Context: an optimization exercise on an open-source flow, tuned for small area and few clock cycles. The choices shown serve that exercise and are no tape-out recipe.
The RTL was checked by simulation tests, not by an equivalence proof against the original design.
Some runs may be left out. An edit can pass the tests and still lose a function that they never use.

==> flow/design.v <==
function integer clogb2;
input [31:0] value;
begin
   for (clogb2 = 0; value > 0; clogb2 = clogb2 + 1)
        value = value >> 1;
end
endfunction 
function integer clogb2_v1;
input [31:0] value;
reg   [31:0] i;
reg   [31:0] temp;
begin
   temp = 0;
   i    = 0;
   for (i = 0; temp < value; i = i + 1)  
	temp = 1<<i;
   clogb2_v1 = i-1;
end
endfunction
module lm32_adder (
    adder_op_x,
    adder_op_x_n,
    operand_0_x,
    operand_1_x,
    adder_result_x,
    adder_carry_n_x,
    adder_overflow_x
    );
input adder_op_x;                                        
input adder_op_x_n;                                      
input [(32-1):0] operand_0_x;                      
input [(32-1):0] operand_1_x;                      
output [(32-1):0] adder_result_x;                  
wire   [(32-1):0] adder_result_x;
output adder_carry_n_x;                                  
wire   adder_carry_n_x;
output adder_overflow_x;                                 
reg    adder_overflow_x;
wire a_sign;                                             
wire b_sign;                                             
wire result_sign;                                        
lm32_addsub addsub (
    .DataA          (operand_0_x), 
    .DataB          (operand_1_x), 
    .Cin            (adder_op_x), 
    .Add_Sub        (adder_op_x_n), 
    .Result         (adder_result_x), 
    .Cout           (adder_carry_n_x)
    );
assign a_sign = operand_0_x[32-1];
assign b_sign = operand_1_x[32-1];
assign result_sign = adder_result_x[32-1];
always @(*)
begin    
    if  (   (!a_sign & b_sign & result_sign)
         || (a_sign & !b_sign & !result_sign)
        )
        adder_overflow_x = 1'b1;
    else
        adder_overflow_x = 1'b0;
end
endmodule
module lm32_addsub (
    DataA, 
    DataB, 
    Cin, 
    Add_Sub, 
    Result, 
    Cout
    );
input [31:0] DataA;
input [31:0] DataB;
input Cin;
input Add_Sub;
output [31:0] Result;
wire   [31:0] Result;
output Cout;
wire   Cout;
	     wire [32:0] tmp_addResult = DataA + DataB + Cin;
	     wire [32:0] tmp_subResult = DataA - DataB - !Cin;   
	     assign  Result = (Add_Sub == 1) ? tmp_addResult[31:0] : tmp_subResult[31:0];
	     assign  Cout = (Add_Sub == 1) ? tmp_addResult[32] : !tmp_subResult[32];
endmodule
module lm32_logic_op (
    logic_op_x,
    operand_0_x,
    operand_1_x,
    logic_result_x
    );
input [3:0] logic_op_x;
input [(32-1):0] operand_0_x;
input [(32-1):0] operand_1_x;
output [(32-1):0] logic_result_x;
reg    [(32-1):0] logic_result_x;
integer logic_idx;
always @(*)
begin
    for(logic_idx = 0; logic_idx < 32; logic_idx = logic_idx + 1)
        logic_result_x[logic_idx] = logic_op_x[{operand_1_x[logic_idx], operand_0_x[logic_idx]}];
end
endmodule
module lm32_decoder (
    instruction,
    d_result_sel_0,
    d_result_sel_1,        
    x_result_sel_csr,
    x_result_sel_shift,
    x_result_sel_logic,
    x_result_sel_add,
    m_result_sel_compare,
    w_result_sel_load,
    x_bypass_enable,
    m_bypass_enable,
    read_enable_0,
    read_idx_0,
    read_enable_1,
    read_idx_1,
    write_enable,
    write_idx,
    immediate,
    branch_offset,
    load,
    store,
    size,
    sign_extend,
    adder_op,
    logic_op,
    branch,
    branch_reg,
    condition,
    bi_conditional,
    bi_unconditional,
    scall,
    eret,
    csr_write_enable
    );
input [(32-1):0] instruction;        
output [0:0] d_result_sel_0;
reg    [0:0] d_result_sel_0;
output [1:0] d_result_sel_1;
reg    [1:0] d_result_sel_1;
output x_result_sel_csr;
reg    x_result_sel_csr;
output x_result_sel_shift;
reg    x_result_sel_shift;
output x_result_sel_logic;
reg    x_result_sel_logic;
output x_result_sel_add;
reg    x_result_sel_add;
output m_result_sel_compare;
reg    m_result_sel_compare;
output w_result_sel_load;
reg    w_result_sel_load;
output x_bypass_enable;
wire   x_bypass_enable;
output m_bypass_enable;
wire   m_bypass_enable;
output read_enable_0;
wire   read_enable_0;
output [(5-1):0] read_idx_0;
wire   [(5-1):0] read_idx_0;
output read_enable_1;
wire   read_enable_1;
output [(5-1):0] read_idx_1;
wire   [(5-1):0] read_idx_1;
output write_enable;
wire   write_enable;
output [(5-1):0] write_idx;
wire   [(5-1):0] write_idx;
output [(32-1):0] immediate;
wire   [(32-1):0] immediate;
output [((32-2)+2-1):2] branch_offset;
wire   [((32-2)+2-1):2] branch_offset;
output load;
wire   load;
output store;
wire   store;
output [1:0] size;
wire   [1:0] size;
output sign_extend;
wire   sign_extend;
output adder_op;
wire   adder_op;
output [3:0] logic_op;
wire   [3:0] logic_op;
output branch;
wire   branch;
output branch_reg;
wire   branch_reg;
output [(3-1):0] condition;
wire   [(3-1):0] condition;
output bi_conditional;
wire bi_conditional;
output bi_unconditional;
wire bi_unconditional;
output scall;
wire   scall;
output eret;
wire   eret;
output csr_write_enable;
wire   csr_write_enable;
wire [(32-1):0] extended_immediate;        
wire [(32-1):0] high_immediate;            
wire [(32-1):0] call_immediate;            
wire [(32-1):0] branch_immediate;          
wire sign_extend_immediate;                      
wire select_high_immediate;                      
wire select_call_immediate;                      
function integer clogb2;
input [31:0] value;
begin
   for (clogb2 = 0; value > 0; clogb2 = clogb2 + 1)
        value = value >> 1;
end
endfunction 
function integer clogb2_v1;
input [31:0] value;
reg   [31:0] i;
reg   [31:0] temp;
begin
   temp = 0;
   i    = 0;
   for (i = 0; temp < value; i = i + 1)  
	temp = 1<<i;
   clogb2_v1 = i-1;
end
endfunction
assign op_add    = instruction[30:26] == 5'b01101;
assign op_and    = instruction[30:26] == 5'b01000;
assign op_andhi  = instruction[31:26] == 6'b011000;
assign op_b      = instruction[31:26] == 6'b110000;
assign op_bi     = instruction[31:26] == 6'b111000;
assign op_be     = instruction[31:26] == 6'b010001;
assign op_bg     = instruction[31:26] == 6'b010010;
assign op_bge    = instruction[31:26] == 6'b010011;
assign op_bgeu   = instruction[31:26] == 6'b010100;
assign op_bgu    = instruction[31:26] == 6'b010101;
assign op_bne    = instruction[31:26] == 6'b010111;
assign op_call   = instruction[31:26] == 6'b110110;
assign op_calli  = instruction[31:26] == 6'b111110;
assign op_cmpe   = instruction[30:26] == 5'b11001;
assign op_cmpg   = instruction[30:26] == 5'b11010;
assign op_cmpge  = instruction[30:26] == 5'b11011;
assign op_cmpgeu = instruction[30:26] == 5'b11100;
assign op_cmpgu  = instruction[30:26] == 5'b11101;
assign op_cmpne  = instruction[30:26] == 5'b11111;
assign op_lb     = instruction[31:26] == 6'b000100;
assign op_lbu    = instruction[31:26] == 6'b010000;
assign op_lh     = instruction[31:26] == 6'b000111;
assign op_lhu    = instruction[31:26] == 6'b001011;
assign op_lw     = instruction[31:26] == 6'b001010;
assign op_nor    = instruction[30:26] == 5'b00001;
assign op_or     = instruction[30:26] == 5'b01110;
assign op_orhi   = instruction[31:26] == 6'b011110;
assign op_raise  = instruction[31:26] == 6'b101011;
assign op_rcsr   = instruction[31:26] == 6'b100100;
assign op_sb     = instruction[31:26] == 6'b001100;
assign op_sh     = instruction[31:26] == 6'b000011;
assign op_sr     = instruction[30:26] == 5'b00101;
assign op_sru    = instruction[30:26] == 5'b00000;
assign op_sub    = instruction[31:26] == 6'b110010;
assign op_sw     = instruction[31:26] == 6'b010110;
assign op_user   = instruction[31:26] == 6'b110011;
assign op_wcsr   = instruction[31:26] == 6'b110100;
assign op_xnor   = instruction[30:26] == 5'b01001;
assign op_xor    = instruction[30:26] == 5'b00110;
assign arith = op_add | op_sub;
assign logical = op_and | op_andhi | op_nor | op_or | op_orhi | op_xor | op_xnor;
assign cmp = op_cmpe | op_cmpg | op_cmpge | op_cmpgeu | op_cmpgu | op_cmpne;
assign bi_conditional = op_be | op_bg | op_bge | op_bgeu  | op_bgu | op_bne;
assign bi_unconditional = op_bi;
assign bra = op_b | bi_unconditional | bi_conditional;
assign call = op_call | op_calli;
assign shift = op_sr | op_sru;
assign load = op_lb | op_lbu | op_lh | op_lhu | op_lw;
assign store = op_sb | op_sh | op_sw;
always @(*)
begin
    if (call) 
        d_result_sel_0 = 1'b1;
    else 
        d_result_sel_0 = 1'b0;
    if (call) 
        d_result_sel_1 = 2'b00;         
    else if ((instruction[31] == 1'b0) && !bra) 
        d_result_sel_1 = 2'b10;
    else
        d_result_sel_1 = 2'b01; 
    x_result_sel_csr = 1'b0;
    x_result_sel_shift = 1'b0;
    x_result_sel_logic = 1'b0;
    x_result_sel_add = 1'b0;
    if (op_rcsr)
        x_result_sel_csr = 1'b1;
    else if (shift)
        x_result_sel_shift = 1'b1;        
    else if (logical) 
        x_result_sel_logic = 1'b1;
    else 
        x_result_sel_add = 1'b1;        
    m_result_sel_compare = cmp;
    w_result_sel_load = load;
end
assign x_bypass_enable =  arith 
                        | logical
                        | shift
                        | op_rcsr
                        ;
assign m_bypass_enable = x_bypass_enable 
                        | cmp
                        ;
assign read_enable_0 = ~(op_bi | op_calli);
assign read_idx_0 = instruction[25:21];
assign read_enable_1 = ~(op_bi | op_calli | load);
assign read_idx_1 = instruction[20:16];
assign write_enable = ~(bra | op_raise | store | op_wcsr);
assign write_idx = call
                    ? 5'd29
                    : instruction[31] == 1'b0 
                        ? instruction[20:16] 
                        : instruction[15:11];
assign size = instruction[27:26];
assign sign_extend = instruction[28];                      
assign adder_op = op_sub | op_cmpe | op_cmpg | op_cmpge | op_cmpgeu | op_cmpgu | op_cmpne | bra;
assign logic_op = instruction[29:26];
assign branch = bra | call;
assign branch_reg = op_call | op_b;
assign condition = instruction[28:26];      
assign scall = op_raise & instruction[2];
assign eret = op_b & (instruction[25:21] == 5'd30);
assign csr_write_enable = op_wcsr;
assign sign_extend_immediate = ~(op_and | op_cmpgeu | op_cmpgu | op_nor | op_or | op_xnor | op_xor);
assign select_high_immediate = op_andhi | op_orhi;
assign select_call_immediate = instruction[31];
assign high_immediate = {instruction[15:0], 16'h0000};
assign extended_immediate = {{16{sign_extend_immediate & instruction[15]}}, instruction[15:0]};
assign call_immediate = {{6{instruction[25]}}, instruction[25:0]};
assign branch_immediate = {{16{instruction[15]}}, instruction[15:0]};
assign immediate = select_high_immediate == 1'b1 
                        ? high_immediate 
                        : extended_immediate;
assign branch_offset = select_call_immediate == 1'b1   
                        ? call_immediate
                        : branch_immediate;
endmodule 
module lm32_interrupt (
    clk_i, 
    rst_i,
    interrupt,
    stall_x,
    exception,
    eret_q_x,
    csr,
    csr_write_data,
    csr_write_enable,
    interrupt_exception,
    csr_read_data
    );
parameter interrupts = 32;          
input clk_i;                                     
input rst_i;                                     
input [interrupts-1:0] interrupt;                
input stall_x;                                   
input exception;                                 
input eret_q_x;                                  
input [(3-1):0] csr;                       
input [(32-1):0] csr_write_data;           
input csr_write_enable;                          
output interrupt_exception;                      
wire   interrupt_exception;
output [(32-1):0] csr_read_data;           
reg    [(32-1):0] csr_read_data;
wire [interrupts-1:0] asserted;                  
wire [interrupts-1:0] interrupt_n_exception;
reg ie;                                          
reg eie;                                         
reg [interrupts-1:0] ip;                         
reg [interrupts-1:0] im;                         
assign interrupt_n_exception = ip & im;
assign interrupt_exception = (|interrupt_n_exception) & ie;
assign asserted = ip | interrupt;
assign ie_csr_read_data = {{32-3{1'b0}}, 
                           1'b0,
                           eie, 
                           ie
                          };
assign ip_csr_read_data = ip;
assign im_csr_read_data = im;
generate
    if (interrupts > 1) 
    begin
always @(*)
begin
    case (csr)
    3'h0:  csr_read_data = {{32-3{1'b0}}, 
                                    1'b0,                                     
                                    eie, 
                                    ie
                                   };
    3'h2:  csr_read_data = ip;
    3'h1:  csr_read_data = im;
    default:       csr_read_data = {32{1'bx}};
    endcase
end
    end
    else
    begin
always @(*)
begin
    case (csr)
    3'h0:  csr_read_data = {{32-3{1'b0}}, 
                                    1'b0,                                    
                                    eie, 
                                    ie
                                   };
    3'h2:  csr_read_data = ip;
    default:       csr_read_data = {32{1'bx}};
    endcase
end
    end
endgenerate
generate
    if (interrupts > 1)
    begin
always @(posedge clk_i )
begin
    if (rst_i == 1'b1)
    begin
        ie <= 1'b0;
        eie <= 1'b0;
        im <= {interrupts{1'b0}};
        ip <= {interrupts{1'b0}};
    end
    else
    begin
        ip <= asserted;
        if (exception == 1'b1)
        begin
            eie <= ie;
            ie <= 1'b0;
        end
        else if (stall_x == 1'b0)
        begin
            if (eret_q_x == 1'b1)
                ie <= eie;          
            else if (csr_write_enable == 1'b1)
            begin
                if (csr == 3'h0)
                begin
                    ie <= csr_write_data[0];
                    eie <= csr_write_data[1];
                end
                if (csr == 3'h1)
                    im <= csr_write_data[interrupts-1:0];
                if (csr == 3'h2)
                    ip <= asserted & ~csr_write_data[interrupts-1:0];
            end
        end
    end
end
    end
else
    begin
always @(posedge clk_i )
begin
    if (rst_i == 1'b1)
    begin
        ie <= 1'b0;
        eie <= 1'b0;
        ip <= {interrupts{1'b0}};
    end
    else
    begin
        ip <= asserted;
        if (exception == 1'b1)
        begin
            eie <= ie;
            ie <= 1'b0;
        end
        else if (stall_x == 1'b0)
        begin
            if (eret_q_x == 1'b1)
                ie <= eie;          
            else if (csr_write_enable == 1'b1)
            begin
                if (csr == 3'h0)
                begin
                    ie <= csr_write_data[0];
                    eie <= csr_write_data[1];
                end
                if (csr == 3'h2)
                    ip <= asserted & ~csr_write_data[interrupts-1:0];
            end
        end
    end
end
    end
endgenerate
endmodule
module lm32_load_store_unit (
    clk_i,
    rst_i,
    stall_a,
    stall_x,
    stall_m,
    kill_x,
    kill_m,
    exception_m,
    store_operand_x,
    load_store_address_x,
    load_store_address_m,
    load_store_address_w,
    load_x,
    store_x,
    load_q_x,
    store_q_x,
    load_q_m,
    store_q_m,
    sign_extend_x,
    size_x,
    d_dat_i,
    d_ack_i,
    d_err_i,
    d_rty_i,
    load_data_w,
    stall_wb_load,
    d_dat_o,
    d_adr_o,
    d_cyc_o,
    d_sel_o,
    d_stb_o,
    d_we_o,
    d_cti_o,
    d_lock_o,
    d_bte_o
    );
parameter associativity = 1;                             
parameter sets = 512;                                    
parameter bytes_per_line = 16;                           
parameter base_address = 0;                              
parameter limit = 0;                                     
localparam addr_offset_width = bytes_per_line == 4 ? 1 : clogb2(bytes_per_line)-1-2;
localparam addr_offset_lsb = 2;
localparam addr_offset_msb = (addr_offset_lsb+addr_offset_width-1);
input clk_i;                                             
input rst_i;                                             
input stall_a;                                           
input stall_x;                                           
input stall_m;                                           
input kill_x;                                            
input kill_m;                                            
input exception_m;                                       
input [(32-1):0] store_operand_x;                  
input [(32-1):0] load_store_address_x;             
input [(32-1):0] load_store_address_m;             
input [1:0] load_store_address_w;                        
input load_x;                                            
input store_x;                                           
input load_q_x;                                          
input store_q_x;                                         
input load_q_m;                                          
input store_q_m;                                         
input sign_extend_x;                                     
input [1:0] size_x;                           
input [(32-1):0] d_dat_i;                          
input d_ack_i;                                           
input d_err_i;                                           
input d_rty_i;                                           
output [(32-1):0] load_data_w;                     
reg    [(32-1):0] load_data_w;
output stall_wb_load;                                    
reg    stall_wb_load;
output [(32-1):0] d_dat_o;                         
reg    [(32-1):0] d_dat_o;
output [(32-1):0] d_adr_o;                         
reg    [(32-1):0] d_adr_o;
output d_cyc_o;                                          
reg    d_cyc_o;
output [(4-1):0] d_sel_o;                  
reg    [(4-1):0] d_sel_o;
output d_stb_o;                                          
reg    d_stb_o; 
output d_we_o;                                           
reg    d_we_o;
output [(3-1):0] d_cti_o;                        
reg    [(3-1):0] d_cti_o;
output d_lock_o;                                         
reg    d_lock_o;
output [(2-1):0] d_bte_o;                        
wire   [(2-1):0] d_bte_o;
reg [1:0] size_m;
reg [1:0] size_w;
reg sign_extend_m;
reg sign_extend_w;
reg [(32-1):0] store_data_x;       
reg [(32-1):0] store_data_m;       
reg [(4-1):0] byte_enable_x;
reg [(4-1):0] byte_enable_m;
wire [(32-1):0] data_m;
reg [(32-1):0] data_w;
wire wb_select_x;                                        
reg wb_select_m;
reg [(32-1):0] wb_data_m;                          
reg wb_load_complete;                                    
function integer clogb2;
input [31:0] value;
begin
   for (clogb2 = 0; value > 0; clogb2 = clogb2 + 1)
        value = value >> 1;
end
endfunction 
function integer clogb2_v1;
input [31:0] value;
reg   [31:0] i;
reg   [31:0] temp;
begin
   temp = 0;
   i    = 0;
   for (i = 0; temp < value; i = i + 1)  
	temp = 1<<i;
   clogb2_v1 = i-1;
end
endfunction
   assign wb_select_x =    1'b1
                     ;
always @(*)
begin
    case (size_x)
    2'b00:  store_data_x = {4{store_operand_x[7:0]}};
    2'b11: store_data_x = {2{store_operand_x[15:0]}};
    2'b10:  store_data_x = store_operand_x;    
    default:          store_data_x = {32{1'bx}};
    endcase
end
always @(*)
begin
    casez ({size_x, load_store_address_x[1:0]})
    {2'b00, 2'b11}:  byte_enable_x = 4'b0001;
    {2'b00, 2'b10}:  byte_enable_x = 4'b0010;
    {2'b00, 2'b01}:  byte_enable_x = 4'b0100;
    {2'b00, 2'b00}:  byte_enable_x = 4'b1000;
    {2'b11, 2'b1?}: byte_enable_x = 4'b0011;
    {2'b11, 2'b0?}: byte_enable_x = 4'b1100;
    {2'b10, 2'b??}:  byte_enable_x = 4'b1111;
    default:                   byte_enable_x = 4'bxxxx;
    endcase
end
   assign data_m = wb_data_m;
always @(*)
begin
    casez ({size_w, load_store_address_w[1:0]})
    {2'b00, 2'b11}:  load_data_w = {{24{sign_extend_w & data_w[7]}}, data_w[7:0]};
    {2'b00, 2'b10}:  load_data_w = {{24{sign_extend_w & data_w[15]}}, data_w[15:8]};
    {2'b00, 2'b01}:  load_data_w = {{24{sign_extend_w & data_w[23]}}, data_w[23:16]};
    {2'b00, 2'b00}:  load_data_w = {{24{sign_extend_w & data_w[31]}}, data_w[31:24]};
    {2'b11, 2'b1?}: load_data_w = {{16{sign_extend_w & data_w[15]}}, data_w[15:0]};
    {2'b11, 2'b0?}: load_data_w = {{16{sign_extend_w & data_w[31]}}, data_w[31:16]};
    {2'b10, 2'b??}:  load_data_w = data_w;
    default:                   load_data_w = {32{1'bx}};
    endcase
end
assign d_bte_o = 2'b00;
always @(posedge clk_i )
begin
    if (rst_i == 1'b1)
    begin
        d_cyc_o <= 1'b0;
        d_stb_o <= 1'b0;
        d_dat_o <= {32{1'b0}};
        d_adr_o <= {32{1'b0}};
        d_sel_o <= {4{1'b0}};
        d_we_o <= 1'b0;
        d_cti_o <= 3'b111;
        d_lock_o <= 1'b0;
        wb_data_m <= {32{1'b0}};
        wb_load_complete <= 1'b0;
        stall_wb_load <= 1'b0;
    end
    else
    begin
        if (d_cyc_o == 1'b1)
        begin
            if ((d_ack_i == 1'b1) || (d_err_i == 1'b1))
            begin
                begin
                    d_cyc_o <= 1'b0;
                    d_stb_o <= 1'b0;
                    d_lock_o <= 1'b0;
                end
                wb_data_m <= d_dat_i;
                wb_load_complete <= !d_we_o;
            end
            if (d_err_i == 1'b1)
                $display ("Data bus error. Address: %x", d_adr_o);
        end
        else
        begin
                 if (   (store_q_m == 1'b1)
                     && (stall_m == 1'b0)
                    )
            begin
                d_dat_o <= store_data_m;
                d_adr_o <= load_store_address_m;
                d_cyc_o <= 1'b1;
                d_sel_o <= byte_enable_m;
                d_stb_o <= 1'b1;
                d_we_o <= 1'b1;
                d_cti_o <= 3'b111;
            end        
            else if (   (load_q_m == 1'b1) 
                     && (wb_select_m == 1'b1) 
                     && (wb_load_complete == 1'b0)
                    )
            begin
                stall_wb_load <= 1'b0;
                d_adr_o <= load_store_address_m;
                d_cyc_o <= 1'b1;
                d_sel_o <= byte_enable_m;
                d_stb_o <= 1'b1;
                d_we_o <= 1'b0;
                d_cti_o <= 3'b111;
            end
        end
        if (stall_m == 1'b0)
            wb_load_complete <= 1'b0;
        if ((load_q_x == 1'b1) && (wb_select_x == 1'b1) && (stall_x == 1'b0))
            stall_wb_load <= 1'b1;
        if ((kill_m == 1'b1) || (exception_m == 1'b1))
            stall_wb_load <= 1'b0;
    end
end
always @(posedge clk_i )
begin
    if (rst_i == 1'b1)
    begin
        sign_extend_m <= 1'b0;
        size_m <= 2'b00;
        byte_enable_m <= 1'b0;
        store_data_m <= {32{1'b0}};
        wb_select_m <= 1'b0;        
    end
    else
    begin
        if (stall_m == 1'b0)
        begin
            sign_extend_m <= sign_extend_x;
            size_m <= size_x;
            byte_enable_m <= byte_enable_x;    
            store_data_m <= store_data_x;
            wb_select_m <= wb_select_x;
        end
    end
end
always @(posedge clk_i )
begin
    if (rst_i == 1'b1)
    begin
        size_w <= 2'b00;
        data_w <= {32{1'b0}};
        sign_extend_w <= 1'b0;
    end
    else
    begin
        size_w <= size_m;
        data_w <= data_m;
        sign_extend_w <= sign_extend_m;
    end
end
always @(posedge clk_i)
begin
    if (((load_q_m == 1'b1) || (store_q_m == 1'b1)) && (stall_m == 1'b0)) 
    begin
        if ((size_m === 2'b11) && (load_store_address_m[0] !== 1'b0))
            $display ("Warning: Non-aligned halfword access. Address: 0x%0x Time: %0t.", load_store_address_m, $time);
        if ((size_m === 2'b10) && (load_store_address_m[1:0] !== 2'b00))
            $display ("Warning: Non-aligned word access. Address: 0x%0x Time: %0t.", load_store_address_m, $time);
    end
end
endmodule
module lm32_instruction_unit (
    clk_i,
    rst_i,
    stall_a,
    stall_f,
    stall_d,
    stall_x,
    stall_m,
    valid_f,
    valid_d,
    kill_f,
    branch_predict_taken_d,
    branch_predict_address_d,
    exception_m,
    branch_taken_m,
    branch_mispredict_taken_m,
    branch_target_m,
    i_dat_i,
    i_ack_i,
    i_err_i,
    i_rty_i,
    pc_f,
    pc_d,
    pc_x,
    pc_m,
    pc_w,
    i_dat_o,
    i_adr_o,
    i_cyc_o,
    i_sel_o,
    i_stb_o,
    i_we_o,
    i_cti_o,
    i_lock_o,
    i_bte_o,
    bus_error_d,
    instruction_d
    );
parameter associativity = 1;                             
parameter sets = 512;                                    
parameter bytes_per_line = 16;                           
parameter base_address = 0;                              
parameter limit = 0;                                     
localparam addr_offset_width = bytes_per_line == 4 ? 1 : clogb2(bytes_per_line)-1-2;
localparam addr_offset_lsb = 2;
localparam addr_offset_msb = (addr_offset_lsb+addr_offset_width-1);
input clk_i;                                             
input rst_i;                                             
input stall_a;                                           
input stall_f;                                           
input stall_d;                                           
input stall_x;                                           
input stall_m;                                           
input valid_f;                                           
input valid_d;                                           
input kill_f;                                            
input branch_predict_taken_d;                            
input [((32-2)+2-1):2] branch_predict_address_d;           
input exception_m;
input branch_taken_m;                                    
input branch_mispredict_taken_m;                         
input [((32-2)+2-1):2] branch_target_m;                    
input [(32-1):0] i_dat_i;                          
input i_ack_i;                                           
input i_err_i;                                           
input i_rty_i;                                           
output [((32-2)+2-1):2] pc_f;                              
reg    [((32-2)+2-1):2] pc_f;
output [((32-2)+2-1):2] pc_d;                              
reg    [((32-2)+2-1):2] pc_d;
output [((32-2)+2-1):2] pc_x;                              
reg    [((32-2)+2-1):2] pc_x;
output [((32-2)+2-1):2] pc_m;                              
reg    [((32-2)+2-1):2] pc_m;
output [((32-2)+2-1):2] pc_w;                              
reg    [((32-2)+2-1):2] pc_w;
output [(32-1):0] i_dat_o;                         
wire   [(32-1):0] i_dat_o;
output [(32-1):0] i_adr_o;                         
reg    [(32-1):0] i_adr_o;
output i_cyc_o;                                          
reg    i_cyc_o; 
output [(4-1):0] i_sel_o;                  
wire   [(4-1):0] i_sel_o;
output i_stb_o;                                          
reg    i_stb_o;
output i_we_o;                                           
wire   i_we_o;
output [(3-1):0] i_cti_o;                        
reg    [(3-1):0] i_cti_o;
output i_lock_o;                                         
reg    i_lock_o;
output [(2-1):0] i_bte_o;                        
wire   [(2-1):0] i_bte_o;
output bus_error_d;                                      
reg    bus_error_d;
output [(32-1):0] instruction_d;            
reg    [(32-1):0] instruction_d;
reg [((32-2)+2-1):2] pc_a;                                 
reg [(32-1):0] wb_data_f;                   
wire [(32-1):0] instruction_f;              
reg bus_error_f;                                         
function integer clogb2;
input [31:0] value;
begin
   for (clogb2 = 0; value > 0; clogb2 = clogb2 + 1)
        value = value >> 1;
end
endfunction 
function integer clogb2_v1;
input [31:0] value;
reg   [31:0] i;
reg   [31:0] temp;
begin
   temp = 0;
   i    = 0;
   for (i = 0; temp < value; i = i + 1)  
	temp = 1<<i;
   clogb2_v1 = i-1;
end
endfunction
always @(*)
begin
      if (branch_taken_m == 1'b1)
	if ((branch_mispredict_taken_m == 1'b1) && (exception_m == 1'b0))
	  pc_a = pc_x;
	else
          pc_a = branch_target_m;
      else
	if ( (valid_d == 1'b1) && (branch_predict_taken_d == 1'b1) )
	  pc_a = branch_predict_address_d;
	else
            pc_a = pc_f + 1'b1;
end
assign instruction_f = wb_data_f;
assign i_dat_o = 32'd0;
assign i_we_o = 1'b0;
assign i_sel_o = 4'b1111;
assign i_bte_o = 2'b00;
always @(posedge clk_i )
begin
    if (rst_i == 1'b1)
    begin
        pc_f <= (32'h0-4)/4;
        pc_d <= {(32-2){1'b0}};
        pc_x <= {(32-2){1'b0}};
        pc_m <= {(32-2){1'b0}};
        pc_w <= {(32-2){1'b0}};
    end
    else
    begin
        if (stall_f == 1'b0)
            pc_f <= pc_a;
        if (stall_d == 1'b0)
            pc_d <= pc_f;
        if (stall_x == 1'b0)
            pc_x <= pc_d;
        if (stall_m == 1'b0)
            pc_m <= pc_x;
        pc_w <= pc_m;
    end
end
always @(posedge clk_i )
begin
    if (rst_i == 1'b1)
    begin
        i_cyc_o <= 1'b0;
        i_stb_o <= 1'b0;
        i_adr_o <= {32{1'b0}};
        i_cti_o <= 3'b111;
        i_lock_o <= 1'b0;
        wb_data_f <= {32{1'b0}};
        bus_error_f <= 1'b0;
    end
    else
    begin   
        if (i_cyc_o == 1'b1)
        begin
            if((i_ack_i == 1'b1) || (i_err_i == 1'b1))
            begin
                i_cyc_o <= 1'b0;
                i_stb_o <= 1'b0;
                wb_data_f <= i_dat_i;
            end
            if (i_err_i == 1'b1)
            begin
                bus_error_f <= 1'b1;
                $display ("Instruction bus error. Address: %x", i_adr_o);
            end
        end
        else
        begin
            if (   (stall_a == 1'b0) 
               )
            begin
                i_adr_o <= {pc_a, 2'b00};
                i_cyc_o <= 1'b1;
                i_stb_o <= 1'b1;
                bus_error_f <= 1'b0;
            end
	    else
	    begin
	        if (   (stall_a == 1'b0) 
	           )
		begin
		    bus_error_f <= 1'b0;
		end
	    end
        end
    end
end
always @(posedge clk_i )
begin
    if (rst_i == 1'b1)
    begin
        instruction_d <= {32{1'b0}};
        bus_error_d <= 1'b0;
    end
    else
    begin
        if (stall_d == 1'b0)
        begin
            instruction_d <= instruction_f;
            bus_error_d <= bus_error_f;
        end
    end
end  
endmodule
module lm32_cpu (
    clk_i,
    rst_i,
    interrupt,
    I_DAT_I,
    I_ACK_I,
    I_ERR_I,
    I_RTY_I,
    D_DAT_I,
    D_ACK_I,
    D_ERR_I,
    D_RTY_I,
    I_DAT_O,
    I_ADR_O,
    I_CYC_O,
    I_SEL_O,
    I_STB_O,
    I_WE_O,
    I_CTI_O,
    I_LOCK_O,
    I_BTE_O,
    D_DAT_O,
    D_ADR_O,
    D_CYC_O,
    D_SEL_O,
    D_STB_O,
    D_WE_O,
    D_CTI_O,
    D_LOCK_O,
    D_BTE_O
    );
parameter eba_reset = 32'h0;                            
parameter icache_associativity = 1;    
parameter icache_sets = 512;                      
parameter icache_bytes_per_line = 16;  
parameter icache_base_address = 0;      
parameter icache_limit = 0;                    
parameter dcache_associativity = 1;    
parameter dcache_sets = 512;                      
parameter dcache_bytes_per_line = 16;  
parameter dcache_base_address = 0;      
parameter dcache_limit = 0;                    
parameter watchpoints = 0;
parameter breakpoints = 0;
parameter interrupts = 32;                          
input clk_i;                                     
input rst_i;                                     
input [(32-1):0] interrupt;           
input [(32-1):0] I_DAT_I;                  
input I_ACK_I;                                   
input I_ERR_I;                                   
input I_RTY_I;                                   
input [(32-1):0] D_DAT_I;                  
input D_ACK_I;                                   
input D_ERR_I;                                   
input D_RTY_I;                                   
output [(32-1):0] I_DAT_O;                 
wire   [(32-1):0] I_DAT_O;
output [(32-1):0] I_ADR_O;                 
wire   [(32-1):0] I_ADR_O;
output I_CYC_O;                                  
wire   I_CYC_O;
output [(4-1):0] I_SEL_O;          
wire   [(4-1):0] I_SEL_O;
output I_STB_O;                                  
wire   I_STB_O;
output I_WE_O;                                   
wire   I_WE_O;
output [(3-1):0] I_CTI_O;                
wire   [(3-1):0] I_CTI_O;
output I_LOCK_O;                                 
wire   I_LOCK_O;
output [(2-1):0] I_BTE_O;                
wire   [(2-1):0] I_BTE_O;
output [(32-1):0] D_DAT_O;                 
wire   [(32-1):0] D_DAT_O;
output [(32-1):0] D_ADR_O;                 
wire   [(32-1):0] D_ADR_O;
output D_CYC_O;                                  
wire   D_CYC_O;
output [(4-1):0] D_SEL_O;          
wire   [(4-1):0] D_SEL_O;
output D_STB_O;                                  
wire   D_STB_O;
output D_WE_O;                                   
wire   D_WE_O;
output [(3-1):0] D_CTI_O;                
wire   [(3-1):0] D_CTI_O;
output D_LOCK_O;                                 
wire   D_LOCK_O;
output [(2-1):0] D_BTE_O;                
wire   [(2-1):0] D_BTE_O;
reg valid_f;                                     
reg valid_d;                                     
reg valid_x;                                     
reg valid_m;                                     
reg valid_w;                                     
wire q_x;
wire [(32-1):0] immediate_d;               
wire load_d;                                     
reg load_x;                                     
reg load_m;
wire load_q_x;
wire store_q_x;
wire store_d;                                    
reg store_x;
reg store_m;
wire [1:0] size_d;                    
reg [1:0] size_x;
wire branch_d;                                   
wire branch_predict_d;                           
wire branch_predict_taken_d;                     
wire [((32-2)+2-1):2] branch_predict_address_d;    
wire [((32-2)+2-1):2] branch_target_d;
wire bi_unconditional;
wire bi_conditional;
reg branch_x;                                   
reg branch_predict_x;
reg branch_predict_taken_x;
reg branch_m;
reg branch_predict_m;
reg branch_predict_taken_m;
wire branch_mispredict_taken_m;                  
wire branch_flushX_m;                            
wire branch_reg_d;                               
wire [((32-2)+2-1):2] branch_offset_d;             
reg [((32-2)+2-1):2] branch_target_x;              
reg [((32-2)+2-1):2] branch_target_m;
wire [0:0] d_result_sel_0_d;  
wire [1:0] d_result_sel_1_d;  
wire x_result_sel_csr_d;                         
reg x_result_sel_csr_x;
wire x_result_sel_shift_d;                       
reg x_result_sel_shift_x;
wire x_result_sel_logic_d;                       
reg x_result_sel_logic_x;
wire x_result_sel_add_d;                         
reg x_result_sel_add_x;
wire m_result_sel_compare_d;                     
reg m_result_sel_compare_x;
reg m_result_sel_compare_m;
wire w_result_sel_load_d;                        
reg w_result_sel_load_x;
reg w_result_sel_load_m;
reg w_result_sel_load_w;
wire x_bypass_enable_d;                          
reg x_bypass_enable_x;                          
wire m_bypass_enable_d;                          
reg m_bypass_enable_x;                          
reg m_bypass_enable_m;
wire sign_extend_d;                              
reg sign_extend_x;
wire write_enable_d;                             
reg write_enable_x;
wire write_enable_q_x;
reg write_enable_m;
wire write_enable_q_m;
reg write_enable_w;
wire write_enable_q_w;
wire read_enable_0_d;                            
wire [(5-1):0] read_idx_0_d;           
wire read_enable_1_d;                            
wire [(5-1):0] read_idx_1_d;           
wire [(5-1):0] write_idx_d;            
reg [(5-1):0] write_idx_x;            
reg [(5-1):0] write_idx_m;
reg [(5-1):0] write_idx_w;
wire [(3-1):0] csr_d;                      
reg  [(3-1):0] csr_x;                  
wire [(3-1):0] condition_d;          
reg [(3-1):0] condition_x;          
wire scall_d;                                    
reg scall_x;    
wire eret_d;                                     
reg eret_x;
wire eret_q_x;
reg eret_m;
wire csr_write_enable_d;                         
reg csr_write_enable_x;
wire csr_write_enable_q_x;
wire bus_error_d;                                
reg bus_error_x;
reg data_bus_error_exception_m;
reg [((32-2)+2-1):2] memop_pc_w;
reg [(32-1):0] d_result_0;                 
reg [(32-1):0] d_result_1;                 
reg [(32-1):0] x_result;                   
reg [(32-1):0] m_result;                   
reg [(32-1):0] w_result;                   
reg [(32-1):0] operand_0_x;                
reg [(32-1):0] operand_1_x;                
reg [(32-1):0] store_operand_x;            
reg [(32-1):0] operand_m;                  
reg [(32-1):0] operand_w;                  
reg [(32-1):0] registers[0:(1<<5)-1];    
wire [(32-1):0] reg_data_0;                
wire [(32-1):0] reg_data_1;                
reg [(32-1):0] bypass_data_0;              
reg [(32-1):0] bypass_data_1;              
wire reg_write_enable_q_w;
reg interlock;                                   
wire stall_a;                                    
wire stall_f;                                    
wire stall_d;                                    
wire stall_x;                                    
wire stall_m;                                    
wire adder_op_d;                                 
reg adder_op_x;                                 
reg adder_op_x_n;                                
wire [(32-1):0] adder_result_x;            
wire adder_overflow_x;                           
wire adder_carry_n_x;                            
wire [3:0] logic_op_d;            
reg [3:0] logic_op_x;            
wire [(32-1):0] logic_result_x;            
wire [(32-1):0] shifter_result_x;          
wire [(32-1):0] interrupt_csr_read_data_x; 
wire [(32-1):0] cfg;                       
wire [(32-1):0] cfg2;                      
reg [(32-1):0] csr_read_data_x;            
wire [((32-2)+2-1):2] pc_f;                        
wire [((32-2)+2-1):2] pc_d;                        
wire [((32-2)+2-1):2] pc_x;                        
wire [((32-2)+2-1):2] pc_m;                        
wire [((32-2)+2-1):2] pc_w;                        
wire [(32-1):0] instruction_d;      
wire [(32-1):0] load_data_w;               
wire stall_wb_load;                              
wire raw_x_0;                                    
wire raw_x_1;                                    
wire raw_m_0;                                    
wire raw_m_1;                                    
wire raw_w_0;                                    
wire raw_w_1;                                    
wire cmp_zero;                                   
wire cmp_negative;                               
wire cmp_overflow;                               
wire cmp_carry_n;                                
reg condition_met_x;                             
reg condition_met_m;
wire branch_taken_m;                             
wire kill_f;                                     
wire kill_d;                                     
wire kill_x;                                     
wire kill_m;                                     
wire kill_w;                                     
reg [(32-2)+2-1:8] eba;                  
reg [(3-1):0] eid_x;                       
wire exception_x;                                
reg exception_m;
reg exception_w;
wire exception_q_w;
wire interrupt_exception;                        
wire instruction_bus_error_exception;            
wire data_bus_error_exception;                   
wire system_call_exception;                      
reg data_bus_error_seen;                         
function integer clogb2;
input [31:0] value;
begin
   for (clogb2 = 0; value > 0; clogb2 = clogb2 + 1)
        value = value >> 1;
end
endfunction 
function integer clogb2_v1;
input [31:0] value;
reg   [31:0] i;
reg   [31:0] temp;
begin
   temp = 0;
   i    = 0;
   for (i = 0; temp < value; i = i + 1)  
	temp = 1<<i;
   clogb2_v1 = i-1;
end
endfunction
lm32_instruction_unit #(
    .associativity          (icache_associativity),
    .sets                   (icache_sets),
    .bytes_per_line         (icache_bytes_per_line),
    .base_address           (icache_base_address),
    .limit                  (icache_limit)
  ) instruction_unit (
    .clk_i                  (clk_i),
    .rst_i                  (rst_i),
    .stall_a                (stall_a),
    .stall_f                (stall_f),
    .stall_d                (stall_d),
    .stall_x                (stall_x),
    .stall_m                (stall_m),
    .valid_f                (valid_f),
    .valid_d                (valid_d),
    .kill_f                 (kill_f),
    .branch_predict_taken_d (branch_predict_taken_d),
    .branch_predict_address_d (branch_predict_address_d),
    .exception_m            (exception_m),
    .branch_taken_m         (branch_taken_m),
    .branch_mispredict_taken_m (branch_mispredict_taken_m),
    .branch_target_m        (branch_target_m),
    .i_dat_i                (I_DAT_I),
    .i_ack_i                (I_ACK_I),
    .i_err_i                (I_ERR_I),
    .i_rty_i                (I_RTY_I),
    .pc_f                   (pc_f),
    .pc_d                   (pc_d),
    .pc_x                   (pc_x),
    .pc_m                   (pc_m),
    .pc_w                   (pc_w),
    .i_dat_o                (I_DAT_O),
    .i_adr_o                (I_ADR_O),
    .i_cyc_o                (I_CYC_O),
    .i_sel_o                (I_SEL_O),
    .i_stb_o                (I_STB_O),
    .i_we_o                 (I_WE_O),
    .i_cti_o                (I_CTI_O),
    .i_lock_o               (I_LOCK_O),
    .i_bte_o                (I_BTE_O),
    .bus_error_d            (bus_error_d),
    .instruction_d          (instruction_d)
    );
lm32_decoder decoder (
    .instruction            (instruction_d),
    .d_result_sel_0         (d_result_sel_0_d),
    .d_result_sel_1         (d_result_sel_1_d),
    .x_result_sel_csr       (x_result_sel_csr_d),
    .x_result_sel_shift     (x_result_sel_shift_d),
    .x_result_sel_logic     (x_result_sel_logic_d),
    .x_result_sel_add       (x_result_sel_add_d),
    .m_result_sel_compare   (m_result_sel_compare_d),
    .w_result_sel_load      (w_result_sel_load_d),
    .x_bypass_enable        (x_bypass_enable_d),
    .m_bypass_enable        (m_bypass_enable_d),
    .read_enable_0          (read_enable_0_d),
    .read_idx_0             (read_idx_0_d),
    .read_enable_1          (read_enable_1_d),
    .read_idx_1             (read_idx_1_d),
    .write_enable           (write_enable_d),
    .write_idx              (write_idx_d),
    .immediate              (immediate_d),
    .branch_offset          (branch_offset_d),
    .load                   (load_d),
    .store                  (store_d),
    .size                   (size_d),
    .sign_extend            (sign_extend_d),
    .adder_op               (adder_op_d),
    .logic_op               (logic_op_d),
    .branch                 (branch_d),
    .bi_unconditional       (bi_unconditional),
    .bi_conditional         (bi_conditional),
    .branch_reg             (branch_reg_d),
    .condition              (condition_d),
    .scall                  (scall_d),
    .eret                   (eret_d),
    .csr_write_enable       (csr_write_enable_d)
    ); 
lm32_load_store_unit #(
    .associativity          (dcache_associativity),
    .sets                   (dcache_sets),
    .bytes_per_line         (dcache_bytes_per_line),
    .base_address           (dcache_base_address),
    .limit                  (dcache_limit)
  ) load_store_unit (
    .clk_i                  (clk_i),
    .rst_i                  (rst_i),
    .stall_a                (stall_a),
    .stall_x                (stall_x),
    .stall_m                (stall_m),
    .kill_x                 (kill_x),
    .kill_m                 (kill_m),
    .exception_m            (exception_m),
    .store_operand_x        (store_operand_x),
    .load_store_address_x   (adder_result_x),
    .load_store_address_m   (operand_m),
    .load_store_address_w   (operand_w[1:0]),
    .load_x                 (load_x),
    .store_x                (store_x),
    .load_q_x               (load_q_x),
    .store_q_x              (store_q_x),
    .load_q_m               (load_q_m),
    .store_q_m              (store_q_m),
    .sign_extend_x          (sign_extend_x),
    .size_x                 (size_x),
    .d_dat_i                (D_DAT_I),
    .d_ack_i                (D_ACK_I),
    .d_err_i                (D_ERR_I),
    .d_rty_i                (D_RTY_I),
    .load_data_w            (load_data_w),
    .stall_wb_load          (stall_wb_load),
    .d_dat_o                (D_DAT_O),
    .d_adr_o                (D_ADR_O),
    .d_cyc_o                (D_CYC_O),
    .d_sel_o                (D_SEL_O),
    .d_stb_o                (D_STB_O),
    .d_we_o                 (D_WE_O),
    .d_cti_o                (D_CTI_O),
    .d_lock_o               (D_LOCK_O),
    .d_bte_o                (D_BTE_O)
    );      
lm32_adder adder (
    .adder_op_x             (adder_op_x),
    .adder_op_x_n           (adder_op_x_n),
    .operand_0_x            (operand_0_x),
    .operand_1_x            (operand_1_x),
    .adder_result_x         (adder_result_x),
    .adder_carry_n_x        (adder_carry_n_x),
    .adder_overflow_x       (adder_overflow_x)
    );
lm32_logic_op logic_op (
    .logic_op_x             (logic_op_x),
    .operand_0_x            (operand_0_x),
    .operand_1_x            (operand_1_x),
    .logic_result_x         (logic_result_x)
    );
lm32_interrupt interrupt_unit (
    .clk_i                  (clk_i), 
    .rst_i                  (rst_i),
    .interrupt              (interrupt),
    .stall_x                (stall_x),
    .exception              (exception_q_w), 
    .eret_q_x               (eret_q_x),
    .csr                    (csr_x),
    .csr_write_data         (operand_1_x),
    .csr_write_enable       (csr_write_enable_q_x),
    .interrupt_exception    (interrupt_exception),
    .csr_read_data          (interrupt_csr_read_data_x)
    );
assign reg_data_0 = registers[read_idx_0_d];
assign reg_data_1 = registers[read_idx_1_d];
assign raw_x_0 = (write_idx_x == read_idx_0_d) && (write_enable_q_x == 1'b1);
assign raw_m_0 = (write_idx_m == read_idx_0_d) && (write_enable_q_m == 1'b1);
assign raw_w_0 = (write_idx_w == read_idx_0_d) && (write_enable_q_w == 1'b1);
assign raw_x_1 = (write_idx_x == read_idx_1_d) && (write_enable_q_x == 1'b1);
assign raw_m_1 = (write_idx_m == read_idx_1_d) && (write_enable_q_m == 1'b1);
assign raw_w_1 = (write_idx_w == read_idx_1_d) && (write_enable_q_w == 1'b1);
always @(*)
begin
    if (   (   (x_bypass_enable_x == 1'b0)
            && (   ((read_enable_0_d == 1'b1) && (raw_x_0 == 1'b1))
                || ((read_enable_1_d == 1'b1) && (raw_x_1 == 1'b1))
               )
           )
        || (   (m_bypass_enable_m == 1'b0)
            && (   ((read_enable_0_d == 1'b1) && (raw_m_0 == 1'b1))
                || ((read_enable_1_d == 1'b1) && (raw_m_1 == 1'b1))
               )
           )
       )
        interlock = 1'b1;
    else
        interlock = 1'b0;
end
always @(*)
begin
    if (raw_x_0 == 1'b1)        
        bypass_data_0 = x_result;
    else if (raw_m_0 == 1'b1)
        bypass_data_0 = m_result;
    else if (raw_w_0 == 1'b1)
        bypass_data_0 = w_result;
    else
        bypass_data_0 = reg_data_0;
end
always @(*)
begin
    if (raw_x_1 == 1'b1)
        bypass_data_1 = x_result;
    else if (raw_m_1 == 1'b1)
        bypass_data_1 = m_result;
    else if (raw_w_1 == 1'b1)
        bypass_data_1 = w_result;
    else
        bypass_data_1 = reg_data_1;
end
   assign branch_predict_d = bi_unconditional | bi_conditional;
   assign branch_predict_taken_d = bi_unconditional ? 1'b1 : (bi_conditional ? instruction_d[15] : 1'b0);
   assign branch_target_d = pc_d + branch_offset_d;
   assign branch_predict_address_d = branch_predict_taken_d ? branch_target_d : pc_f;
always @(*)
begin
    d_result_0 = d_result_sel_0_d[0] ? {pc_f, 2'b00} : bypass_data_0; 
    case (d_result_sel_1_d)
    2'b00:      d_result_1 = {32{1'b0}};
    2'b01:     d_result_1 = bypass_data_1;
    2'b10: d_result_1 = immediate_d;
    default:                        d_result_1 = {32{1'bx}};
    endcase
end
assign shifter_result_x = {operand_0_x[32-1] & sign_extend_x, operand_0_x[32-1:1]};
assign cmp_zero = operand_0_x == operand_1_x;
assign cmp_negative = adder_result_x[32-1];
assign cmp_overflow = adder_overflow_x;
assign cmp_carry_n = adder_carry_n_x;
always @(*)
begin
    case (condition_x)
    3'b000:   condition_met_x = 1'b1;
    3'b110:   condition_met_x = 1'b1;
    3'b001:    condition_met_x = cmp_zero;
    3'b111:   condition_met_x = !cmp_zero;
    3'b010:    condition_met_x = !cmp_zero && (cmp_negative == cmp_overflow);
    3'b101:   condition_met_x = cmp_carry_n && !cmp_zero;
    3'b011:   condition_met_x = cmp_negative == cmp_overflow;
    3'b100:  condition_met_x = cmp_carry_n;
    default:              condition_met_x = 1'bx;
    endcase 
end
always @(*)
begin
    x_result =   x_result_sel_add_x ? adder_result_x 
               : x_result_sel_csr_x ? csr_read_data_x
               : x_result_sel_shift_x ? shifter_result_x
               : logic_result_x;
end
always @(*)
begin
    m_result =   m_result_sel_compare_m ? {{32-1{1'b0}}, condition_met_m}
               : operand_m; 
end
always @(*)
begin
    w_result =    w_result_sel_load_w ? load_data_w
                : operand_w;
end
assign branch_taken_m =      (stall_m == 1'b0) 
                          && (   (   (branch_m == 1'b1) 
                                  && (valid_m == 1'b1)
                                  && (   (   (condition_met_m == 1'b1)
					  && (branch_predict_taken_m == 1'b0)
					 )
				      || (   (condition_met_m == 1'b0)
					  && (branch_predict_m == 1'b1)
					  && (branch_predict_taken_m == 1'b1)
					 )
				     )
                                 ) 
                              || (exception_m == 1'b1)
                             );
assign branch_mispredict_taken_m =    (condition_met_m == 1'b0)
                                   && (branch_predict_m == 1'b1)
	   			   && (branch_predict_taken_m == 1'b1);
assign branch_flushX_m =    (stall_m == 1'b0)
                         && (   (   (branch_m == 1'b1) 
                                 && (valid_m == 1'b1)
			         && (   (condition_met_m == 1'b1)
				     || (   (condition_met_m == 1'b0)
					 && (branch_predict_m == 1'b1)
					 && (branch_predict_taken_m == 1'b1)
					)
				    )
			        )
			     || (exception_m == 1'b1)
			    );
assign kill_f =    (   (valid_d == 1'b1)
                    && (branch_predict_taken_d == 1'b1)
		   )
                || (branch_taken_m == 1'b1) 
                ;
assign kill_d =    (branch_taken_m == 1'b1) 
                ;
assign kill_x =    (branch_flushX_m == 1'b1) 
                ;
assign kill_m =    1'b0
                ;                
assign kill_w =    1'b0
                ;
assign instruction_bus_error_exception = (   (bus_error_x == 1'b1)
                                          && (valid_x == 1'b1)
                                         );
assign data_bus_error_exception = data_bus_error_seen == 1'b1;
assign system_call_exception = (   (scall_x == 1'b1)
                                && (valid_x == 1'b1)
			       );
assign exception_x =           (system_call_exception == 1'b1)
                            || (instruction_bus_error_exception == 1'b1)
                            || (data_bus_error_exception == 1'b1)
                            || (   (interrupt_exception == 1'b1)
 				&& (store_q_m == 1'b0)
				&& (D_CYC_O == 1'b0)
                               )
                            ;
always @(*)
begin
         if (data_bus_error_exception == 1'b1)
        eid_x = 3'h4;
    else
         if (instruction_bus_error_exception == 1'b1)
        eid_x = 3'h2;
    else
         if (   (interrupt_exception == 1'b1)
            )
        eid_x = 3'h6;
    else
        eid_x = 3'h7;
end
assign stall_a = (stall_f == 1'b1);
assign stall_f = (stall_d == 1'b1);
assign stall_d =   (stall_x == 1'b1) 
                || (   (interlock == 1'b1)
                    && (kill_d == 1'b0)
                   ) 
		|| (   (   (eret_d == 1'b1)
			|| (scall_d == 1'b1)
			|| (bus_error_d == 1'b1)
		       )
		    && (   (load_q_x == 1'b1)
			|| (load_q_m == 1'b1)
			|| (store_q_x == 1'b1)
			|| (store_q_m == 1'b1)
			|| (D_CYC_O == 1'b1)
		       )
                    && (kill_d == 1'b0)
		   )
                || (   (csr_write_enable_d == 1'b1)
                    && (load_q_x == 1'b1)
                   )                      
                ;
assign stall_x =    (stall_m == 1'b1)
                 ;
assign stall_m =    (stall_wb_load == 1'b1)
                 || (   (D_CYC_O == 1'b1)
                     && (   (store_m == 1'b1)
		         || ((store_x == 1'b1) && (interrupt_exception == 1'b1))
                         || (load_m == 1'b1)
                         || (load_x == 1'b1)
                        ) 
                    ) 
                 || (I_CYC_O == 1'b1)            
                 ;      
assign q_x = (valid_x == 1'b1) && (kill_x == 1'b0);
assign csr_write_enable_q_x = (csr_write_enable_x == 1'b1) && (q_x == 1'b1);
assign eret_q_x = (eret_x == 1'b1) && (q_x == 1'b1);
assign load_q_x = (load_x == 1'b1) 
               && (q_x == 1'b1)
                  ;
assign store_q_x = (store_x == 1'b1) 
               && (q_x == 1'b1)
                  ;
assign q_m = (valid_m == 1'b1) && (kill_m == 1'b0) && (exception_m == 1'b0);
assign load_q_m = (load_m == 1'b1) && (q_m == 1'b1);
assign store_q_m = (store_m == 1'b1) && (q_m == 1'b1);
assign exception_q_w = ((exception_w == 1'b1) && (valid_w == 1'b1));        
assign write_enable_q_x = (write_enable_x == 1'b1) && (valid_x == 1'b1) && (branch_flushX_m == 1'b0);
assign write_enable_q_m = (write_enable_m == 1'b1) && (valid_m == 1'b1);
assign write_enable_q_w = (write_enable_w == 1'b1) && (valid_w == 1'b1);
assign reg_write_enable_q_w = (write_enable_w == 1'b1) && (kill_w == 1'b0) && (valid_w == 1'b1);
assign cfg = {
              6'h02,
              watchpoints[3:0],
              breakpoints[3:0],
              interrupts[5:0],
              1'b0,
              1'b0,
              1'b0,
              1'b0,
              1'b0,
              1'b0,
              1'b0,
              1'b0,
              1'b0,
              1'b0,
              1'b0,
              1'b0
              };
assign cfg2 = {
		     30'b0,
		     1'b0,
		     1'b0
		     };
assign csr_d = read_idx_0_d[(3-1):0];
always @(*)
begin
    case (csr_x)
    3'h0,
    3'h1,
    3'h2:   csr_read_data_x = interrupt_csr_read_data_x;  
    3'h6:  csr_read_data_x = cfg;
    3'h7:  csr_read_data_x = {eba, 8'h00};
    3'ha: csr_read_data_x = cfg2;
    default:        csr_read_data_x = {32{1'bx}};
    endcase
end
always @(posedge clk_i )
begin
    if (rst_i == 1'b1)
        eba <= eba_reset[(32-2)+2-1:8];
    else
    begin
        if ((csr_write_enable_q_x == 1'b1) && (csr_x == 3'h7) && (stall_x == 1'b0))
            eba <= operand_1_x[(32-2)+2-1:8];
    end
end
always @(posedge clk_i )
begin
    if (rst_i == 1'b1)
        data_bus_error_seen <= 1'b0;
    else
    begin
        if ((D_ERR_I == 1'b1) && (D_CYC_O == 1'b1))
            data_bus_error_seen <= 1'b1;
        if ((exception_m == 1'b1) && (kill_m == 1'b0))
            data_bus_error_seen <= 1'b0;
    end
end
always @(posedge clk_i )
begin
    if (rst_i == 1'b1)
    begin
        valid_f <= 1'b0;
        valid_d <= 1'b0;
        valid_x <= 1'b0;
        valid_m <= 1'b0;
        valid_w <= 1'b0;
    end
    else
    begin    
        if ((kill_f == 1'b1) || (stall_a == 1'b0))
            valid_f <= 1'b1;
        else if (stall_f == 1'b0)
            valid_f <= 1'b0;            
        if (kill_d == 1'b1)
            valid_d <= 1'b0;
        else if (stall_f == 1'b0)
            valid_d <= valid_f & !kill_f;
        else if (stall_d == 1'b0)
            valid_d <= 1'b0;
        if (stall_d == 1'b0)
            valid_x <= valid_d & !kill_d;
        else if (kill_x == 1'b1)
            valid_x <= 1'b0;
        else if (stall_x == 1'b0)
            valid_x <= 1'b0;
        if (kill_m == 1'b1)
            valid_m <= 1'b0;
        else if (stall_x == 1'b0)
            valid_m <= valid_x & !kill_x;
        else if (stall_m == 1'b0)
            valid_m <= 1'b0;
        if (stall_m == 1'b0)
            valid_w <= valid_m & !kill_m;
        else 
            valid_w <= 1'b0;        
    end
end
always @(posedge clk_i )
begin
    if (rst_i == 1'b1)
    begin
        operand_0_x <= {32{1'b0}};
        operand_1_x <= {32{1'b0}};
        store_operand_x <= {32{1'b0}};
        branch_target_x <= {32{1'b0}};        
        x_result_sel_csr_x <= 1'b0;
        x_result_sel_shift_x <= 1'b0;
        x_result_sel_logic_x <= 1'b0;
        x_result_sel_add_x <= 1'b0;
        m_result_sel_compare_x <= 1'b0;
        w_result_sel_load_x <= 1'b0;
        x_bypass_enable_x <= 1'b0;
        m_bypass_enable_x <= 1'b0;
        write_enable_x <= 1'b0;
        write_idx_x <= {5{1'b0}};
        csr_x <= {3{1'b0}};
        load_x <= 1'b0;
        store_x <= 1'b0;
        size_x <= {2{1'b0}};
        sign_extend_x <= 1'b0;
        adder_op_x <= 1'b0;
        adder_op_x_n <= 1'b0;
        logic_op_x <= 4'h0;
        branch_x <= 1'b0;
        branch_predict_x <= 1'b0;
        branch_predict_taken_x <= 1'b0;
        condition_x <= 3'b000;
        scall_x <= 1'b0;
        eret_x <= 1'b0;
        bus_error_x <= 1'b0;
        data_bus_error_exception_m <= 1'b0;
        csr_write_enable_x <= 1'b0;
        operand_m <= {32{1'b0}};
        branch_target_m <= {32{1'b0}};
        m_result_sel_compare_m <= 1'b0;
        w_result_sel_load_m <= 1'b0;
        m_bypass_enable_m <= 1'b0;
        branch_m <= 1'b0;
        branch_predict_m <= 1'b0;
	branch_predict_taken_m <= 1'b0;
        exception_m <= 1'b0;
        load_m <= 1'b0;
        store_m <= 1'b0;
        write_enable_m <= 1'b0;            
        write_idx_m <= {5{1'b0}};
        condition_met_m <= 1'b0;
        operand_w <= {32{1'b0}};        
        w_result_sel_load_w <= 1'b0;
        write_idx_w <= {5{1'b0}};        
        write_enable_w <= 1'b0;
        exception_w <= 1'b0;
        memop_pc_w <= {(32-2){1'b0}};
    end
    else
    begin
        if (stall_x == 1'b0)
        begin
            operand_0_x <= d_result_0;
            operand_1_x <= d_result_1;
            store_operand_x <= bypass_data_1;
            branch_target_x <= branch_reg_d == 1'b1 ? bypass_data_0[((32-2)+2-1):2] : branch_target_d;            
            x_result_sel_csr_x <= x_result_sel_csr_d;
            x_result_sel_shift_x <= x_result_sel_shift_d;
            x_result_sel_logic_x <= x_result_sel_logic_d;
            x_result_sel_add_x <= x_result_sel_add_d;
            m_result_sel_compare_x <= m_result_sel_compare_d;
            w_result_sel_load_x <= w_result_sel_load_d;
            x_bypass_enable_x <= x_bypass_enable_d;
            m_bypass_enable_x <= m_bypass_enable_d;
            load_x <= load_d;
            store_x <= store_d;
            branch_x <= branch_d;
	    branch_predict_x <= branch_predict_d;
	    branch_predict_taken_x <= branch_predict_taken_d;
	    write_idx_x <= write_idx_d;
            csr_x <= csr_d;
            size_x <= size_d;
            sign_extend_x <= sign_extend_d;
            adder_op_x <= adder_op_d;
            adder_op_x_n <= ~adder_op_d;
            logic_op_x <= logic_op_d;
            condition_x <= condition_d;
            csr_write_enable_x <= csr_write_enable_d;
            scall_x <= scall_d;
            bus_error_x <= bus_error_d;
            eret_x <= eret_d;
            write_enable_x <= write_enable_d;
        end
        if (stall_m == 1'b0)
        begin
            operand_m <= x_result;
            m_result_sel_compare_m <= m_result_sel_compare_x;
            if (exception_x == 1'b1)
            begin
                w_result_sel_load_m <= 1'b0;
            end
            else
            begin
                w_result_sel_load_m <= w_result_sel_load_x;
            end
            m_bypass_enable_m <= m_bypass_enable_x;
            load_m <= load_x;
            store_m <= store_x;
            branch_m <= branch_x;
	    branch_predict_m <= branch_predict_x;
	    branch_predict_taken_m <= branch_predict_taken_x;
            if (exception_x == 1'b1)
                write_idx_m <= 5'd30;
            else 
                write_idx_m <= write_idx_x;
            condition_met_m <= condition_met_x;
            branch_target_m <= exception_x == 1'b1 ? {eba, eid_x, {3{1'b0}}} : branch_target_x;
            eret_m <= eret_q_x;
            write_enable_m <= exception_x == 1'b1 ? 1'b1 : write_enable_x;            
        end
        if (stall_m == 1'b0)
        begin
            if ((exception_x == 1'b1) && (q_x == 1'b1) && (stall_x == 1'b0))
                exception_m <= 1'b1;
            else 
                exception_m <= 1'b0;
	   data_bus_error_exception_m <=    (data_bus_error_exception == 1'b1) 
					 ;
	end
        operand_w <= exception_m == 1'b1 ? (data_bus_error_exception_m ? {memop_pc_w, 2'b00} : {pc_m, 2'b00}) : m_result;
        w_result_sel_load_w <= w_result_sel_load_m;
        write_idx_w <= write_idx_m;
        write_enable_w <= write_enable_m;
        exception_w <= exception_m;
        if (   (stall_m == 1'b0)
            && (   (load_q_m == 1'b1) 
                || (store_q_m == 1'b1)
               )
	   )
          memop_pc_w <= pc_m;
    end
end
always @(posedge clk_i )
begin
    if (rst_i == 1'b1) begin
        registers[0] <= {32{1'b0}};
        registers[1] <= {32{1'b0}};
        registers[2] <= {32{1'b0}};
        registers[3] <= {32{1'b0}};
        registers[4] <= {32{1'b0}};
        registers[5] <= {32{1'b0}};
        registers[6] <= {32{1'b0}};
        registers[7] <= {32{1'b0}};
        registers[8] <= {32{1'b0}};
        registers[9] <= {32{1'b0}};
        registers[10] <= {32{1'b0}};
        registers[11] <= {32{1'b0}};
        registers[12] <= {32{1'b0}};
        registers[13] <= {32{1'b0}};
        registers[14] <= {32{1'b0}};
        registers[15] <= {32{1'b0}};
        registers[16] <= {32{1'b0}};
        registers[17] <= {32{1'b0}};
        registers[18] <= {32{1'b0}};
        registers[19] <= {32{1'b0}};
        registers[20] <= {32{1'b0}};
        registers[21] <= {32{1'b0}};
        registers[22] <= {32{1'b0}};
        registers[23] <= {32{1'b0}};
        registers[24] <= {32{1'b0}};
        registers[25] <= {32{1'b0}};
        registers[26] <= {32{1'b0}};
        registers[27] <= {32{1'b0}};
        registers[28] <= {32{1'b0}};
        registers[29] <= {32{1'b0}};
        registers[30] <= {32{1'b0}};
        registers[31] <= {32{1'b0}}; 
        end
    else begin
        if (reg_write_enable_q_w == 1'b1)
          registers[write_idx_w] <= w_result;
        end
end
endmodule 
module lm32_wb (
    input         clk_i,
    input         rst_i,
    input  [31:0] interrupt,
    input  [31:0] I_DAT_I,
    input         I_ACK_I,
    output [31:0] I_ADR_O,
    output        I_CYC_O,
    output        I_STB_O,
    input  [31:0] D_DAT_I,
    input         D_ACK_I,
    output [31:0] D_DAT_O,
    output [31:0] D_ADR_O,
    output        D_CYC_O,
    output [3:0]  D_SEL_O,
    output        D_STB_O,
    output        D_WE_O
);
wire [31:0] i_dat_o_unused;
wire [3:0]  i_sel_o_unused;
wire        i_we_o_unused;
wire [2:0]  i_cti_o_unused;
wire        i_lock_o_unused;
wire [1:0]  i_bte_o_unused;
wire [2:0]  d_cti_o_unused;
wire        d_lock_o_unused;
wire [1:0]  d_bte_o_unused;
lm32_cpu cpu (
    .clk_i     (clk_i),
    .rst_i     (rst_i),
    .interrupt (interrupt),
    .I_DAT_I   (I_DAT_I),
    .I_ACK_I   (I_ACK_I),
    .I_ERR_I   (1'b0),
    .I_RTY_I   (1'b0),
    .D_DAT_I   (D_DAT_I),
    .D_ACK_I   (D_ACK_I),
    .D_ERR_I   (1'b0),
    .D_RTY_I   (1'b0),
    .I_DAT_O   (i_dat_o_unused),
    .I_ADR_O   (I_ADR_O),
    .I_CYC_O   (I_CYC_O),
    .I_SEL_O   (i_sel_o_unused),
    .I_STB_O   (I_STB_O),
    .I_WE_O    (i_we_o_unused),
    .I_CTI_O   (i_cti_o_unused),
    .I_LOCK_O  (i_lock_o_unused),
    .I_BTE_O   (i_bte_o_unused),
    .D_DAT_O   (D_DAT_O),
    .D_ADR_O   (D_ADR_O),
    .D_CYC_O   (D_CYC_O),
    .D_SEL_O   (D_SEL_O),
    .D_STB_O   (D_STB_O),
    .D_WE_O    (D_WE_O),
    .D_CTI_O   (d_cti_o_unused),
    .D_LOCK_O  (d_lock_o_unused),
    .D_BTE_O   (d_bte_o_unused)
);
endmodule
==> flow/run.sh <==
#!/bin/bash
# synth_recipe.tcl (not shown) runs the flow's synth.tcl, then flattens the netlist and writes it again
# the make line also repeats each setting of config.mk as NAME=value (left out here)
make -C /OpenROAD-flow-scripts/flow DESIGN_CONFIG=/design/flow/config.mk WORK_HOME=/design/flow/orfs CLKGATE_MAP_FILE= SYNTH_SCRIPT=/design/flow/synth_recipe.tcl finish
==> flow/config.mk <==
export PLATFORM = sky130hd
export DESIGN_NAME = lm32_wb
export DESIGN_NICKNAME = lm32_wb
export VERILOG_FILES = /design/flow/design.v
export SDC_FILE = /design/flow/constraint.sdc
export NUM_CORES = 4
export LEC_CHECK = 0
export CAP_MARGIN = 20
export CORE_MARGIN = 2
export CORE_UTILIZATION = 45
export PLACE_DENSITY = 0.6
export SLEW_MARGIN = 20
==> flow/constraint.sdc <==
create_clock -name core_clock -period 10.0 [get_ports {clk_i}]
set_input_delay 2.0000 -clock core_clock [delete_from_list [all_inputs] [get_ports {clk_i}]]
set_output_delay 2.0000 -clock core_clock [all_outputs]
set_load 0.01 [all_outputs]
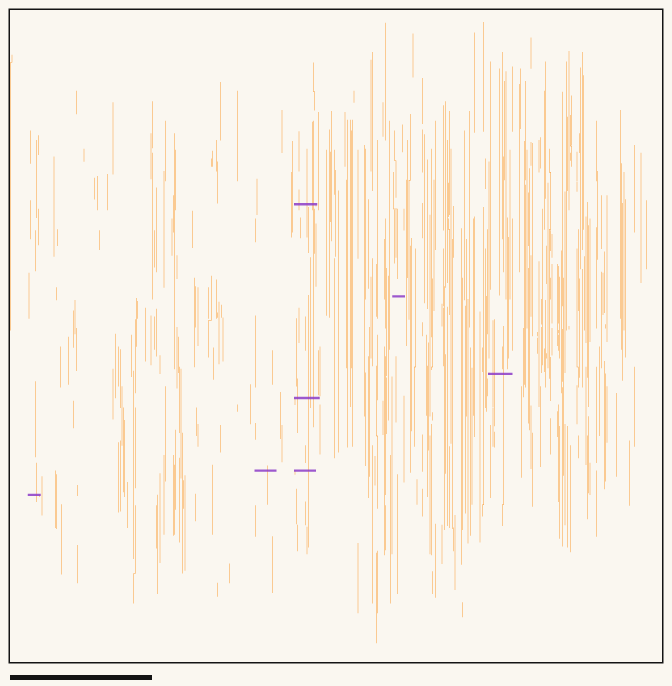
Run 1: routed metal, one color a layer
Bar = 100 um. Only two layers are drawn.
met5: shown in purple, wire length 89.2 um. met4: shown in orange, wire length 26.4 mm.
detailed-route via count: 71740
Tot GR Track Use: 33.21%
wirelength, routed: 353000 um

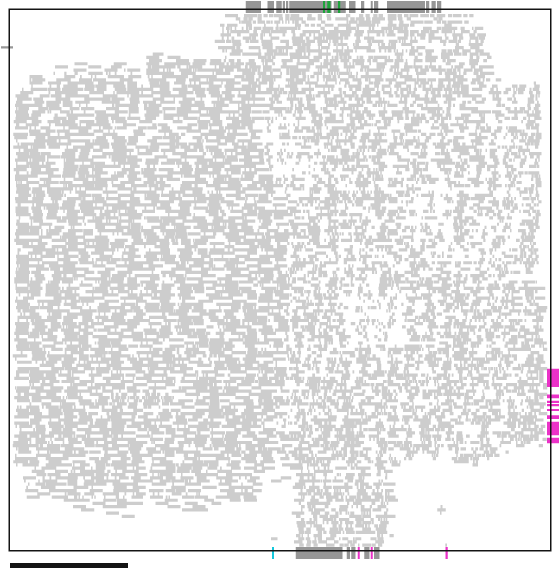
Run 1: pin map
Bar = 100 um. Pins as bars across the die edge, other pins in gray.
`rst_i`: shown in cyan, pins 1, direction input, edge south. `D_SEL_O`: shown in green, pins 4, direction output, edge north. `I_ADR_O`: shown in magenta, pins 32, direction output, edge 29 east, 3 south.

==> results.toml, run 1 <==
[run_status]
status = "complete, no violations"

[cells_and_area]
regArea_um2 = 46280
multi_input_area_share_pct = 41.65
clock_area_share_pct = 6.267
fillers = 18170
clkbuf_count = 248
fin_cells = 11200
final_cell_mix = "nor2_1 (1500), nand2_1 (1092), edfxtp_1 (1024)"
n_all_buffers = 396
multi_input_gates = 5801
bufAreaShareNonClock_pct = 3.521
postLayoutCellArea_um2 = 103500
largest_reg_flops = 1024
multi_input_area_um2 = 43120
area.share.sequential_pct = 44.71
nets = 8584
layout-drive-gt1-share_pct = 15.93
layout_commonest_cell = "nor2_1"
largest_class = "flip-flops and latches"
n_all_inverters = 165
syn_to_final_growth_pct = 11.80
diodes = 4
seq_cell_count = 1798
regMostFlops = "cpu.registers"

[global_route]
met1_usage_pct = 40.56
met2_usage_pct = 53.84
grt_max_degree = 222
antenna_found_initial = 13
grt_use_met3_pct = 6.568
grt_pass1_vias = 70260
grt_pass1_wl_um = 504100
grt.busiest_layer = "met2"
gr-total-overflow = 0

[critical_path]
r2r_start = "cpu.interrupt_unit.ip[0]"
rr_worst_depth = 11
crit_path_end = "cpu.operand_1_x[14]"
cp_slowest_cell = "o211a_4"
cp_num_cells = 11
worstSetupEndpointType = "flip-flop"
cp_cell_sequence = "a22oi_1, nand4_1, o41ai_2, buf_4, o211a_4, buf_4, nand2_1, nor2_1, o21a_1, a222oi_1, inv_1"
path_common_cell = "buf_4"
critical-path-top-delay-family = "compound AO/OA/AOI/OAI gates"
crit_arrival_ns = 6.13
crit_path_start_kind = "flip-flop"
critPathKind = "reg2reg"
cpPeakStageDelay_ns = 0.77
crit_fanout = 74
critPathBufInv = 3
cp.required_ns = 10.73
reg2reg_setup_slack_ns = 4.59
r2r_end = "cpu.operand_1_x[14]"
startpoint = "cpu.interrupt_unit.ip[0]"

[timing]
hold_violations = 0
maxSlewViolCount = 0
fin_ws_ns = 4.594
rsz0062_at_grt = "false"
post-route-period-util_pct = 54.06
timing.slew.headroom_pct = 17.31
setup_viol = 0
worst_slew_pin_slew_ns = 1.227
whs_ns = 0.4479
skew_ns = 0.07259
fmax_mhz = 185.0
setup_tns_ns = 0

[synth]
synth_cells = 8531
synth.area.top_cells = "edfxtp_1 (33%), dfxtp_1 (17%), mux4_2 (16%)"
ys_seq_area_share_pct = 49.94
synth_top_area_share_pct = 33.21
syn-cell-area_um2 = 92600
synth-edff-count = 1024
synth-main-ff-cell = "edfxtp_1"
synth.most_common_cell = "nor2_1"
ys_ff_latch = 1798
yosysWarnings = 69
synthDistinctLibCells = 92
synth_area_per_cell_um2 = 10.85
yosys.area.top_type = "edfxtp_1"
synthArstFlopShare_pct = 0
synthTopCellsByCount = "nor2_1 (1502), nand2_1 (1135), edfxtp_1 (1024)"

[min_path]
min_to = "cpu.valid_d"
hp-start = "cpu.valid_f"
hp-class = "reg2reg"
whs_path_depth = 2

[clocking]
hold_buffers = 0
cts_root_buf = "clkbuf_16"
path_clk_slew_ns = 0.06
post_cts_buffers = 0
cts_resized = 0
clk_latency_ns = 0.87
clock_path_buffers = 3
cts_tree = "yes"
cts_max_level = 4
cts_sinks = 1798
numCtsBuffers = 191

[place]
hpwl_um = 240600
placed_cell_area_um2 = 96940
dp_slack_ns = 4.499
placed_cells = 10840
port_buffers = 202
globalplace.congestion = 1.028

[floorplan]
die_w_um = 457.6
fp-row-count = 166
die_area_um2 = 209400
io_pins = 205
fp.dieH_um = 457.6
start_util_pct = 45.26
tap-cell-count = 2688
core_um2 = 204600

[drt]
ant_nets = 0
avgViaCountPerCell = 6.403
firstDrtPassIters = 8
drt_iter0_markers = 9341
drc = 0
wire_per_inst_um = 31.51

[flow_run]
drv_cap = 0
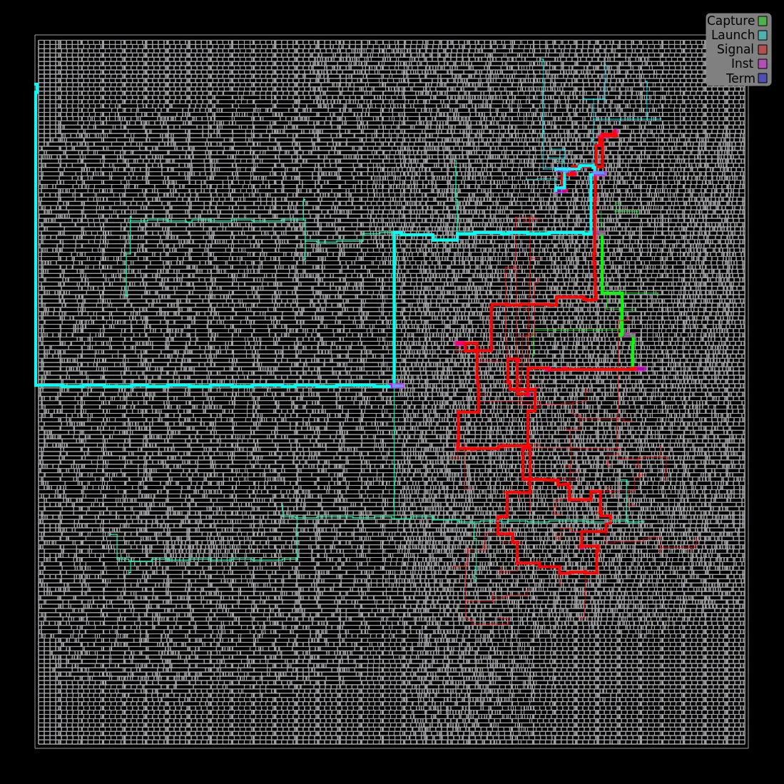
Run 1: path with the least slack
Min Clock Period, post-route: 5.406 ns
final core utilization: 50.60%

==> run 1: cell families after synthesis <==
kind of cell | count (synthesis) | synth area share, %
and+or+nand+nor | 3043 | 13.40
DFF | 1798 | 49.94
AOI/OAI and AO/OA | 1579 | 10.59
buffers and inverters | 933 | 4.006
muxes | 923 | 19.09
adders and majority gates | 131 | 1.811
xor gates and xnor gates | 123 | 1.163
other | 1 | 0.004050
==> run 1: metal layers <==
metal | vias up | part of all wire, %
li1 | 30740 | -
met1 | 36140 | 36
met2 | 3929 | 47
met3 | 915 | 9.0
met4 | 14 | 7.5
met5 | - | 0.025
==> run 1: worst register-to-register path: cells and delay by family (launching register included) <==
family / cells / cell delay (ns)
compound gates: 5 / 2.14
buf+inv: 3 / 1.27
simple gates: 3 / 1.57
flops: 1 / 0.33
Run 1, M3 wires:
Bar = 100 um.
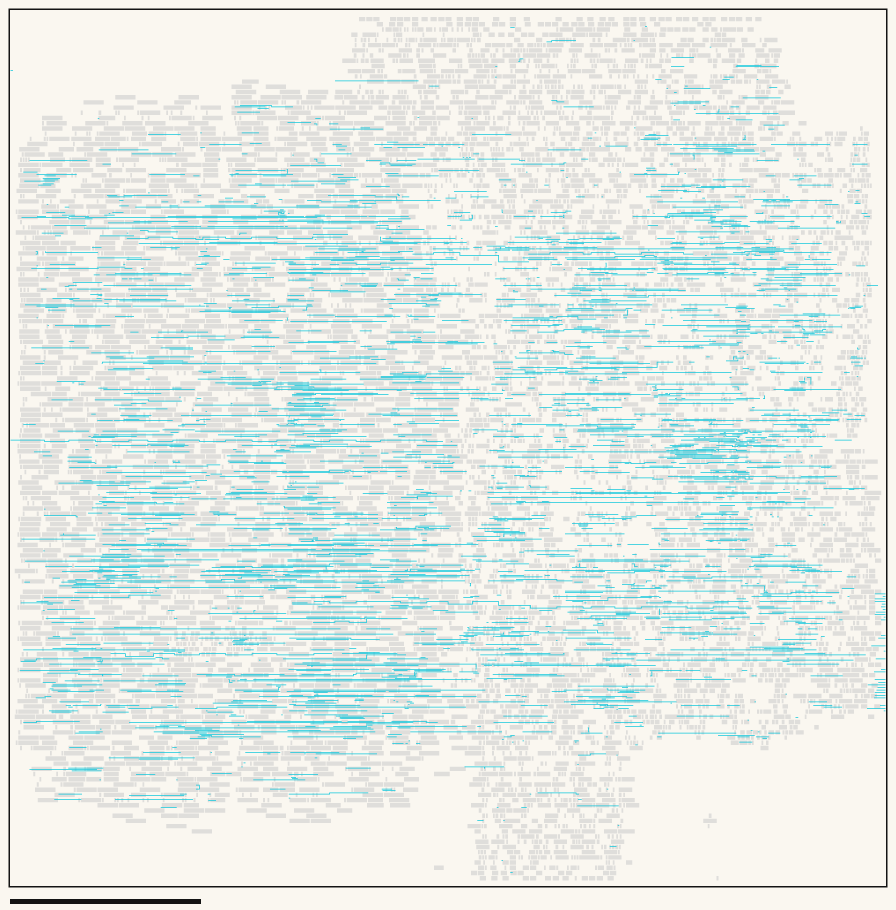

## Run 2: files that changed since run 1, shown whole
==> flow/design.v <==
module lm32_wb (
    input         clk_i,
    input         rst_i,
    input  [31:0] interrupt,
    input  [31:0] I_DAT_I,
    input         I_ACK_I,
    output [31:0] I_ADR_O,
    output        I_CYC_O,
    output        I_STB_O,
    input  [31:0] D_DAT_I,
    input         D_ACK_I,
    output [31:0] D_DAT_O,
    output [31:0] D_ADR_O,
    output        D_CYC_O,
    output [3:0]  D_SEL_O,
    output        D_STB_O,
    output        D_WE_O
);
reg         e1;          
reg         e2;          
reg         d_pend;      
reg  [31:2] pc;          
reg  [31:0] ir;
reg  [31:0] opa;         
reg  [31:2] adr_h;       
reg  [3:0]  sel_h;
reg         ie, eie;
reg  [31:0] im, ip;
reg  [31:8] eba;
reg  [31:0] rf [1:31];
wire [5:0] op  = ir[31:26];
wire [4:0] op5 = ir[30:26];
wire op_b      = op == 6'b110000;
wire op_bi     = op == 6'b111000;
wire op_call   = op == 6'b110110;
wire op_calli  = op == 6'b111110;
wire op_bcond  = (op[5:3] == 3'b010) && (op[2:0] != 3'b000) && (op[2:0] != 3'b110);
wire op_scall  = (op == 6'b101011) && ir[2];
wire op_rcsr   = op == 6'b100100;
wire op_wcsr   = op == 6'b110100;
wire op_sub    = op == 6'b110010;
wire op_andhi  = op == 6'b011000;
wire op_orhi   = op == 6'b011110;
wire op_and    = op5 == 5'b01000;
wire op_nor    = op5 == 5'b00001;
wire op_or     = op5 == 5'b01110;
wire op_xor    = op5 == 5'b00110;
wire op_xnor   = op5 == 5'b01001;
wire op_cmpgeu = op5 == 5'b11100;
wire op_cmpgu  = op5 == 5'b11101;
wire op_shift  = (op5 == 5'b00101) || (op5 == 5'b00000);
wire op_cmp    = (op5 == 5'b11001) || (op5 == 5'b11010) || (op5 == 5'b11011) ||
                 op_cmpgeu || op_cmpgu || (op5 == 5'b11111);
wire op_logic  = op_and || op_nor || op_or || op_xor || op_xnor || op_andhi || op_orhi;
wire op_load   = (op == 6'b000100) || (op == 6'b010000) || (op == 6'b000111) ||
                 (op == 6'b001011) || (op == 6'b001010);
wire op_store  = (op == 6'b001100) || (op == 6'b000011) || (op == 6'b010110);
wire call      = op_call || op_calli;
wire reg_tgt   = op_b || op_call;           
wire eret      = op_b && (ir[25:21] == 5'd30);
wire rb_zero   = ir[20:16] == 5'd0;
wire bc_rr     = op_bcond && !rb_zero;      
wire [1:0] size = ir[27:26];                
wire [5:0]  iop    = I_DAT_I[31:26];
wire        i_rd_a = (iop == 6'b000100) || (iop == 6'b010000) || (iop == 6'b000111) ||
                     (iop == 6'b001011) || (iop == 6'b001010) ||
                     (iop == 6'b110000) || (iop == 6'b110110) ||
                     ((iop[5:3] == 3'b010) && (iop[2:0] != 3'b000) && (iop[2:0] != 3'b110) &&
                      (I_DAT_I[20:16] == 5'd0));
wire [4:0]  i_ra   = i_rd_a ? I_DAT_I[25:21] : I_DAT_I[20:16];
reg  [31:1] rsel;
integer q;
always @(posedge clk_i)
    for (q = 1; q < 32; q = q + 1)
        if (acc)
            rsel[q] <= i_ra == q;
        else if (e1 && e1_go)
            rsel[q] <= ir[25:21] == q;
reg  [31:0] rfq;
always @(*) begin
    rfq = 32'd0;
    for (q = 1; q < 32; q = q + 1)
        rfq = rfq | ({32{rsel[q]}} & rf[q]);
end
wire int_take = e1 && ie && (|(ip & im));
wire exc      = int_take || op_scall;       
wire        sext_imm = !(op_and || op_cmpgeu || op_cmpgu || op_nor || op_or || op_xnor || op_xor);
wire [31:0] imm      = (op_andhi || op_orhi) ? {ir[15:0], 16'h0000}
                                             : {{16{sext_imm & ir[15]}}, ir[15:0]};
wire        use_imm  = !ir[31] && !op_bcond;
wire [31:0] opb      = use_imm ? imm : opa;
wire [31:0] sum      = rfq + (op_sub ? ~opb : opb) + {31'd0, op_sub};
wire        eq       = rfq == opb;
wire        ge_lo    = rfq[30:0] >= opb[30:0];
wire        same_msb = rfq[31] == opb[31];
wire        ge_u     = (rfq[31] && !opb[31]) || (same_msb && ge_lo);
wire        ge_s     = (!rfq[31] && opb[31]) || (same_msb && ge_lo);
reg cond;
always @(*) begin
    case (ir[28:26])
    3'b001:  cond = eq;
    3'b111:  cond = !eq;
    3'b010:  cond = ge_s && !eq;
    3'b011:  cond = ge_s;
    3'b101:  cond = ge_u && !eq;
    3'b100:  cond = ge_u;
    default: cond = 1'b1;
    endcase
end
wire rz = rfq == 32'd0;
reg cond_z;
always @(*) begin
    case (ir[28:26])
    3'b001:  cond_z = rz;
    3'b111:  cond_z = !rz;
    3'b010:  cond_z = !rz && !rfq[31];
    3'b011:  cond_z = !rfq[31];
    3'b101:  cond_z = !rz;
    default: cond_z = 1'b1;
    endcase
end
reg [31:0] logic_r;
integer k;
always @(*)
    for (k = 0; k < 32; k = k + 1)
        logic_r[k] = ir[26 + {opb[k], rfq[k]}];
wire [31:0] shr = {rfq[31] & ir[28], rfq[31:1]};
reg [31:0] csr;
always @(*) begin
    case (ir[23:21])
    3'd0:    csr = {30'd0, eie, ie};
    3'd1:    csr = im;
    3'd2:    csr = ip;
    3'd6:    csr = 32'h0802_0000;
    default: csr = {eba, 8'h00};
    endcase
end
wire [31:0] result = op_rcsr  ? csr :
                     op_shift ? shr :
                     op_logic ? logic_r :
                     op_cmp   ? {31'd0, cond} :
                                sum;
wire [31:2] seq  = pc + 30'd1;
wire [31:2] boff = ir[31] ? {{4{ir[25]}}, ir[25:0]} : {{14{ir[15]}}, ir[15:0]};
wire [31:2] btgt = pc + boff;
reg [31:2] npc1;                              
always @(*) begin
    if (int_take)
        npc1 = {eba, 6'b110000};
    else if (op_scall)
        npc1 = {eba, 6'b111000};
    else if (reg_tgt)
        npc1 = rfq[31:2];
    else if (op_bi || op_calli || (op_bcond && cond_z))
        npc1 = btgt;
    else
        npc1 = seq;
end
wire [31:2] npc2 = cond ? btgt : seq;         
wire [1:0] boff2 = sum[1:0];
reg  [3:0] sel;
always @(*) begin
    case (size)
    2'b10:   sel = 4'b1111;
    2'b11:   sel = boff2[1] ? 4'b0011 : 4'b1100;
    default: sel = 4'b1000 >> boff2;
    endcase
end
wire [31:0] st_data = (size == 2'b00) ? {4{rfq[7:0]}} :
                      (size == 2'b11) ? {2{rfq[15:0]}} : rfq;
wire        ld_word = size == 2'b10;
wire        ld_half = size == 2'b11;
wire [15:0] ld_h    = boff2[1] ? D_DAT_I[15:0] : D_DAT_I[31:16];
wire [7:0]  ld_b    = boff2[0] ? ld_h[7:0] : ld_h[15:8];
wire        ld_sign = ir[28] & (ld_half ? ld_h[15] : ld_b[7]);
wire [31:0] ld_data;
assign ld_data[7:0]   = (ld_word || ld_half) ? D_DAT_I[7:0] & {8{ld_word}} | ld_h[7:0] & {8{ld_half}} : ld_b;
assign ld_data[15:8]  = ld_word ? D_DAT_I[15:8] : ld_half ? ld_h[15:8] : {8{ld_sign}};
assign ld_data[31:16] = ld_word ? D_DAT_I[31:16] : {16{ld_sign}};
wire e1_go  = !(d_pend && (!D_ACK_I || (op_load && !int_take)));
wire ld_req = op_load && ((e1 && !int_take && !d_pend) || e2);
wire st_req = op_store && e2;
wire e2_go  = !(op_load && !D_ACK_I);
assign D_CYC_O = d_pend || ld_req || st_req;
assign D_STB_O = D_CYC_O;
assign D_WE_O  = d_pend || st_req;
assign D_SEL_O = d_pend ? sel_h : sel;
assign D_ADR_O = {d_pend ? adr_h : sum[31:2], 2'b00};
assign D_DAT_O = opa;
wire wait_f = !e1 && !e2;
wire acc    = I_ACK_I && (wait_f || (e2 && e2_go));
assign I_CYC_O = e1 ? (e1_go && !(bc_rr && !int_take)) : 1'b1;
assign I_STB_O = I_CYC_O;
assign I_ADR_O = {e1 ? npc1 : (e2 && bc_rr) ? npc2 : pc, 2'b00};
wire        we1   = e1 && e1_go && (exc || call);
wire        we2   = e2 && (op_load ? D_ACK_I :
                          !(op_bcond || op_b || op_bi || call || op_scall || op_store || op_wcsr));
wire [4:0]  widx  = e1 ? (exc ? 5'd30 : 5'd29) : (ir[31] ? ir[15:11] : ir[20:16]);
wire [31:0] wdata = e1 ? {exc ? pc : seq, 2'b00} : op_load ? ld_data : result;
integer r;
always @(posedge clk_i)
    for (r = 1; r < 32; r = r + 1)
        if ((we1 || we2) && widx == r)
            rf[r] <= wdata;
always @(posedge clk_i) begin
    if (acc)
        ir <= I_DAT_I;
    if (e1 && e1_go)
        opa <= op_store ? st_data : rfq;
    if (st_req) begin
        adr_h <= sum[31:2];
        sel_h <= sel;
    end
end
always @(posedge clk_i) begin
    if (rst_i) begin
        e1     <= 1'b0;
        e2     <= 1'b0;
        d_pend <= 1'b0;
        pc     <= 30'd0;
    end else begin
        if (e1) begin
            if (e1_go) begin
                e1 <= 1'b0;
                e2 <= !int_take;
                if (!(bc_rr && !int_take))
                    pc <= npc1;
            end
        end else begin
            if (e2 && e2_go) begin
                e2 <= 1'b0;
                if (bc_rr)
                    pc <= npc2;
            end
            e1 <= acc;
        end
        if (st_req)
            d_pend <= 1'b1;
        else if (D_ACK_I)
            d_pend <= 1'b0;
    end
end
wire csr_we = e2 && op_wcsr;
wire [2:0] csr_idx = ir[23:21];
always @(posedge clk_i) begin
    if (rst_i) begin
        ie  <= 1'b0;
        eie <= 1'b0;
        im  <= 32'd0;
        ip  <= 32'd0;
        eba <= 24'd0;
    end else begin
        if (csr_we && csr_idx == 3'd2)
            ip <= (ip | interrupt) & ~opa;
        else
            ip <= ip | interrupt;
        if (e1 && e1_go && exc) begin
            eie <= ie;
            ie  <= 1'b0;
        end else if (e1 && e1_go && eret)
            ie <= eie;
        else if (csr_we && csr_idx == 3'd0) begin
            ie  <= opa[0];
            eie <= opa[1];
        end
        if (csr_we && csr_idx == 3'd1)
            im <= opa;
        if (csr_we && csr_idx == 3'd7)
            eba <= opa[31:8];
    end
end
endmodule
==> flow/config.mk <==
export PLATFORM = sky130hd
export DESIGN_NAME = lm32_wb
export DESIGN_NICKNAME = lm32_wb
export VERILOG_FILES = /design/flow/design.v
export SDC_FILE = /design/flow/constraint.sdc
export NUM_CORES = 4
export LEC_CHECK = 0
export CAP_MARGIN = 20
export CORE_MARGIN = 2
export CORE_UTILIZATION = 60
export CTS_BUF_LIST = sky130_fd_sc_hd__clkbuf_8
export PLACE_DENSITY = 0.7
export SLEW_MARGIN = 20
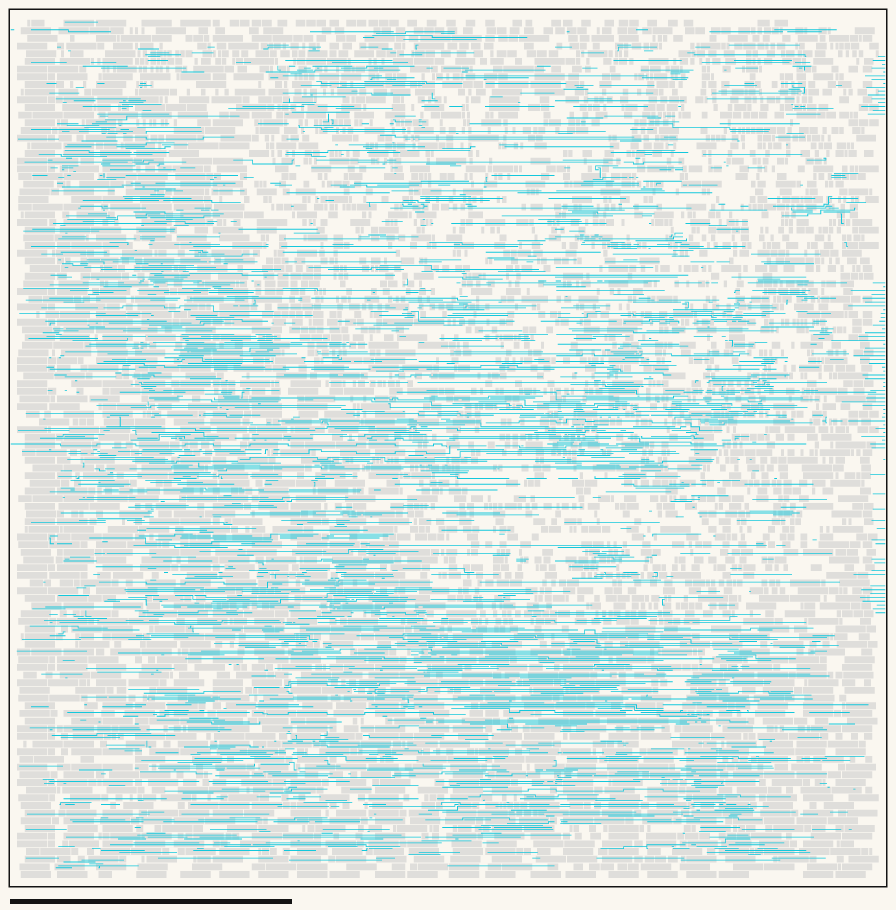
Run 2: M3 wires
Bar = 100 um.
The layer carries 34.5 mm of wire. The longest straight run is 134 um. The layer holds 15% of the routed length.

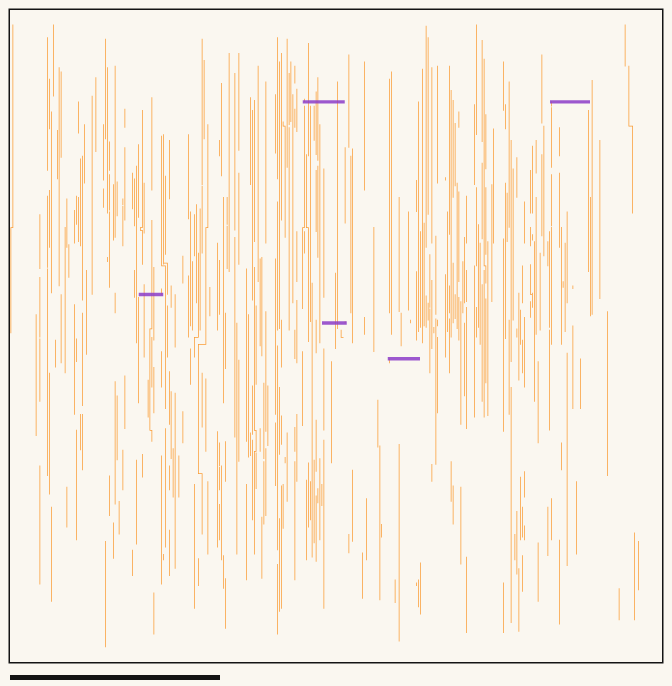
Run 2: routed metal, one color a layer
Bar = 100 um. Only two layers are drawn.
met5: shown in purple, wire length 69.9 um. met4: shown in orange, wire length 16300 um.
wirelength, routed: 227100 um
Tot GR Track Use: 46.22%

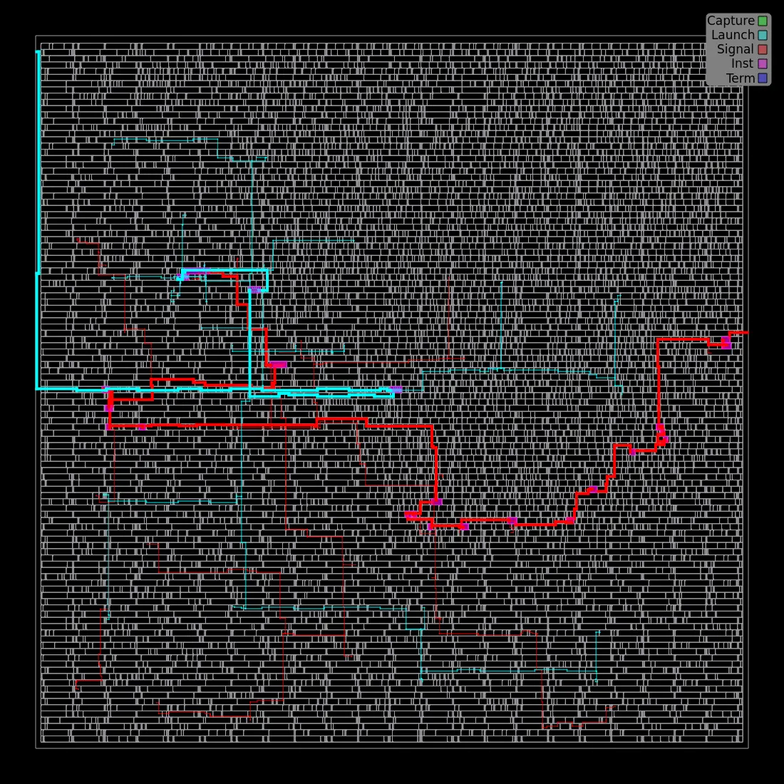
Run 2: path with the least slack
final core utilization: 68.95%
setup TNS: 0 ns
non-filler cells, final: 6123
post-route setup slack: 0.2421 ns

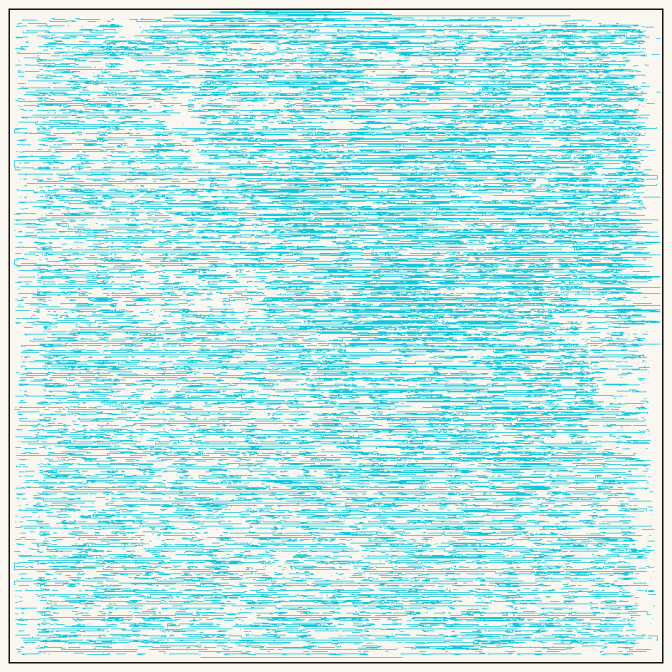
Run 2: metal 1
The longest straight run is 105 um. 4651 nets have wire on it.

==> run 2 against run 1 <==
  * Still clean on timing, DRC and antenna
  * Final area shrank 38%
  * Synthesized area shrank 39%
  * Critical endpoint is now D_ADR_O[28]
  * Largest cell class unchanged
==> results.toml, run 2 <==
[global_route]
met2_usage_pct = 66.96
grt_pass1_vias = 41210
grt_pass1_wl_um = 313500
grt.busiest_layer = "met2"
grt_use_met3_pct = 14.21
grt_max_degree = 77
met1_usage_pct = 62.39

[cells_and_area]
final_cell_mix = "edfxtp_1 (1121), a22oi_1 (424), nand2_1 (398)"
largest_reg_flops = 992
syn_to_final_growth_pct = 13.88
layout-drive-gt1-share_pct = 12.83
layout_commonest_cell = "edfxtp_1"
postLayoutCellArea_um2 = 64250
fillers = 6654
regMostFlops = "rf"
nets = 4912

[floorplan]
io_pins = 205
die_w_um = 310.6
fp.dieH_um = 310.6
core_um2 = 93190

[synth]
synthAdderAreaFrac_pct = 2.167
synth.most_common_cell = "edfxtp_1"
synthDistinctLibCells = 97
ys_ff_latch = 1244
synth_cells = 4441
synth_top_area_share_pct = 59.67
synth_compound_area_share_pct = 16.73
synth-main-ff-cell = "edfxtp_1"
ys_seq_area_share_pct = 64.03
synthTopCellsByCount = "edfxtp_1 (1121), a22oi_1 (424), nand2_1 (400)"
synth-edff-count = 1121
synthSimpleGateAreaFrac_pct = 8.913
synth_top_family_by_area = "compound AO/OA/AOI/OAI gates"
synthArstFlopShare_pct = 0
synth_area_per_cell_um2 = 12.70
synth.area.top_cells = "edfxtp_1 (60%), a22oi_1 (5.6%), dfxtp_1 (4.4%)"
yosysWarnings = 2

[clocking]
clk_latency_ns = 0.93
cts_sinks = 1244
cts_resized = 0
cts_tree = "yes"
numCtsBuffers = 189
clock_path_buffers = 3
hold_buffers = 0

[place]
dp_slack_ns = 1.145
placed_cell_area_um2 = 60780
globalplace.congestion = 1.110
hpwl_um = 147600
port_buffers = 200

[timing]
skew_ns = 0.05283
worst_slew_pin_slew_ns = 1.263
setup_viol = 0
timing.slew.headroom_pct = 15.83
whs_ns = 0.4709
hold_violations = 0
maxSlewViolCount = 0

[run_status]
status = "complete, no violations"

[drt]
top_layer_used = "met5"
via_count = 44740
avgViaCountPerCell = 7.307
firstDrtPassIters = 8
ant_nets = 0
wire_per_inst_um = 37.09
drc = 0
met3_length_um = 34450
wl_met2_um = 95900
drt_iter0_markers = 8828

[critical_path]
crit_arrival_ns = 7.76
r2r_start = "rsel[3]"
cp.required_ns = 8.00
cp_cell_sequence = "buf_12, a22o_1, a221oi_1, nand3_1, or4_1, ha_1, nand3_1, o21bai_1, nand3_1, a41oi_1, maj3_2, o2111ai_1, a41oi_1, or3_1, o21ai_0, a21oi_1, xnor2_1, mux2_2, clkdlybuf4s50_1"
critPathKind = "reg2out"
worstSetupEndpointType = "output pin"
path_common_cell = "nand3_1"
cpPeakStageDelay_ns = 0.94
critical-path-top-delay-family = "compound AO/OA/AOI/OAI gates"
startpoint = "rsel[3]"
crit_path_end = "D_ADR_O[28]"
crit_path_start_kind = "flip-flop"
critPathBufInv = 2
crit_fanout = 19
cp_slowest_cell = "or4_1"
r2r_end = "rf[19][30]"

[flow_run]
drv_cap = 0

[min_path]
hp-class = "reg2reg"
Testbench counts for the RTL of run 2, summed over its fixed seeds: cycles 120,775.
==> run 2: layout make-up <==
cell class | count | area (um^2) | area share [%]
well taps | 1254 | 1569 | 2.442
diodes | 6 | 15.01 | 0.02337
flip-flops and latches | 1244 | 36130 | 56.23
inverters | 57 | 214.0 | 0.3330
clock inverters | 140 | 714.4 | 1.112
multi-input cells | 2826 | 19230 | 29.93
repair buffers | 400 | 3679 | 5.725
clock buffers | 196 | 2698 | 4.199
==> run 2: cell families (layout without fill, tap and decap cells) <==
logic type | count (synthesis) | after routing
compound gates | 1358 | 1358
flops | 1244 | 1244
simple gates | 1087 | 1087
buf+inv | 374 | 793
mux | 145 | 145
xor+xnor | 135 | 135
fa+ha+maj | 97 | 97
other cells | 1 | 10
==> run 2: worst min path at each step <==
stage               startpoint       to  slack (ns)  depth (start not counted)
floorplan              eba[24]  eba[24]        0.45                          2
global placement        im[13]   im[13]        0.46                          2
detailed placement       im[2]    im[2]        0.46                          2
CTS                      im[2]    im[2]        0.47                          2
global route            im[21]   im[21]        0.49                          2
finish                   im[2]    im[2]        0.47                          2
Run 2, pin map:
Bar = 100 um. Pins as bars across the die edge, other pins in gray.
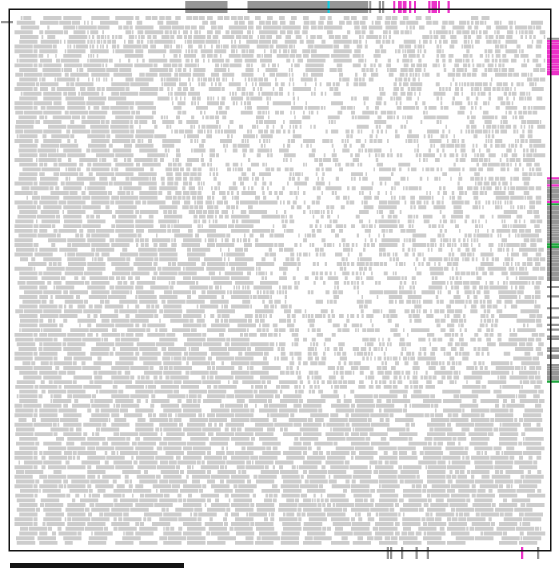

==> run 3, diff against run 2 <==
--- a/flow/design.v
+++ b/flow/design.v
@@ -90,19 +90,23 @@
 wire        use_imm  = !ir[31] && !op_bcond;
 wire [31:0] opb      = use_imm ? imm : opa;
-wire [31:0] sum      = rfq + (op_sub ? ~opb : opb) + {31'd0, op_sub};
-wire        eq       = rfq == opb;
-wire        ge_lo    = rfq[30:0] >= opb[30:0];
-wire        same_msb = rfq[31] == opb[31];
-wire        ge_u     = (rfq[31] && !opb[31]) || (same_msb && ge_lo);
-wire        ge_s     = (!rfq[31] && opb[31]) || (same_msb && ge_lo);
+wire        use_br   = op_bi || op_calli || (op_bcond && e1);
+wire        sub      = !use_br && (op_sub || op_cmp || op_bcond);
+wire [31:2] boff     = ir[31] ? {{4{ir[25]}}, ir[25:0]} : {{14{ir[15]}}, ir[15:0]};
+wire [31:0] add_a    = use_br ? {pc, 2'b00} : rfq;
+wire [31:0] add_b    = use_br ? {boff, 2'b00} : sub ? ~opb : opb;
+wire [32:0] sum33    = {1'b0, add_a} + {1'b0, add_b} + {32'd0, sub};
+wire [31:0] sum      = sum33[31:0];
+wire        carry    = sum33[32];
+wire        zero     = sum == 32'd0;
+wire        ovf      = (rfq[31] ^ opb[31]) && (sum[31] ^ rfq[31]);
 reg cond;
 always @(*) begin
     case (ir[28:26])
-    3'b001:  cond = eq;
-    3'b111:  cond = !eq;
-    3'b010:  cond = ge_s && !eq;
-    3'b011:  cond = ge_s;
-    3'b101:  cond = ge_u && !eq;
-    3'b100:  cond = ge_u;
+    3'b001:  cond = zero;
+    3'b111:  cond = !zero;
+    3'b010:  cond = !zero && (sum[31] == ovf);
+    3'b011:  cond = sum[31] == ovf;
+    3'b101:  cond = carry && !zero;
+    3'b100:  cond = carry;
     default: cond = 1'b1;
     endcase
@@ -142,6 +146,5 @@
                                 sum;
 wire [31:2] seq  = pc + 30'd1;
-wire [31:2] boff = ir[31] ? {{4{ir[25]}}, ir[25:0]} : {{14{ir[15]}}, ir[15:0]};
-wire [31:2] btgt = pc + boff;
+wire [31:2] btgt = sum[31:2];
 reg [31:2] npc1;                              
 always @(*) begin
@@ -157,5 +160,5 @@
         npc1 = seq;
 end
-wire [31:2] npc2 = cond ? btgt : seq;         
+wire [31:2] npc2 = cond ? adr_h : seq;        
 wire [1:0] boff2 = sum[1:0];
 reg  [3:0] sel;
@@ -208,8 +211,8 @@
     if (e1 && e1_go)
         opa <= op_store ? st_data : rfq;
-    if (st_req) begin
+    if (st_req || (e1 && e1_go && bc_rr))
         adr_h <= sum[31:2];
+    if (st_req)
         sel_h <= sel;
-    end
 end
 always @(posedge clk_i) begin
==> flow/flow/run.sh (new file) <==
#!/bin/bash
# The standard layout (standard.sh, from synthesis to the routed layout),
# with one change: buffer_ports gives every input and output port a
# sky130_fd_sc_hd__buf_2 instead of the cell it picks by default
# (clkdlybuf4s50_1, a larger and slower delay buffer).
# make's full output goes to standard_flow.log here; ORFS keeps each tool's
# own log under orfs/logs/.
set -euo pipefail
export BUFFER_PORTS_ARGS="-buffer_cell sky130_fd_sc_hd__buf_2"
bash standard.sh finish > standard_flow.log 2>&1
==> flow/standard.sh (new file) <==
#!/bin/bash
# synth_recipe.tcl (not shown) runs the flow's synth.tcl, then flattens the netlist and writes it again
# the make line also repeats each setting of config.mk as NAME=value (left out here)
make -C /OpenROAD-flow-scripts/flow DESIGN_CONFIG=/design/flow/config.mk WORK_HOME=/design/flow/orfs CLKGATE_MAP_FILE= SYNTH_SCRIPT=/design/flow/synth_recipe.tcl "${@:-finish}"
--- a/flow/config.mk
+++ b/flow/config.mk
@@ -9,5 +9,7 @@
 export CORE_MARGIN = 2
 export CORE_UTILIZATION = 60
-export CTS_BUF_LIST = sky130_fd_sc_hd__clkbuf_8
+export CTS_BUF_LIST = sky130_fd_sc_hd__clkbuf_16
+export CTS_CLUSTER_DIAMETER = 100
+export CTS_CLUSTER_SIZE = 25
 export PLACE_DENSITY = 0.7
 export SLEW_MARGIN = 20
removed: flow/run.sh
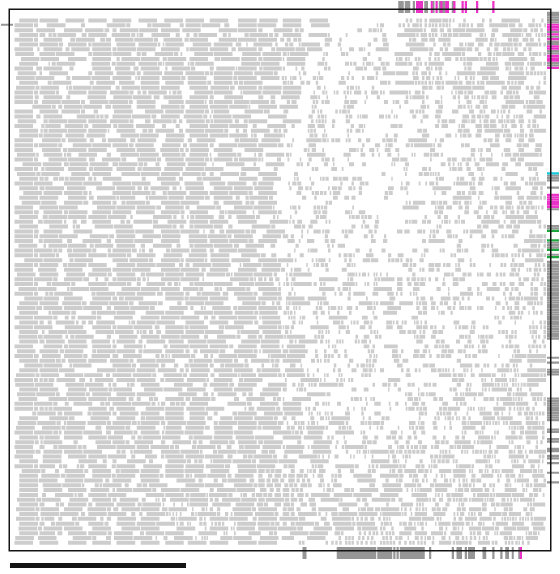
Run 3: pin map
Bar = 100 um. Pins as bars across the die edge, other pins in gray.
`D_SEL_O`: shown in green, pins 4, direction output, edge east. `I_ADR_O`: shown in magenta, pins 32, direction output, edge 17 east, 14 north, 1 south. `rst_i`: shown in cyan, pins 1, direction input, edge east.
All pins by edge: 105 east, 71 south, 28 north, 1 west.
IO Port Bufs: 200
Die Wd: 306.6 um
Die H: 306.6 um

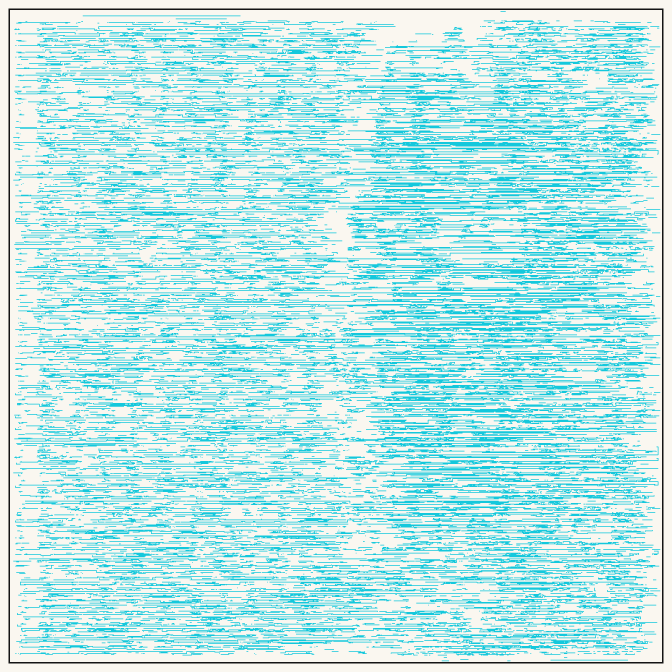
Run 3: metal 1
4333 nets have wire on it. The layer carries 75.2 mm of wire. The longest straight run is 104 um. The layer holds 33% of the routed length. The wires run mostly horizontal.
wirelength, routed: 228100 um
GR Util met1: 60.41%
detailed-route via count: 43290

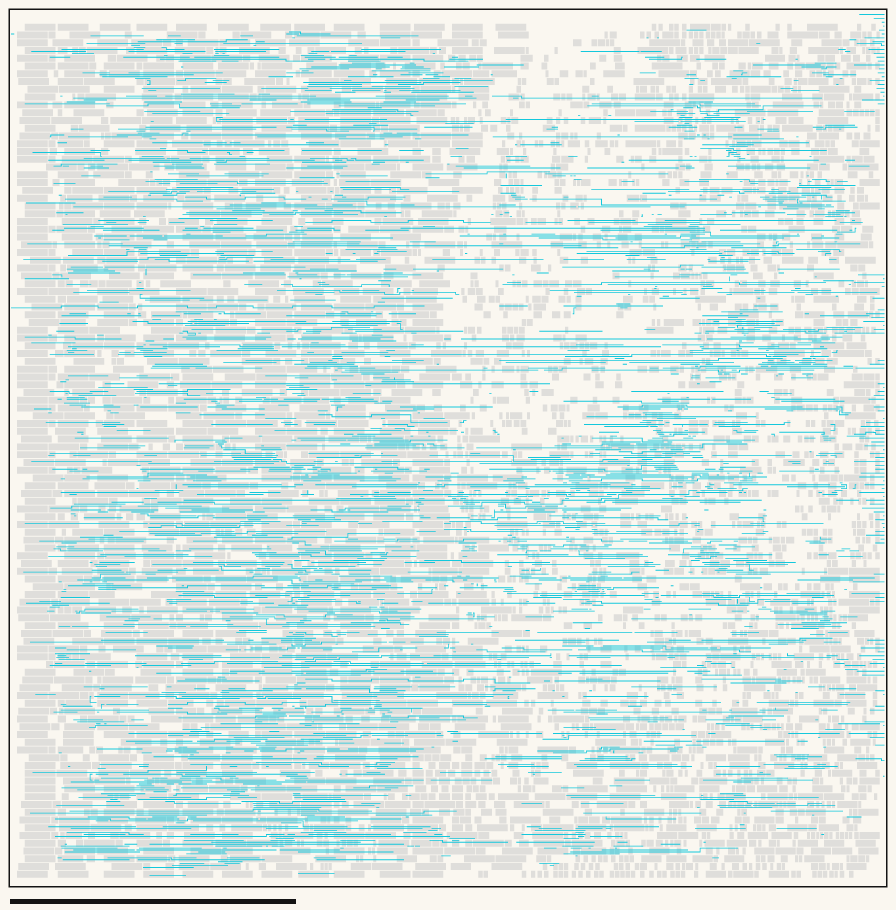
Run 3: M3 wires
Bar = 100 um.
The wires run mostly horizontal. The layer holds 14% of the routed length. 906 nets have wire on it. The layer carries 33.0 mm of wire.

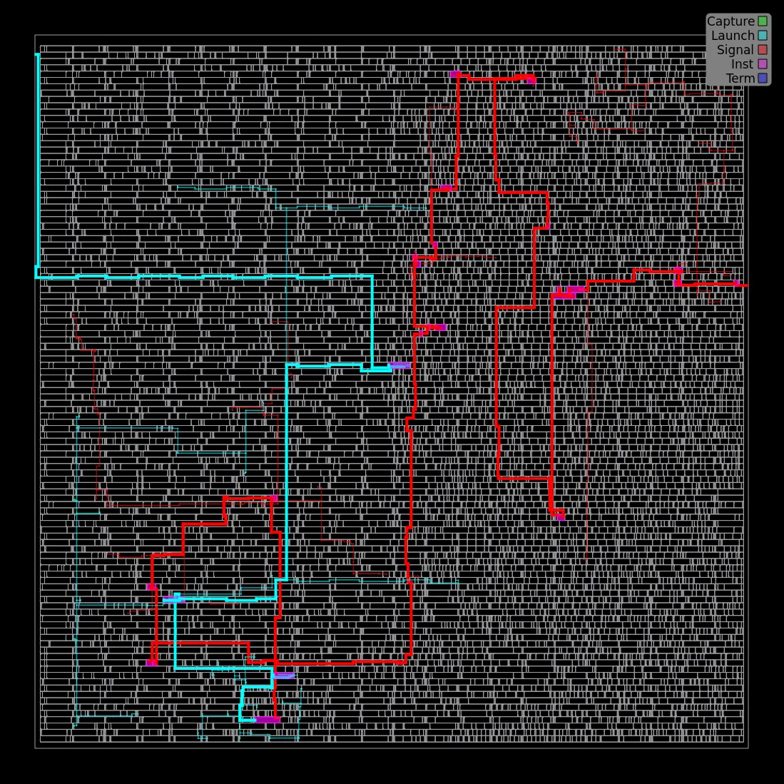
Run 3: path with the least slack
Min Clock Period, post-route: 9.781 ns
non-filler cells, final: 5670
post-route setup slack: 0.2189 ns
final core utilization: 66.35%

==> run 3 against run 2 <==
  * Still clean on timing, DRC and antenna
  * Maximum frequency down 0.24%
  * Non-clock buffer count up 10
  * Critical path depth up 2
  * Sequential share of layout area up 4.0 points
  * Clock-buffer cell count down 139
  * Final cell count down 7.4%
  * Worst setup slack worse by 0.023 ns
  * Clock skew down 0.015 ns
  * Worst hold slack better by 0.0037 ns
  * Die area down 2.6%
==> results.toml, run 3 <==
[timing]
skew_ns = 0.03774
whs_ns = 0.4746
setup_viol = 0
worst_slew_pin_slew_ns = 1.250
hold_violations = 0
setup_tns_ns = 0
maxSlewViolCount = 0
rsz0062_at_grt = "false"
fmax_mhz = 102.2
post-route-period-util_pct = 97.81
timing.slew.headroom_pct = 16.67

[drt]
avgViaCountPerCell = 7.635
top_layer_used = "met5"
firstDrtPassIters = 10
met3_length_um = 33020
drc = 0
ant_nets = 0
wl_met2_um = 99400
wire_per_inst_um = 40.23
drt_iter0_markers = 8589
routedLengthMet1_um = 75220

[cells_and_area]
largest_class = "flip-flops and latches"
syn_to_final_growth_pct = 9.232
nets = 4599
area.share.sequential_pct = 60.21
postLayoutCellArea_um2 = 60000
n_all_inverters = 39
bufAreaShareNonClock_pct = 4.607
seq_cell_count = 1244
multi_input_gates = 2713
regArea_um2 = 36130
layout_commonest_cell = "edfxtp_1"
regMostFlops = "rf"
layout-drive-gt1-share_pct = 14.21
clkbuf_count = 57
largest_reg_flops = 992
multi_input_area_share_pct = 29.75
n_all_buffers = 410
diodes = 11
clock_area_share_pct = 2.688
final_cell_mix = "edfxtp_1 (1121), a22oi_1 (417), nand2_1 (366)"
fillers = 6501
multi_input_area_um2 = 17850

[global_route]
gr-total-overflow = 0
met2_usage_pct = 71.62
grt_pass1_vias = 39920
grt_usage_pct = 48.06
grt.busiest_layer = "met2"
antenna_found_initial = 12
grt_max_degree = 101
grt_use_met3_pct = 13.67
grt_pass1_wl_um = 311900

[synth]
syn-cell-area_um2 = 54930
synth-edff-count = 1121
synthArstFlopShare_pct = 0
synth_top_area_share_pct = 61.28
ys_ff_latch = 1244
synth_compound_area_share_pct = 16.88
synth.area.top_cells = "edfxtp_1 (61%), a22oi_1 (5.7%), dfxtp_1 (4.5%)"
yosys.area.top_type = "edfxtp_1"
synth_cells = 4309
synth_area_per_cell_um2 = 12.75
synthSimpleGateAreaFrac_pct = 9.282
synth_top_family_by_area = "compound AO/OA/AOI/OAI gates"
synthAdderAreaFrac_pct = 0.8200
synthMuxAreaShare_pct = 3.583
yosysWarnings = 2
synthXorXnorAreaFrac_pct = 1.021
synth-main-ff-cell = "edfxtp_1"
synth.most_common_cell = "edfxtp_1"
synthTopCellsByCount = "edfxtp_1 (1121), a22oi_1 (417), nand2_1 (369)"
synthDistinctLibCells = 86
ys_seq_area_share_pct = 65.77

[floorplan]
core_um2 = 90420
tap-cell-count = 1176
die_area_um2 = 93980
io_pins = 205
start_util_pct = 60.74
fp-row-count = 110

[critical_path]
r2r_end = "rf[16][0]"
reg2reg_setup_slack_ns = 2.57
critPathKind = "reg2out"
crit_arrival_ns = 7.78
crit_path_start_kind = "flip-flop"
cp.required_ns = 8.00
r2r_start = "rsel[17]"
worstSetupEndpointType = "output pin"
crit_fanout = 31
rr_worst_depth = 21

[clocking]
clk_latency_ns = 0.74
numCtsBuffers = 57
cts_root_buf = "clkbuf_16"
cts_sinks = 1244
clock_path_buffers = 3
path_clk_slew_ns = 0.10
cts_tree = "yes"
cts_max_level = 2
cts_resized = 0
post_cts_buffers = 0
hold_buffers = 0

[min_path]
whs_path_depth = 2
hp-start = "im[23]"
min_to = "im[23]"
hp-class = "reg2reg"

[place]
globalplace.congestion = 1.083
placed_cells = 5578
hpwl_um = 145800
placed_cell_area_um2 = 58270
dp_slack_ns = 0.9609

[run_status]
status = "complete, no violations"

[flow_run]
drv_cap = 0
Testbench counts for the RTL of run 3, summed over its fixed seeds: cycles 120,775.
[run 3: cell types whose count changed after synthesis, moves of 30 or more]
cell | before | now
ha_1 | 92 | 32
o22ai_1 | 14 | 44
o21ai_0 | 173 | 130
a21oi_1 | 284 | 252
xnor2_1 | 83 | 37
nor3_1 | 21 | 56
a21o_1 | 49 | 15
nand2_1 | 400 | 369
nor2_1 | 278 | 321
mux2i_1 | 65 | 110
[run 3: how the worst max path moves through the flow]
stage / startpoint / end
floorplan: ir[27] / I_ADR_O[7]
global placement: ir[28] / I_ADR_O[6]
detailed placement: ir[28] / I_ADR_O[7]
CTS: ir[28] / I_ADR_O[7]
global route: ir[29] / I_ADR_O[7]
finish: rsel[17] / I_ADR_O[7]
[run 3: worst max-delay path, stage by stage (launching register included)]
cell,delay [ns]
edfxtp_1,0.76
buf_4,0.37
a222oi_1,0.43
nand3_1,0.11
or4_1,0.81
nor2_1,0.19
nor2_1,0.06
ha_1,0.44
o21a_1,0.22
a21oi_1,0.10
a21oi_1,0.40
o22ai_2,0.19
o211ai_2,0.31
a221o_1,0.31
nand2_1,0.28
a32oi_1,0.54
nand2_1,0.18
a311oi_4,0.28
buf_12,0.30
mux2i_1,0.15
a221oi_1,0.35
buf_2,0.20
Run 3, routed metal, one color a layer:
Bar = 100 um. Only two layers are drawn.
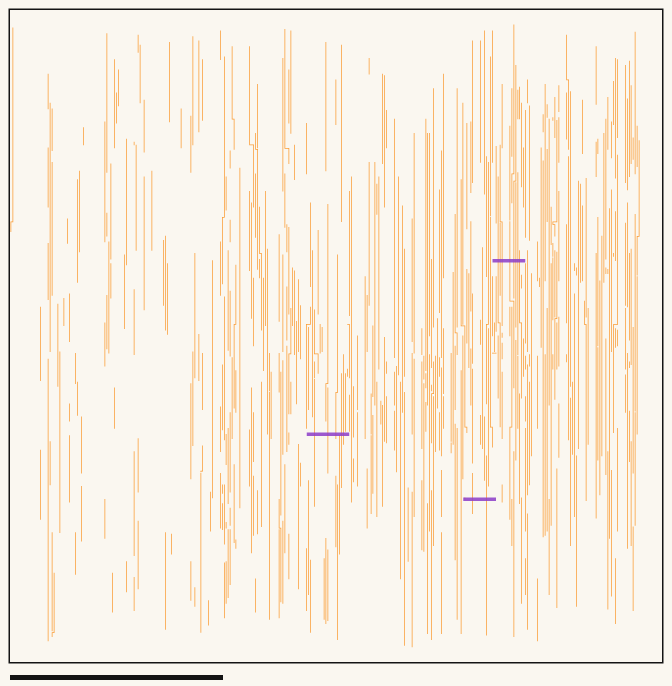

==> run 4, diff against run 3 <==
--- a/flow/design.v
+++ b/flow/design.v
@@ -69,12 +69,11 @@
                       (I_DAT_I[20:16] == 5'd0));
 wire [4:0]  i_ra   = i_rd_a ? I_DAT_I[25:21] : I_DAT_I[20:16];
+wire        rd_a1  = op_load || reg_tgt || (op_bcond && rb_zero);
+wire [4:0]  ra_nx  = acc ? i_ra : (e1 && !e1_go && !rd_a1) ? ir[20:16] : ir[25:21];
 reg  [31:1] rsel;
 integer q;
 always @(posedge clk_i)
     for (q = 1; q < 32; q = q + 1)
-        if (acc)
-            rsel[q] <= i_ra == q;
-        else if (e1 && e1_go)
-            rsel[q] <= ir[25:21] == q;
+        rsel[q] <= ra_nx == q;
 reg  [31:0] rfq;
 always @(*) begin
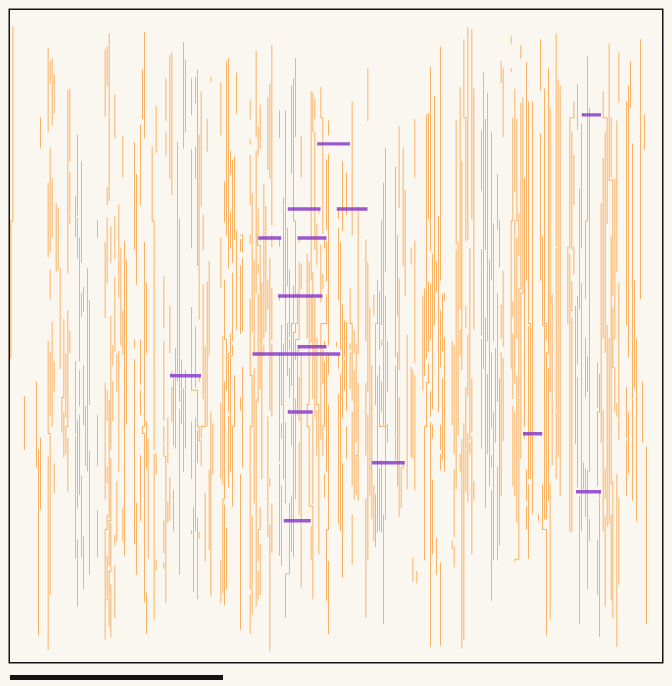
Run 4: routed metal, one color a layer
Bar = 100 um. Only two layers are drawn.
met4: shown in orange, wire length 25.9 mm. met5: shown in purple, wire length 205 um.

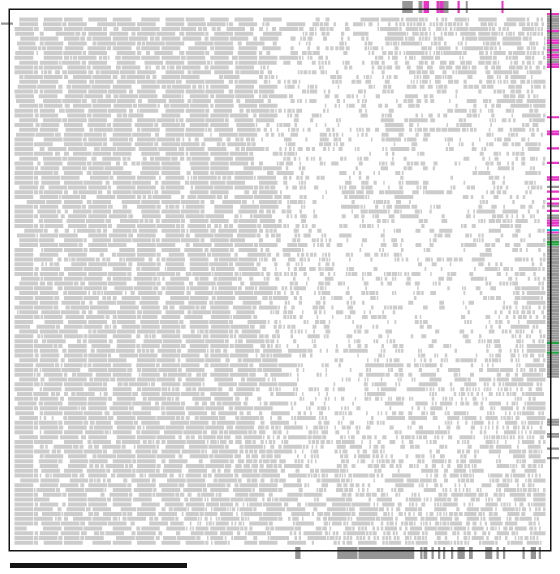
Run 4: pin map
Bar = 100 um. Pins as bars across the die edge, other pins in gray.
`D_SEL_O`: shown in green, pins 4, direction output, edge east. `I_ADR_O`: shown in magenta, pins 32, direction output, edge 24 east, 8 north. `rst_i`: shown in cyan, pins 1, direction input, edge east.

==> run 4 against run 3 <==
  * Still clean
  * Core utilization is 0.81 points higher
  * Synthesized cell count rose by 3.3%
  * Clock-buffer cell count up 5
  * Critical path depth up 2
  * Die area down 0.44%
  * Worst hold slack about the same
  * Register-to-register slack better by 0.03 ns
==> results.toml, run 4 <==
[run_status]
status = "complete, no violations"

[timing]
skew_ns = 0.06962
post-route-period-util_pct = 97.82
setup_tns_ns = 0
worst_slew_pin_slew_ns = 1.225
whs_ns = 0.4746
maxSlewViolCount = 0
fin_ws_ns = 0.2183
timing.slew.headroom_pct = 17.71
setup_viol = 0

[cells_and_area]
nets = 4800
final_cell_mix = "edfxtp_1 (1090), nand2_1 (486), a22oi_1 (417)"
layout_commonest_cell = "edfxtp_1"
fin_util_pct = 67.16
syn_to_final_growth_pct = 10.72
postLayoutCellArea_um2 = 60550
fin_cells = 5884
layout-drive-gt1-share_pct = 15.85

[clocking]
cts_tree = "yes"
hold_buffers = 0
post_cts_buffers = 0
clk_latency_ns = 0.76
numCtsBuffers = 61

[synth]
synthArstFlopShare_pct = 0
synthXorXnorAreaFrac_pct = 1.137
ys_seq_area_share_pct = 65.49
yosys.area.top_type = "edfxtp_1"
synthSimpleGateAreaFrac_pct = 10.04
synthAdderAreaFrac_pct = 0.8237
yosysWarnings = 2
syn-cell-area_um2 = 54680
synth_top_area_share_pct = 59.85
synth-main-ff-cell = "edfxtp_1"
synth-edff-count = 1090
synth_cells = 4450
synth.area.top_cells = "edfxtp_1 (60%), a22oi_1 (5.7%), dfxtp_1 (5.6%)"
synth.most_common_cell = "edfxtp_1"
synthTopCellsByCount = "edfxtp_1 (1090), nand2_1 (491), a22oi_1 (417)"

[global_route]
grt_pass1_vias = 42670
gr-total-overflow = 0
antenna_found_initial = 21

[flow_run]
drv_cap = 0

[critical_path]
cp_num_cells = 23
rr_worst_depth = 22
crit_path_start_kind = "flip-flop"
cp_cell_sequence = "a22oi_1, nand4_1, nor2_1, nand2_2, nand2_1, fa_1, inv_1, fa_1, a211oi_1, o21ai_2, a21o_1, o211a_1, or3_1, a21oi_1, xor2_1, inv_2, nor4_4, mux2i_1, or2_2, buf_4, mux2i_1, o211ai_1, buf_2"
startpoint = "rsel[11]"
crit_arrival_ns = 7.78
cpPeakStageDelay_ns = 0.66
crit_fanout = 20
reg2reg_setup_slack_ns = 2.60
critPathBufInv = 4
crit_path_end = "I_ADR_O[15]"
r2r_end = "rf[16][0]"

[floorplan]
core_um2 = 90150
die_area_um2 = 93570
io_pins = 205
fp-row-count = 110
fp.dieH_um = 305.9
start_util_pct = 60.66

[place]
placed_cells = 5767
globalplace.congestion = 1.063

[drt]
drt_iter0_markers = 9076
drc = 0
wire_per_inst_um = 42.11

[min_path]
hp-start = "im[3]"
hp-class = "reg2reg"
min_to = "im[3]"
Testbench counts for the RTL of run 4, summed over its fixed seeds: cycles 120,775.
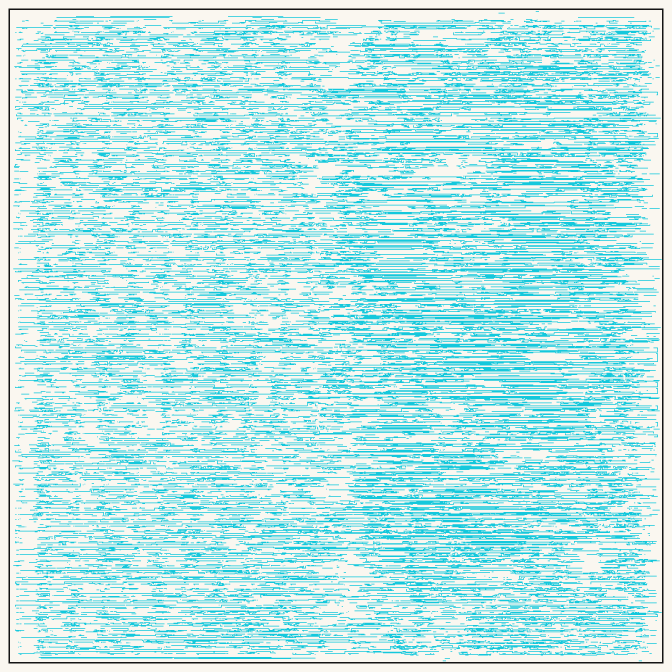
Run 4: metal 1
The layer holds 32% of the routed length. 4542 nets have wire on it.
GR Util met1: 63.89%
detailed-route via count: 45860
wirelength, routed: 247800 um

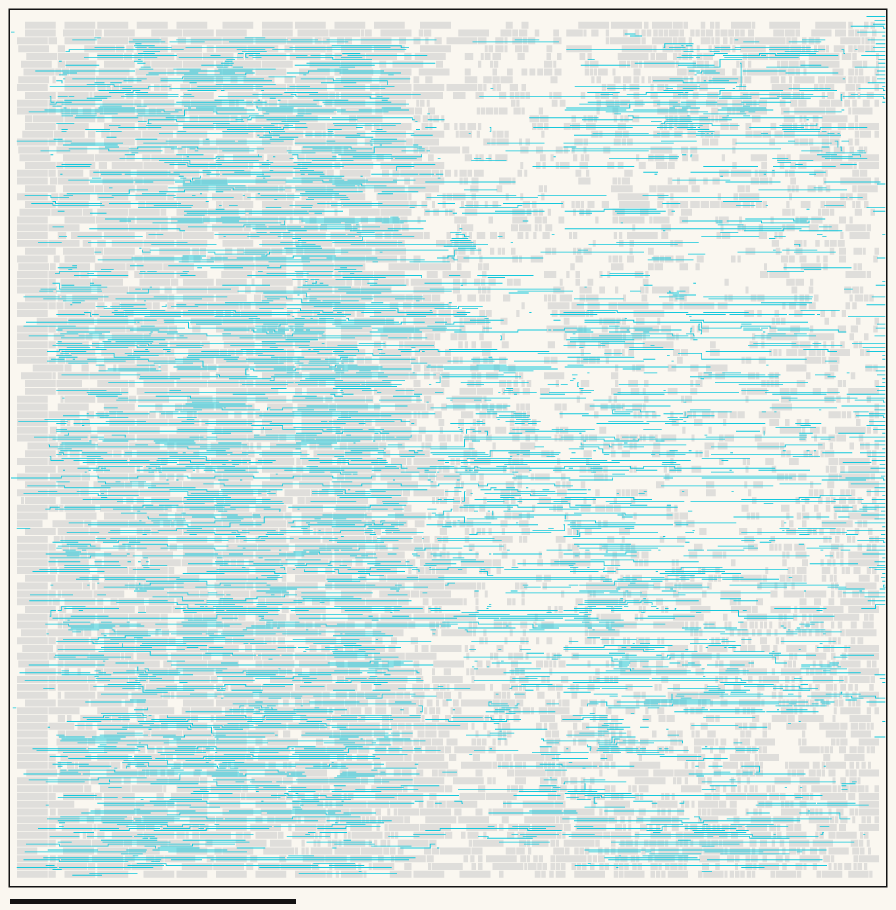
Run 4: M3 wires
Bar = 100 um.
The layer holds 16% of the routed length. The longest straight run is 127 um. The wires run mostly horizontal. The layer carries 38.7 mm of wire. 1070 nets have wire on it.

-- run 4: cell types whose count changed after synthesis, moves of 24 or more --
cell and change:
o211ai_1 +26, o21ai_0 +45, nand3_1 -37, a31oi_1 +33, nor2_1 +80, nand2_1 +122, buf_2 -28, clkbuf_1 +24
dfxtp_1 +31, mux2i_1 -47, nand2b_1 -25, edfxtp_1 -31, a21oi_1 -37, nand4_1 +27
-- run 4: routing by layer --
| layer | track usage [%] | vias up | part of all wire, % |
|---|---|---|---|
| li1 | - | 17810 | - |
| met1 | 63.89 | 21790 | 32 |
| met2 | 76.55 | 4935 | 42 |
| met3 | 16.71 | 1291 | 16 |
| met4 | 43.03 | 30 | 10 |
| met5 | 0.3101 | - | 0.083 |
-- run 4: layout make-up --
| cell class | count | area [um^2] |
|---|---|---|
| antenna | 7 | 17.52 |
| clock buffer | 62 | 1551 |
| clock inverter | 36 | 344.1 |
| fill | 6390 | 29600 |
| inverter | 51 | 191.4 |
| multi-input combinational | 2851 | 18120 |
| sequential | 1244 | 35860 |
| tap | 1176 | 1471 |
| timing repair buffer | 457 | 2994 |

## what the ideal ports hide
No port has a modelled driver above. Below, the same layouts with a new extraction and two added sets of constraints. Step 1 sets driving cells, clkbuf_16 on the clock port and buf_2 on the other inputs (assumed; they add their load-dependent delay and slew). Step 2 also shifts input and output timing later by t, the mid clock arrival at the registers, as if the neighbouring blocks saw the same clock. a / b / c = ideal ports / drivers / drivers and shift; a / b = the first two.
run	t, ns	setup slack, ns	slew at the worst register clock pin (ns)
run 1	0.922	4.594 / 4.594 / 4.555	0.07 / 0.07
run 2	0.976	0.242 / 0.170 / 1.145	0.07 / 0.07
run 3	0.791	0.219 / 0.145 / 0.936	0.11 / 0.11
run 4	0.801	0.218 / 0.141 / 0.943	0.11 / 0.11
After both steps setup and hold are still met in every run listed. The setup slack of run 1, which loses most, moves by 0.000 ns with the drivers and by -0.039 ns with both steps.
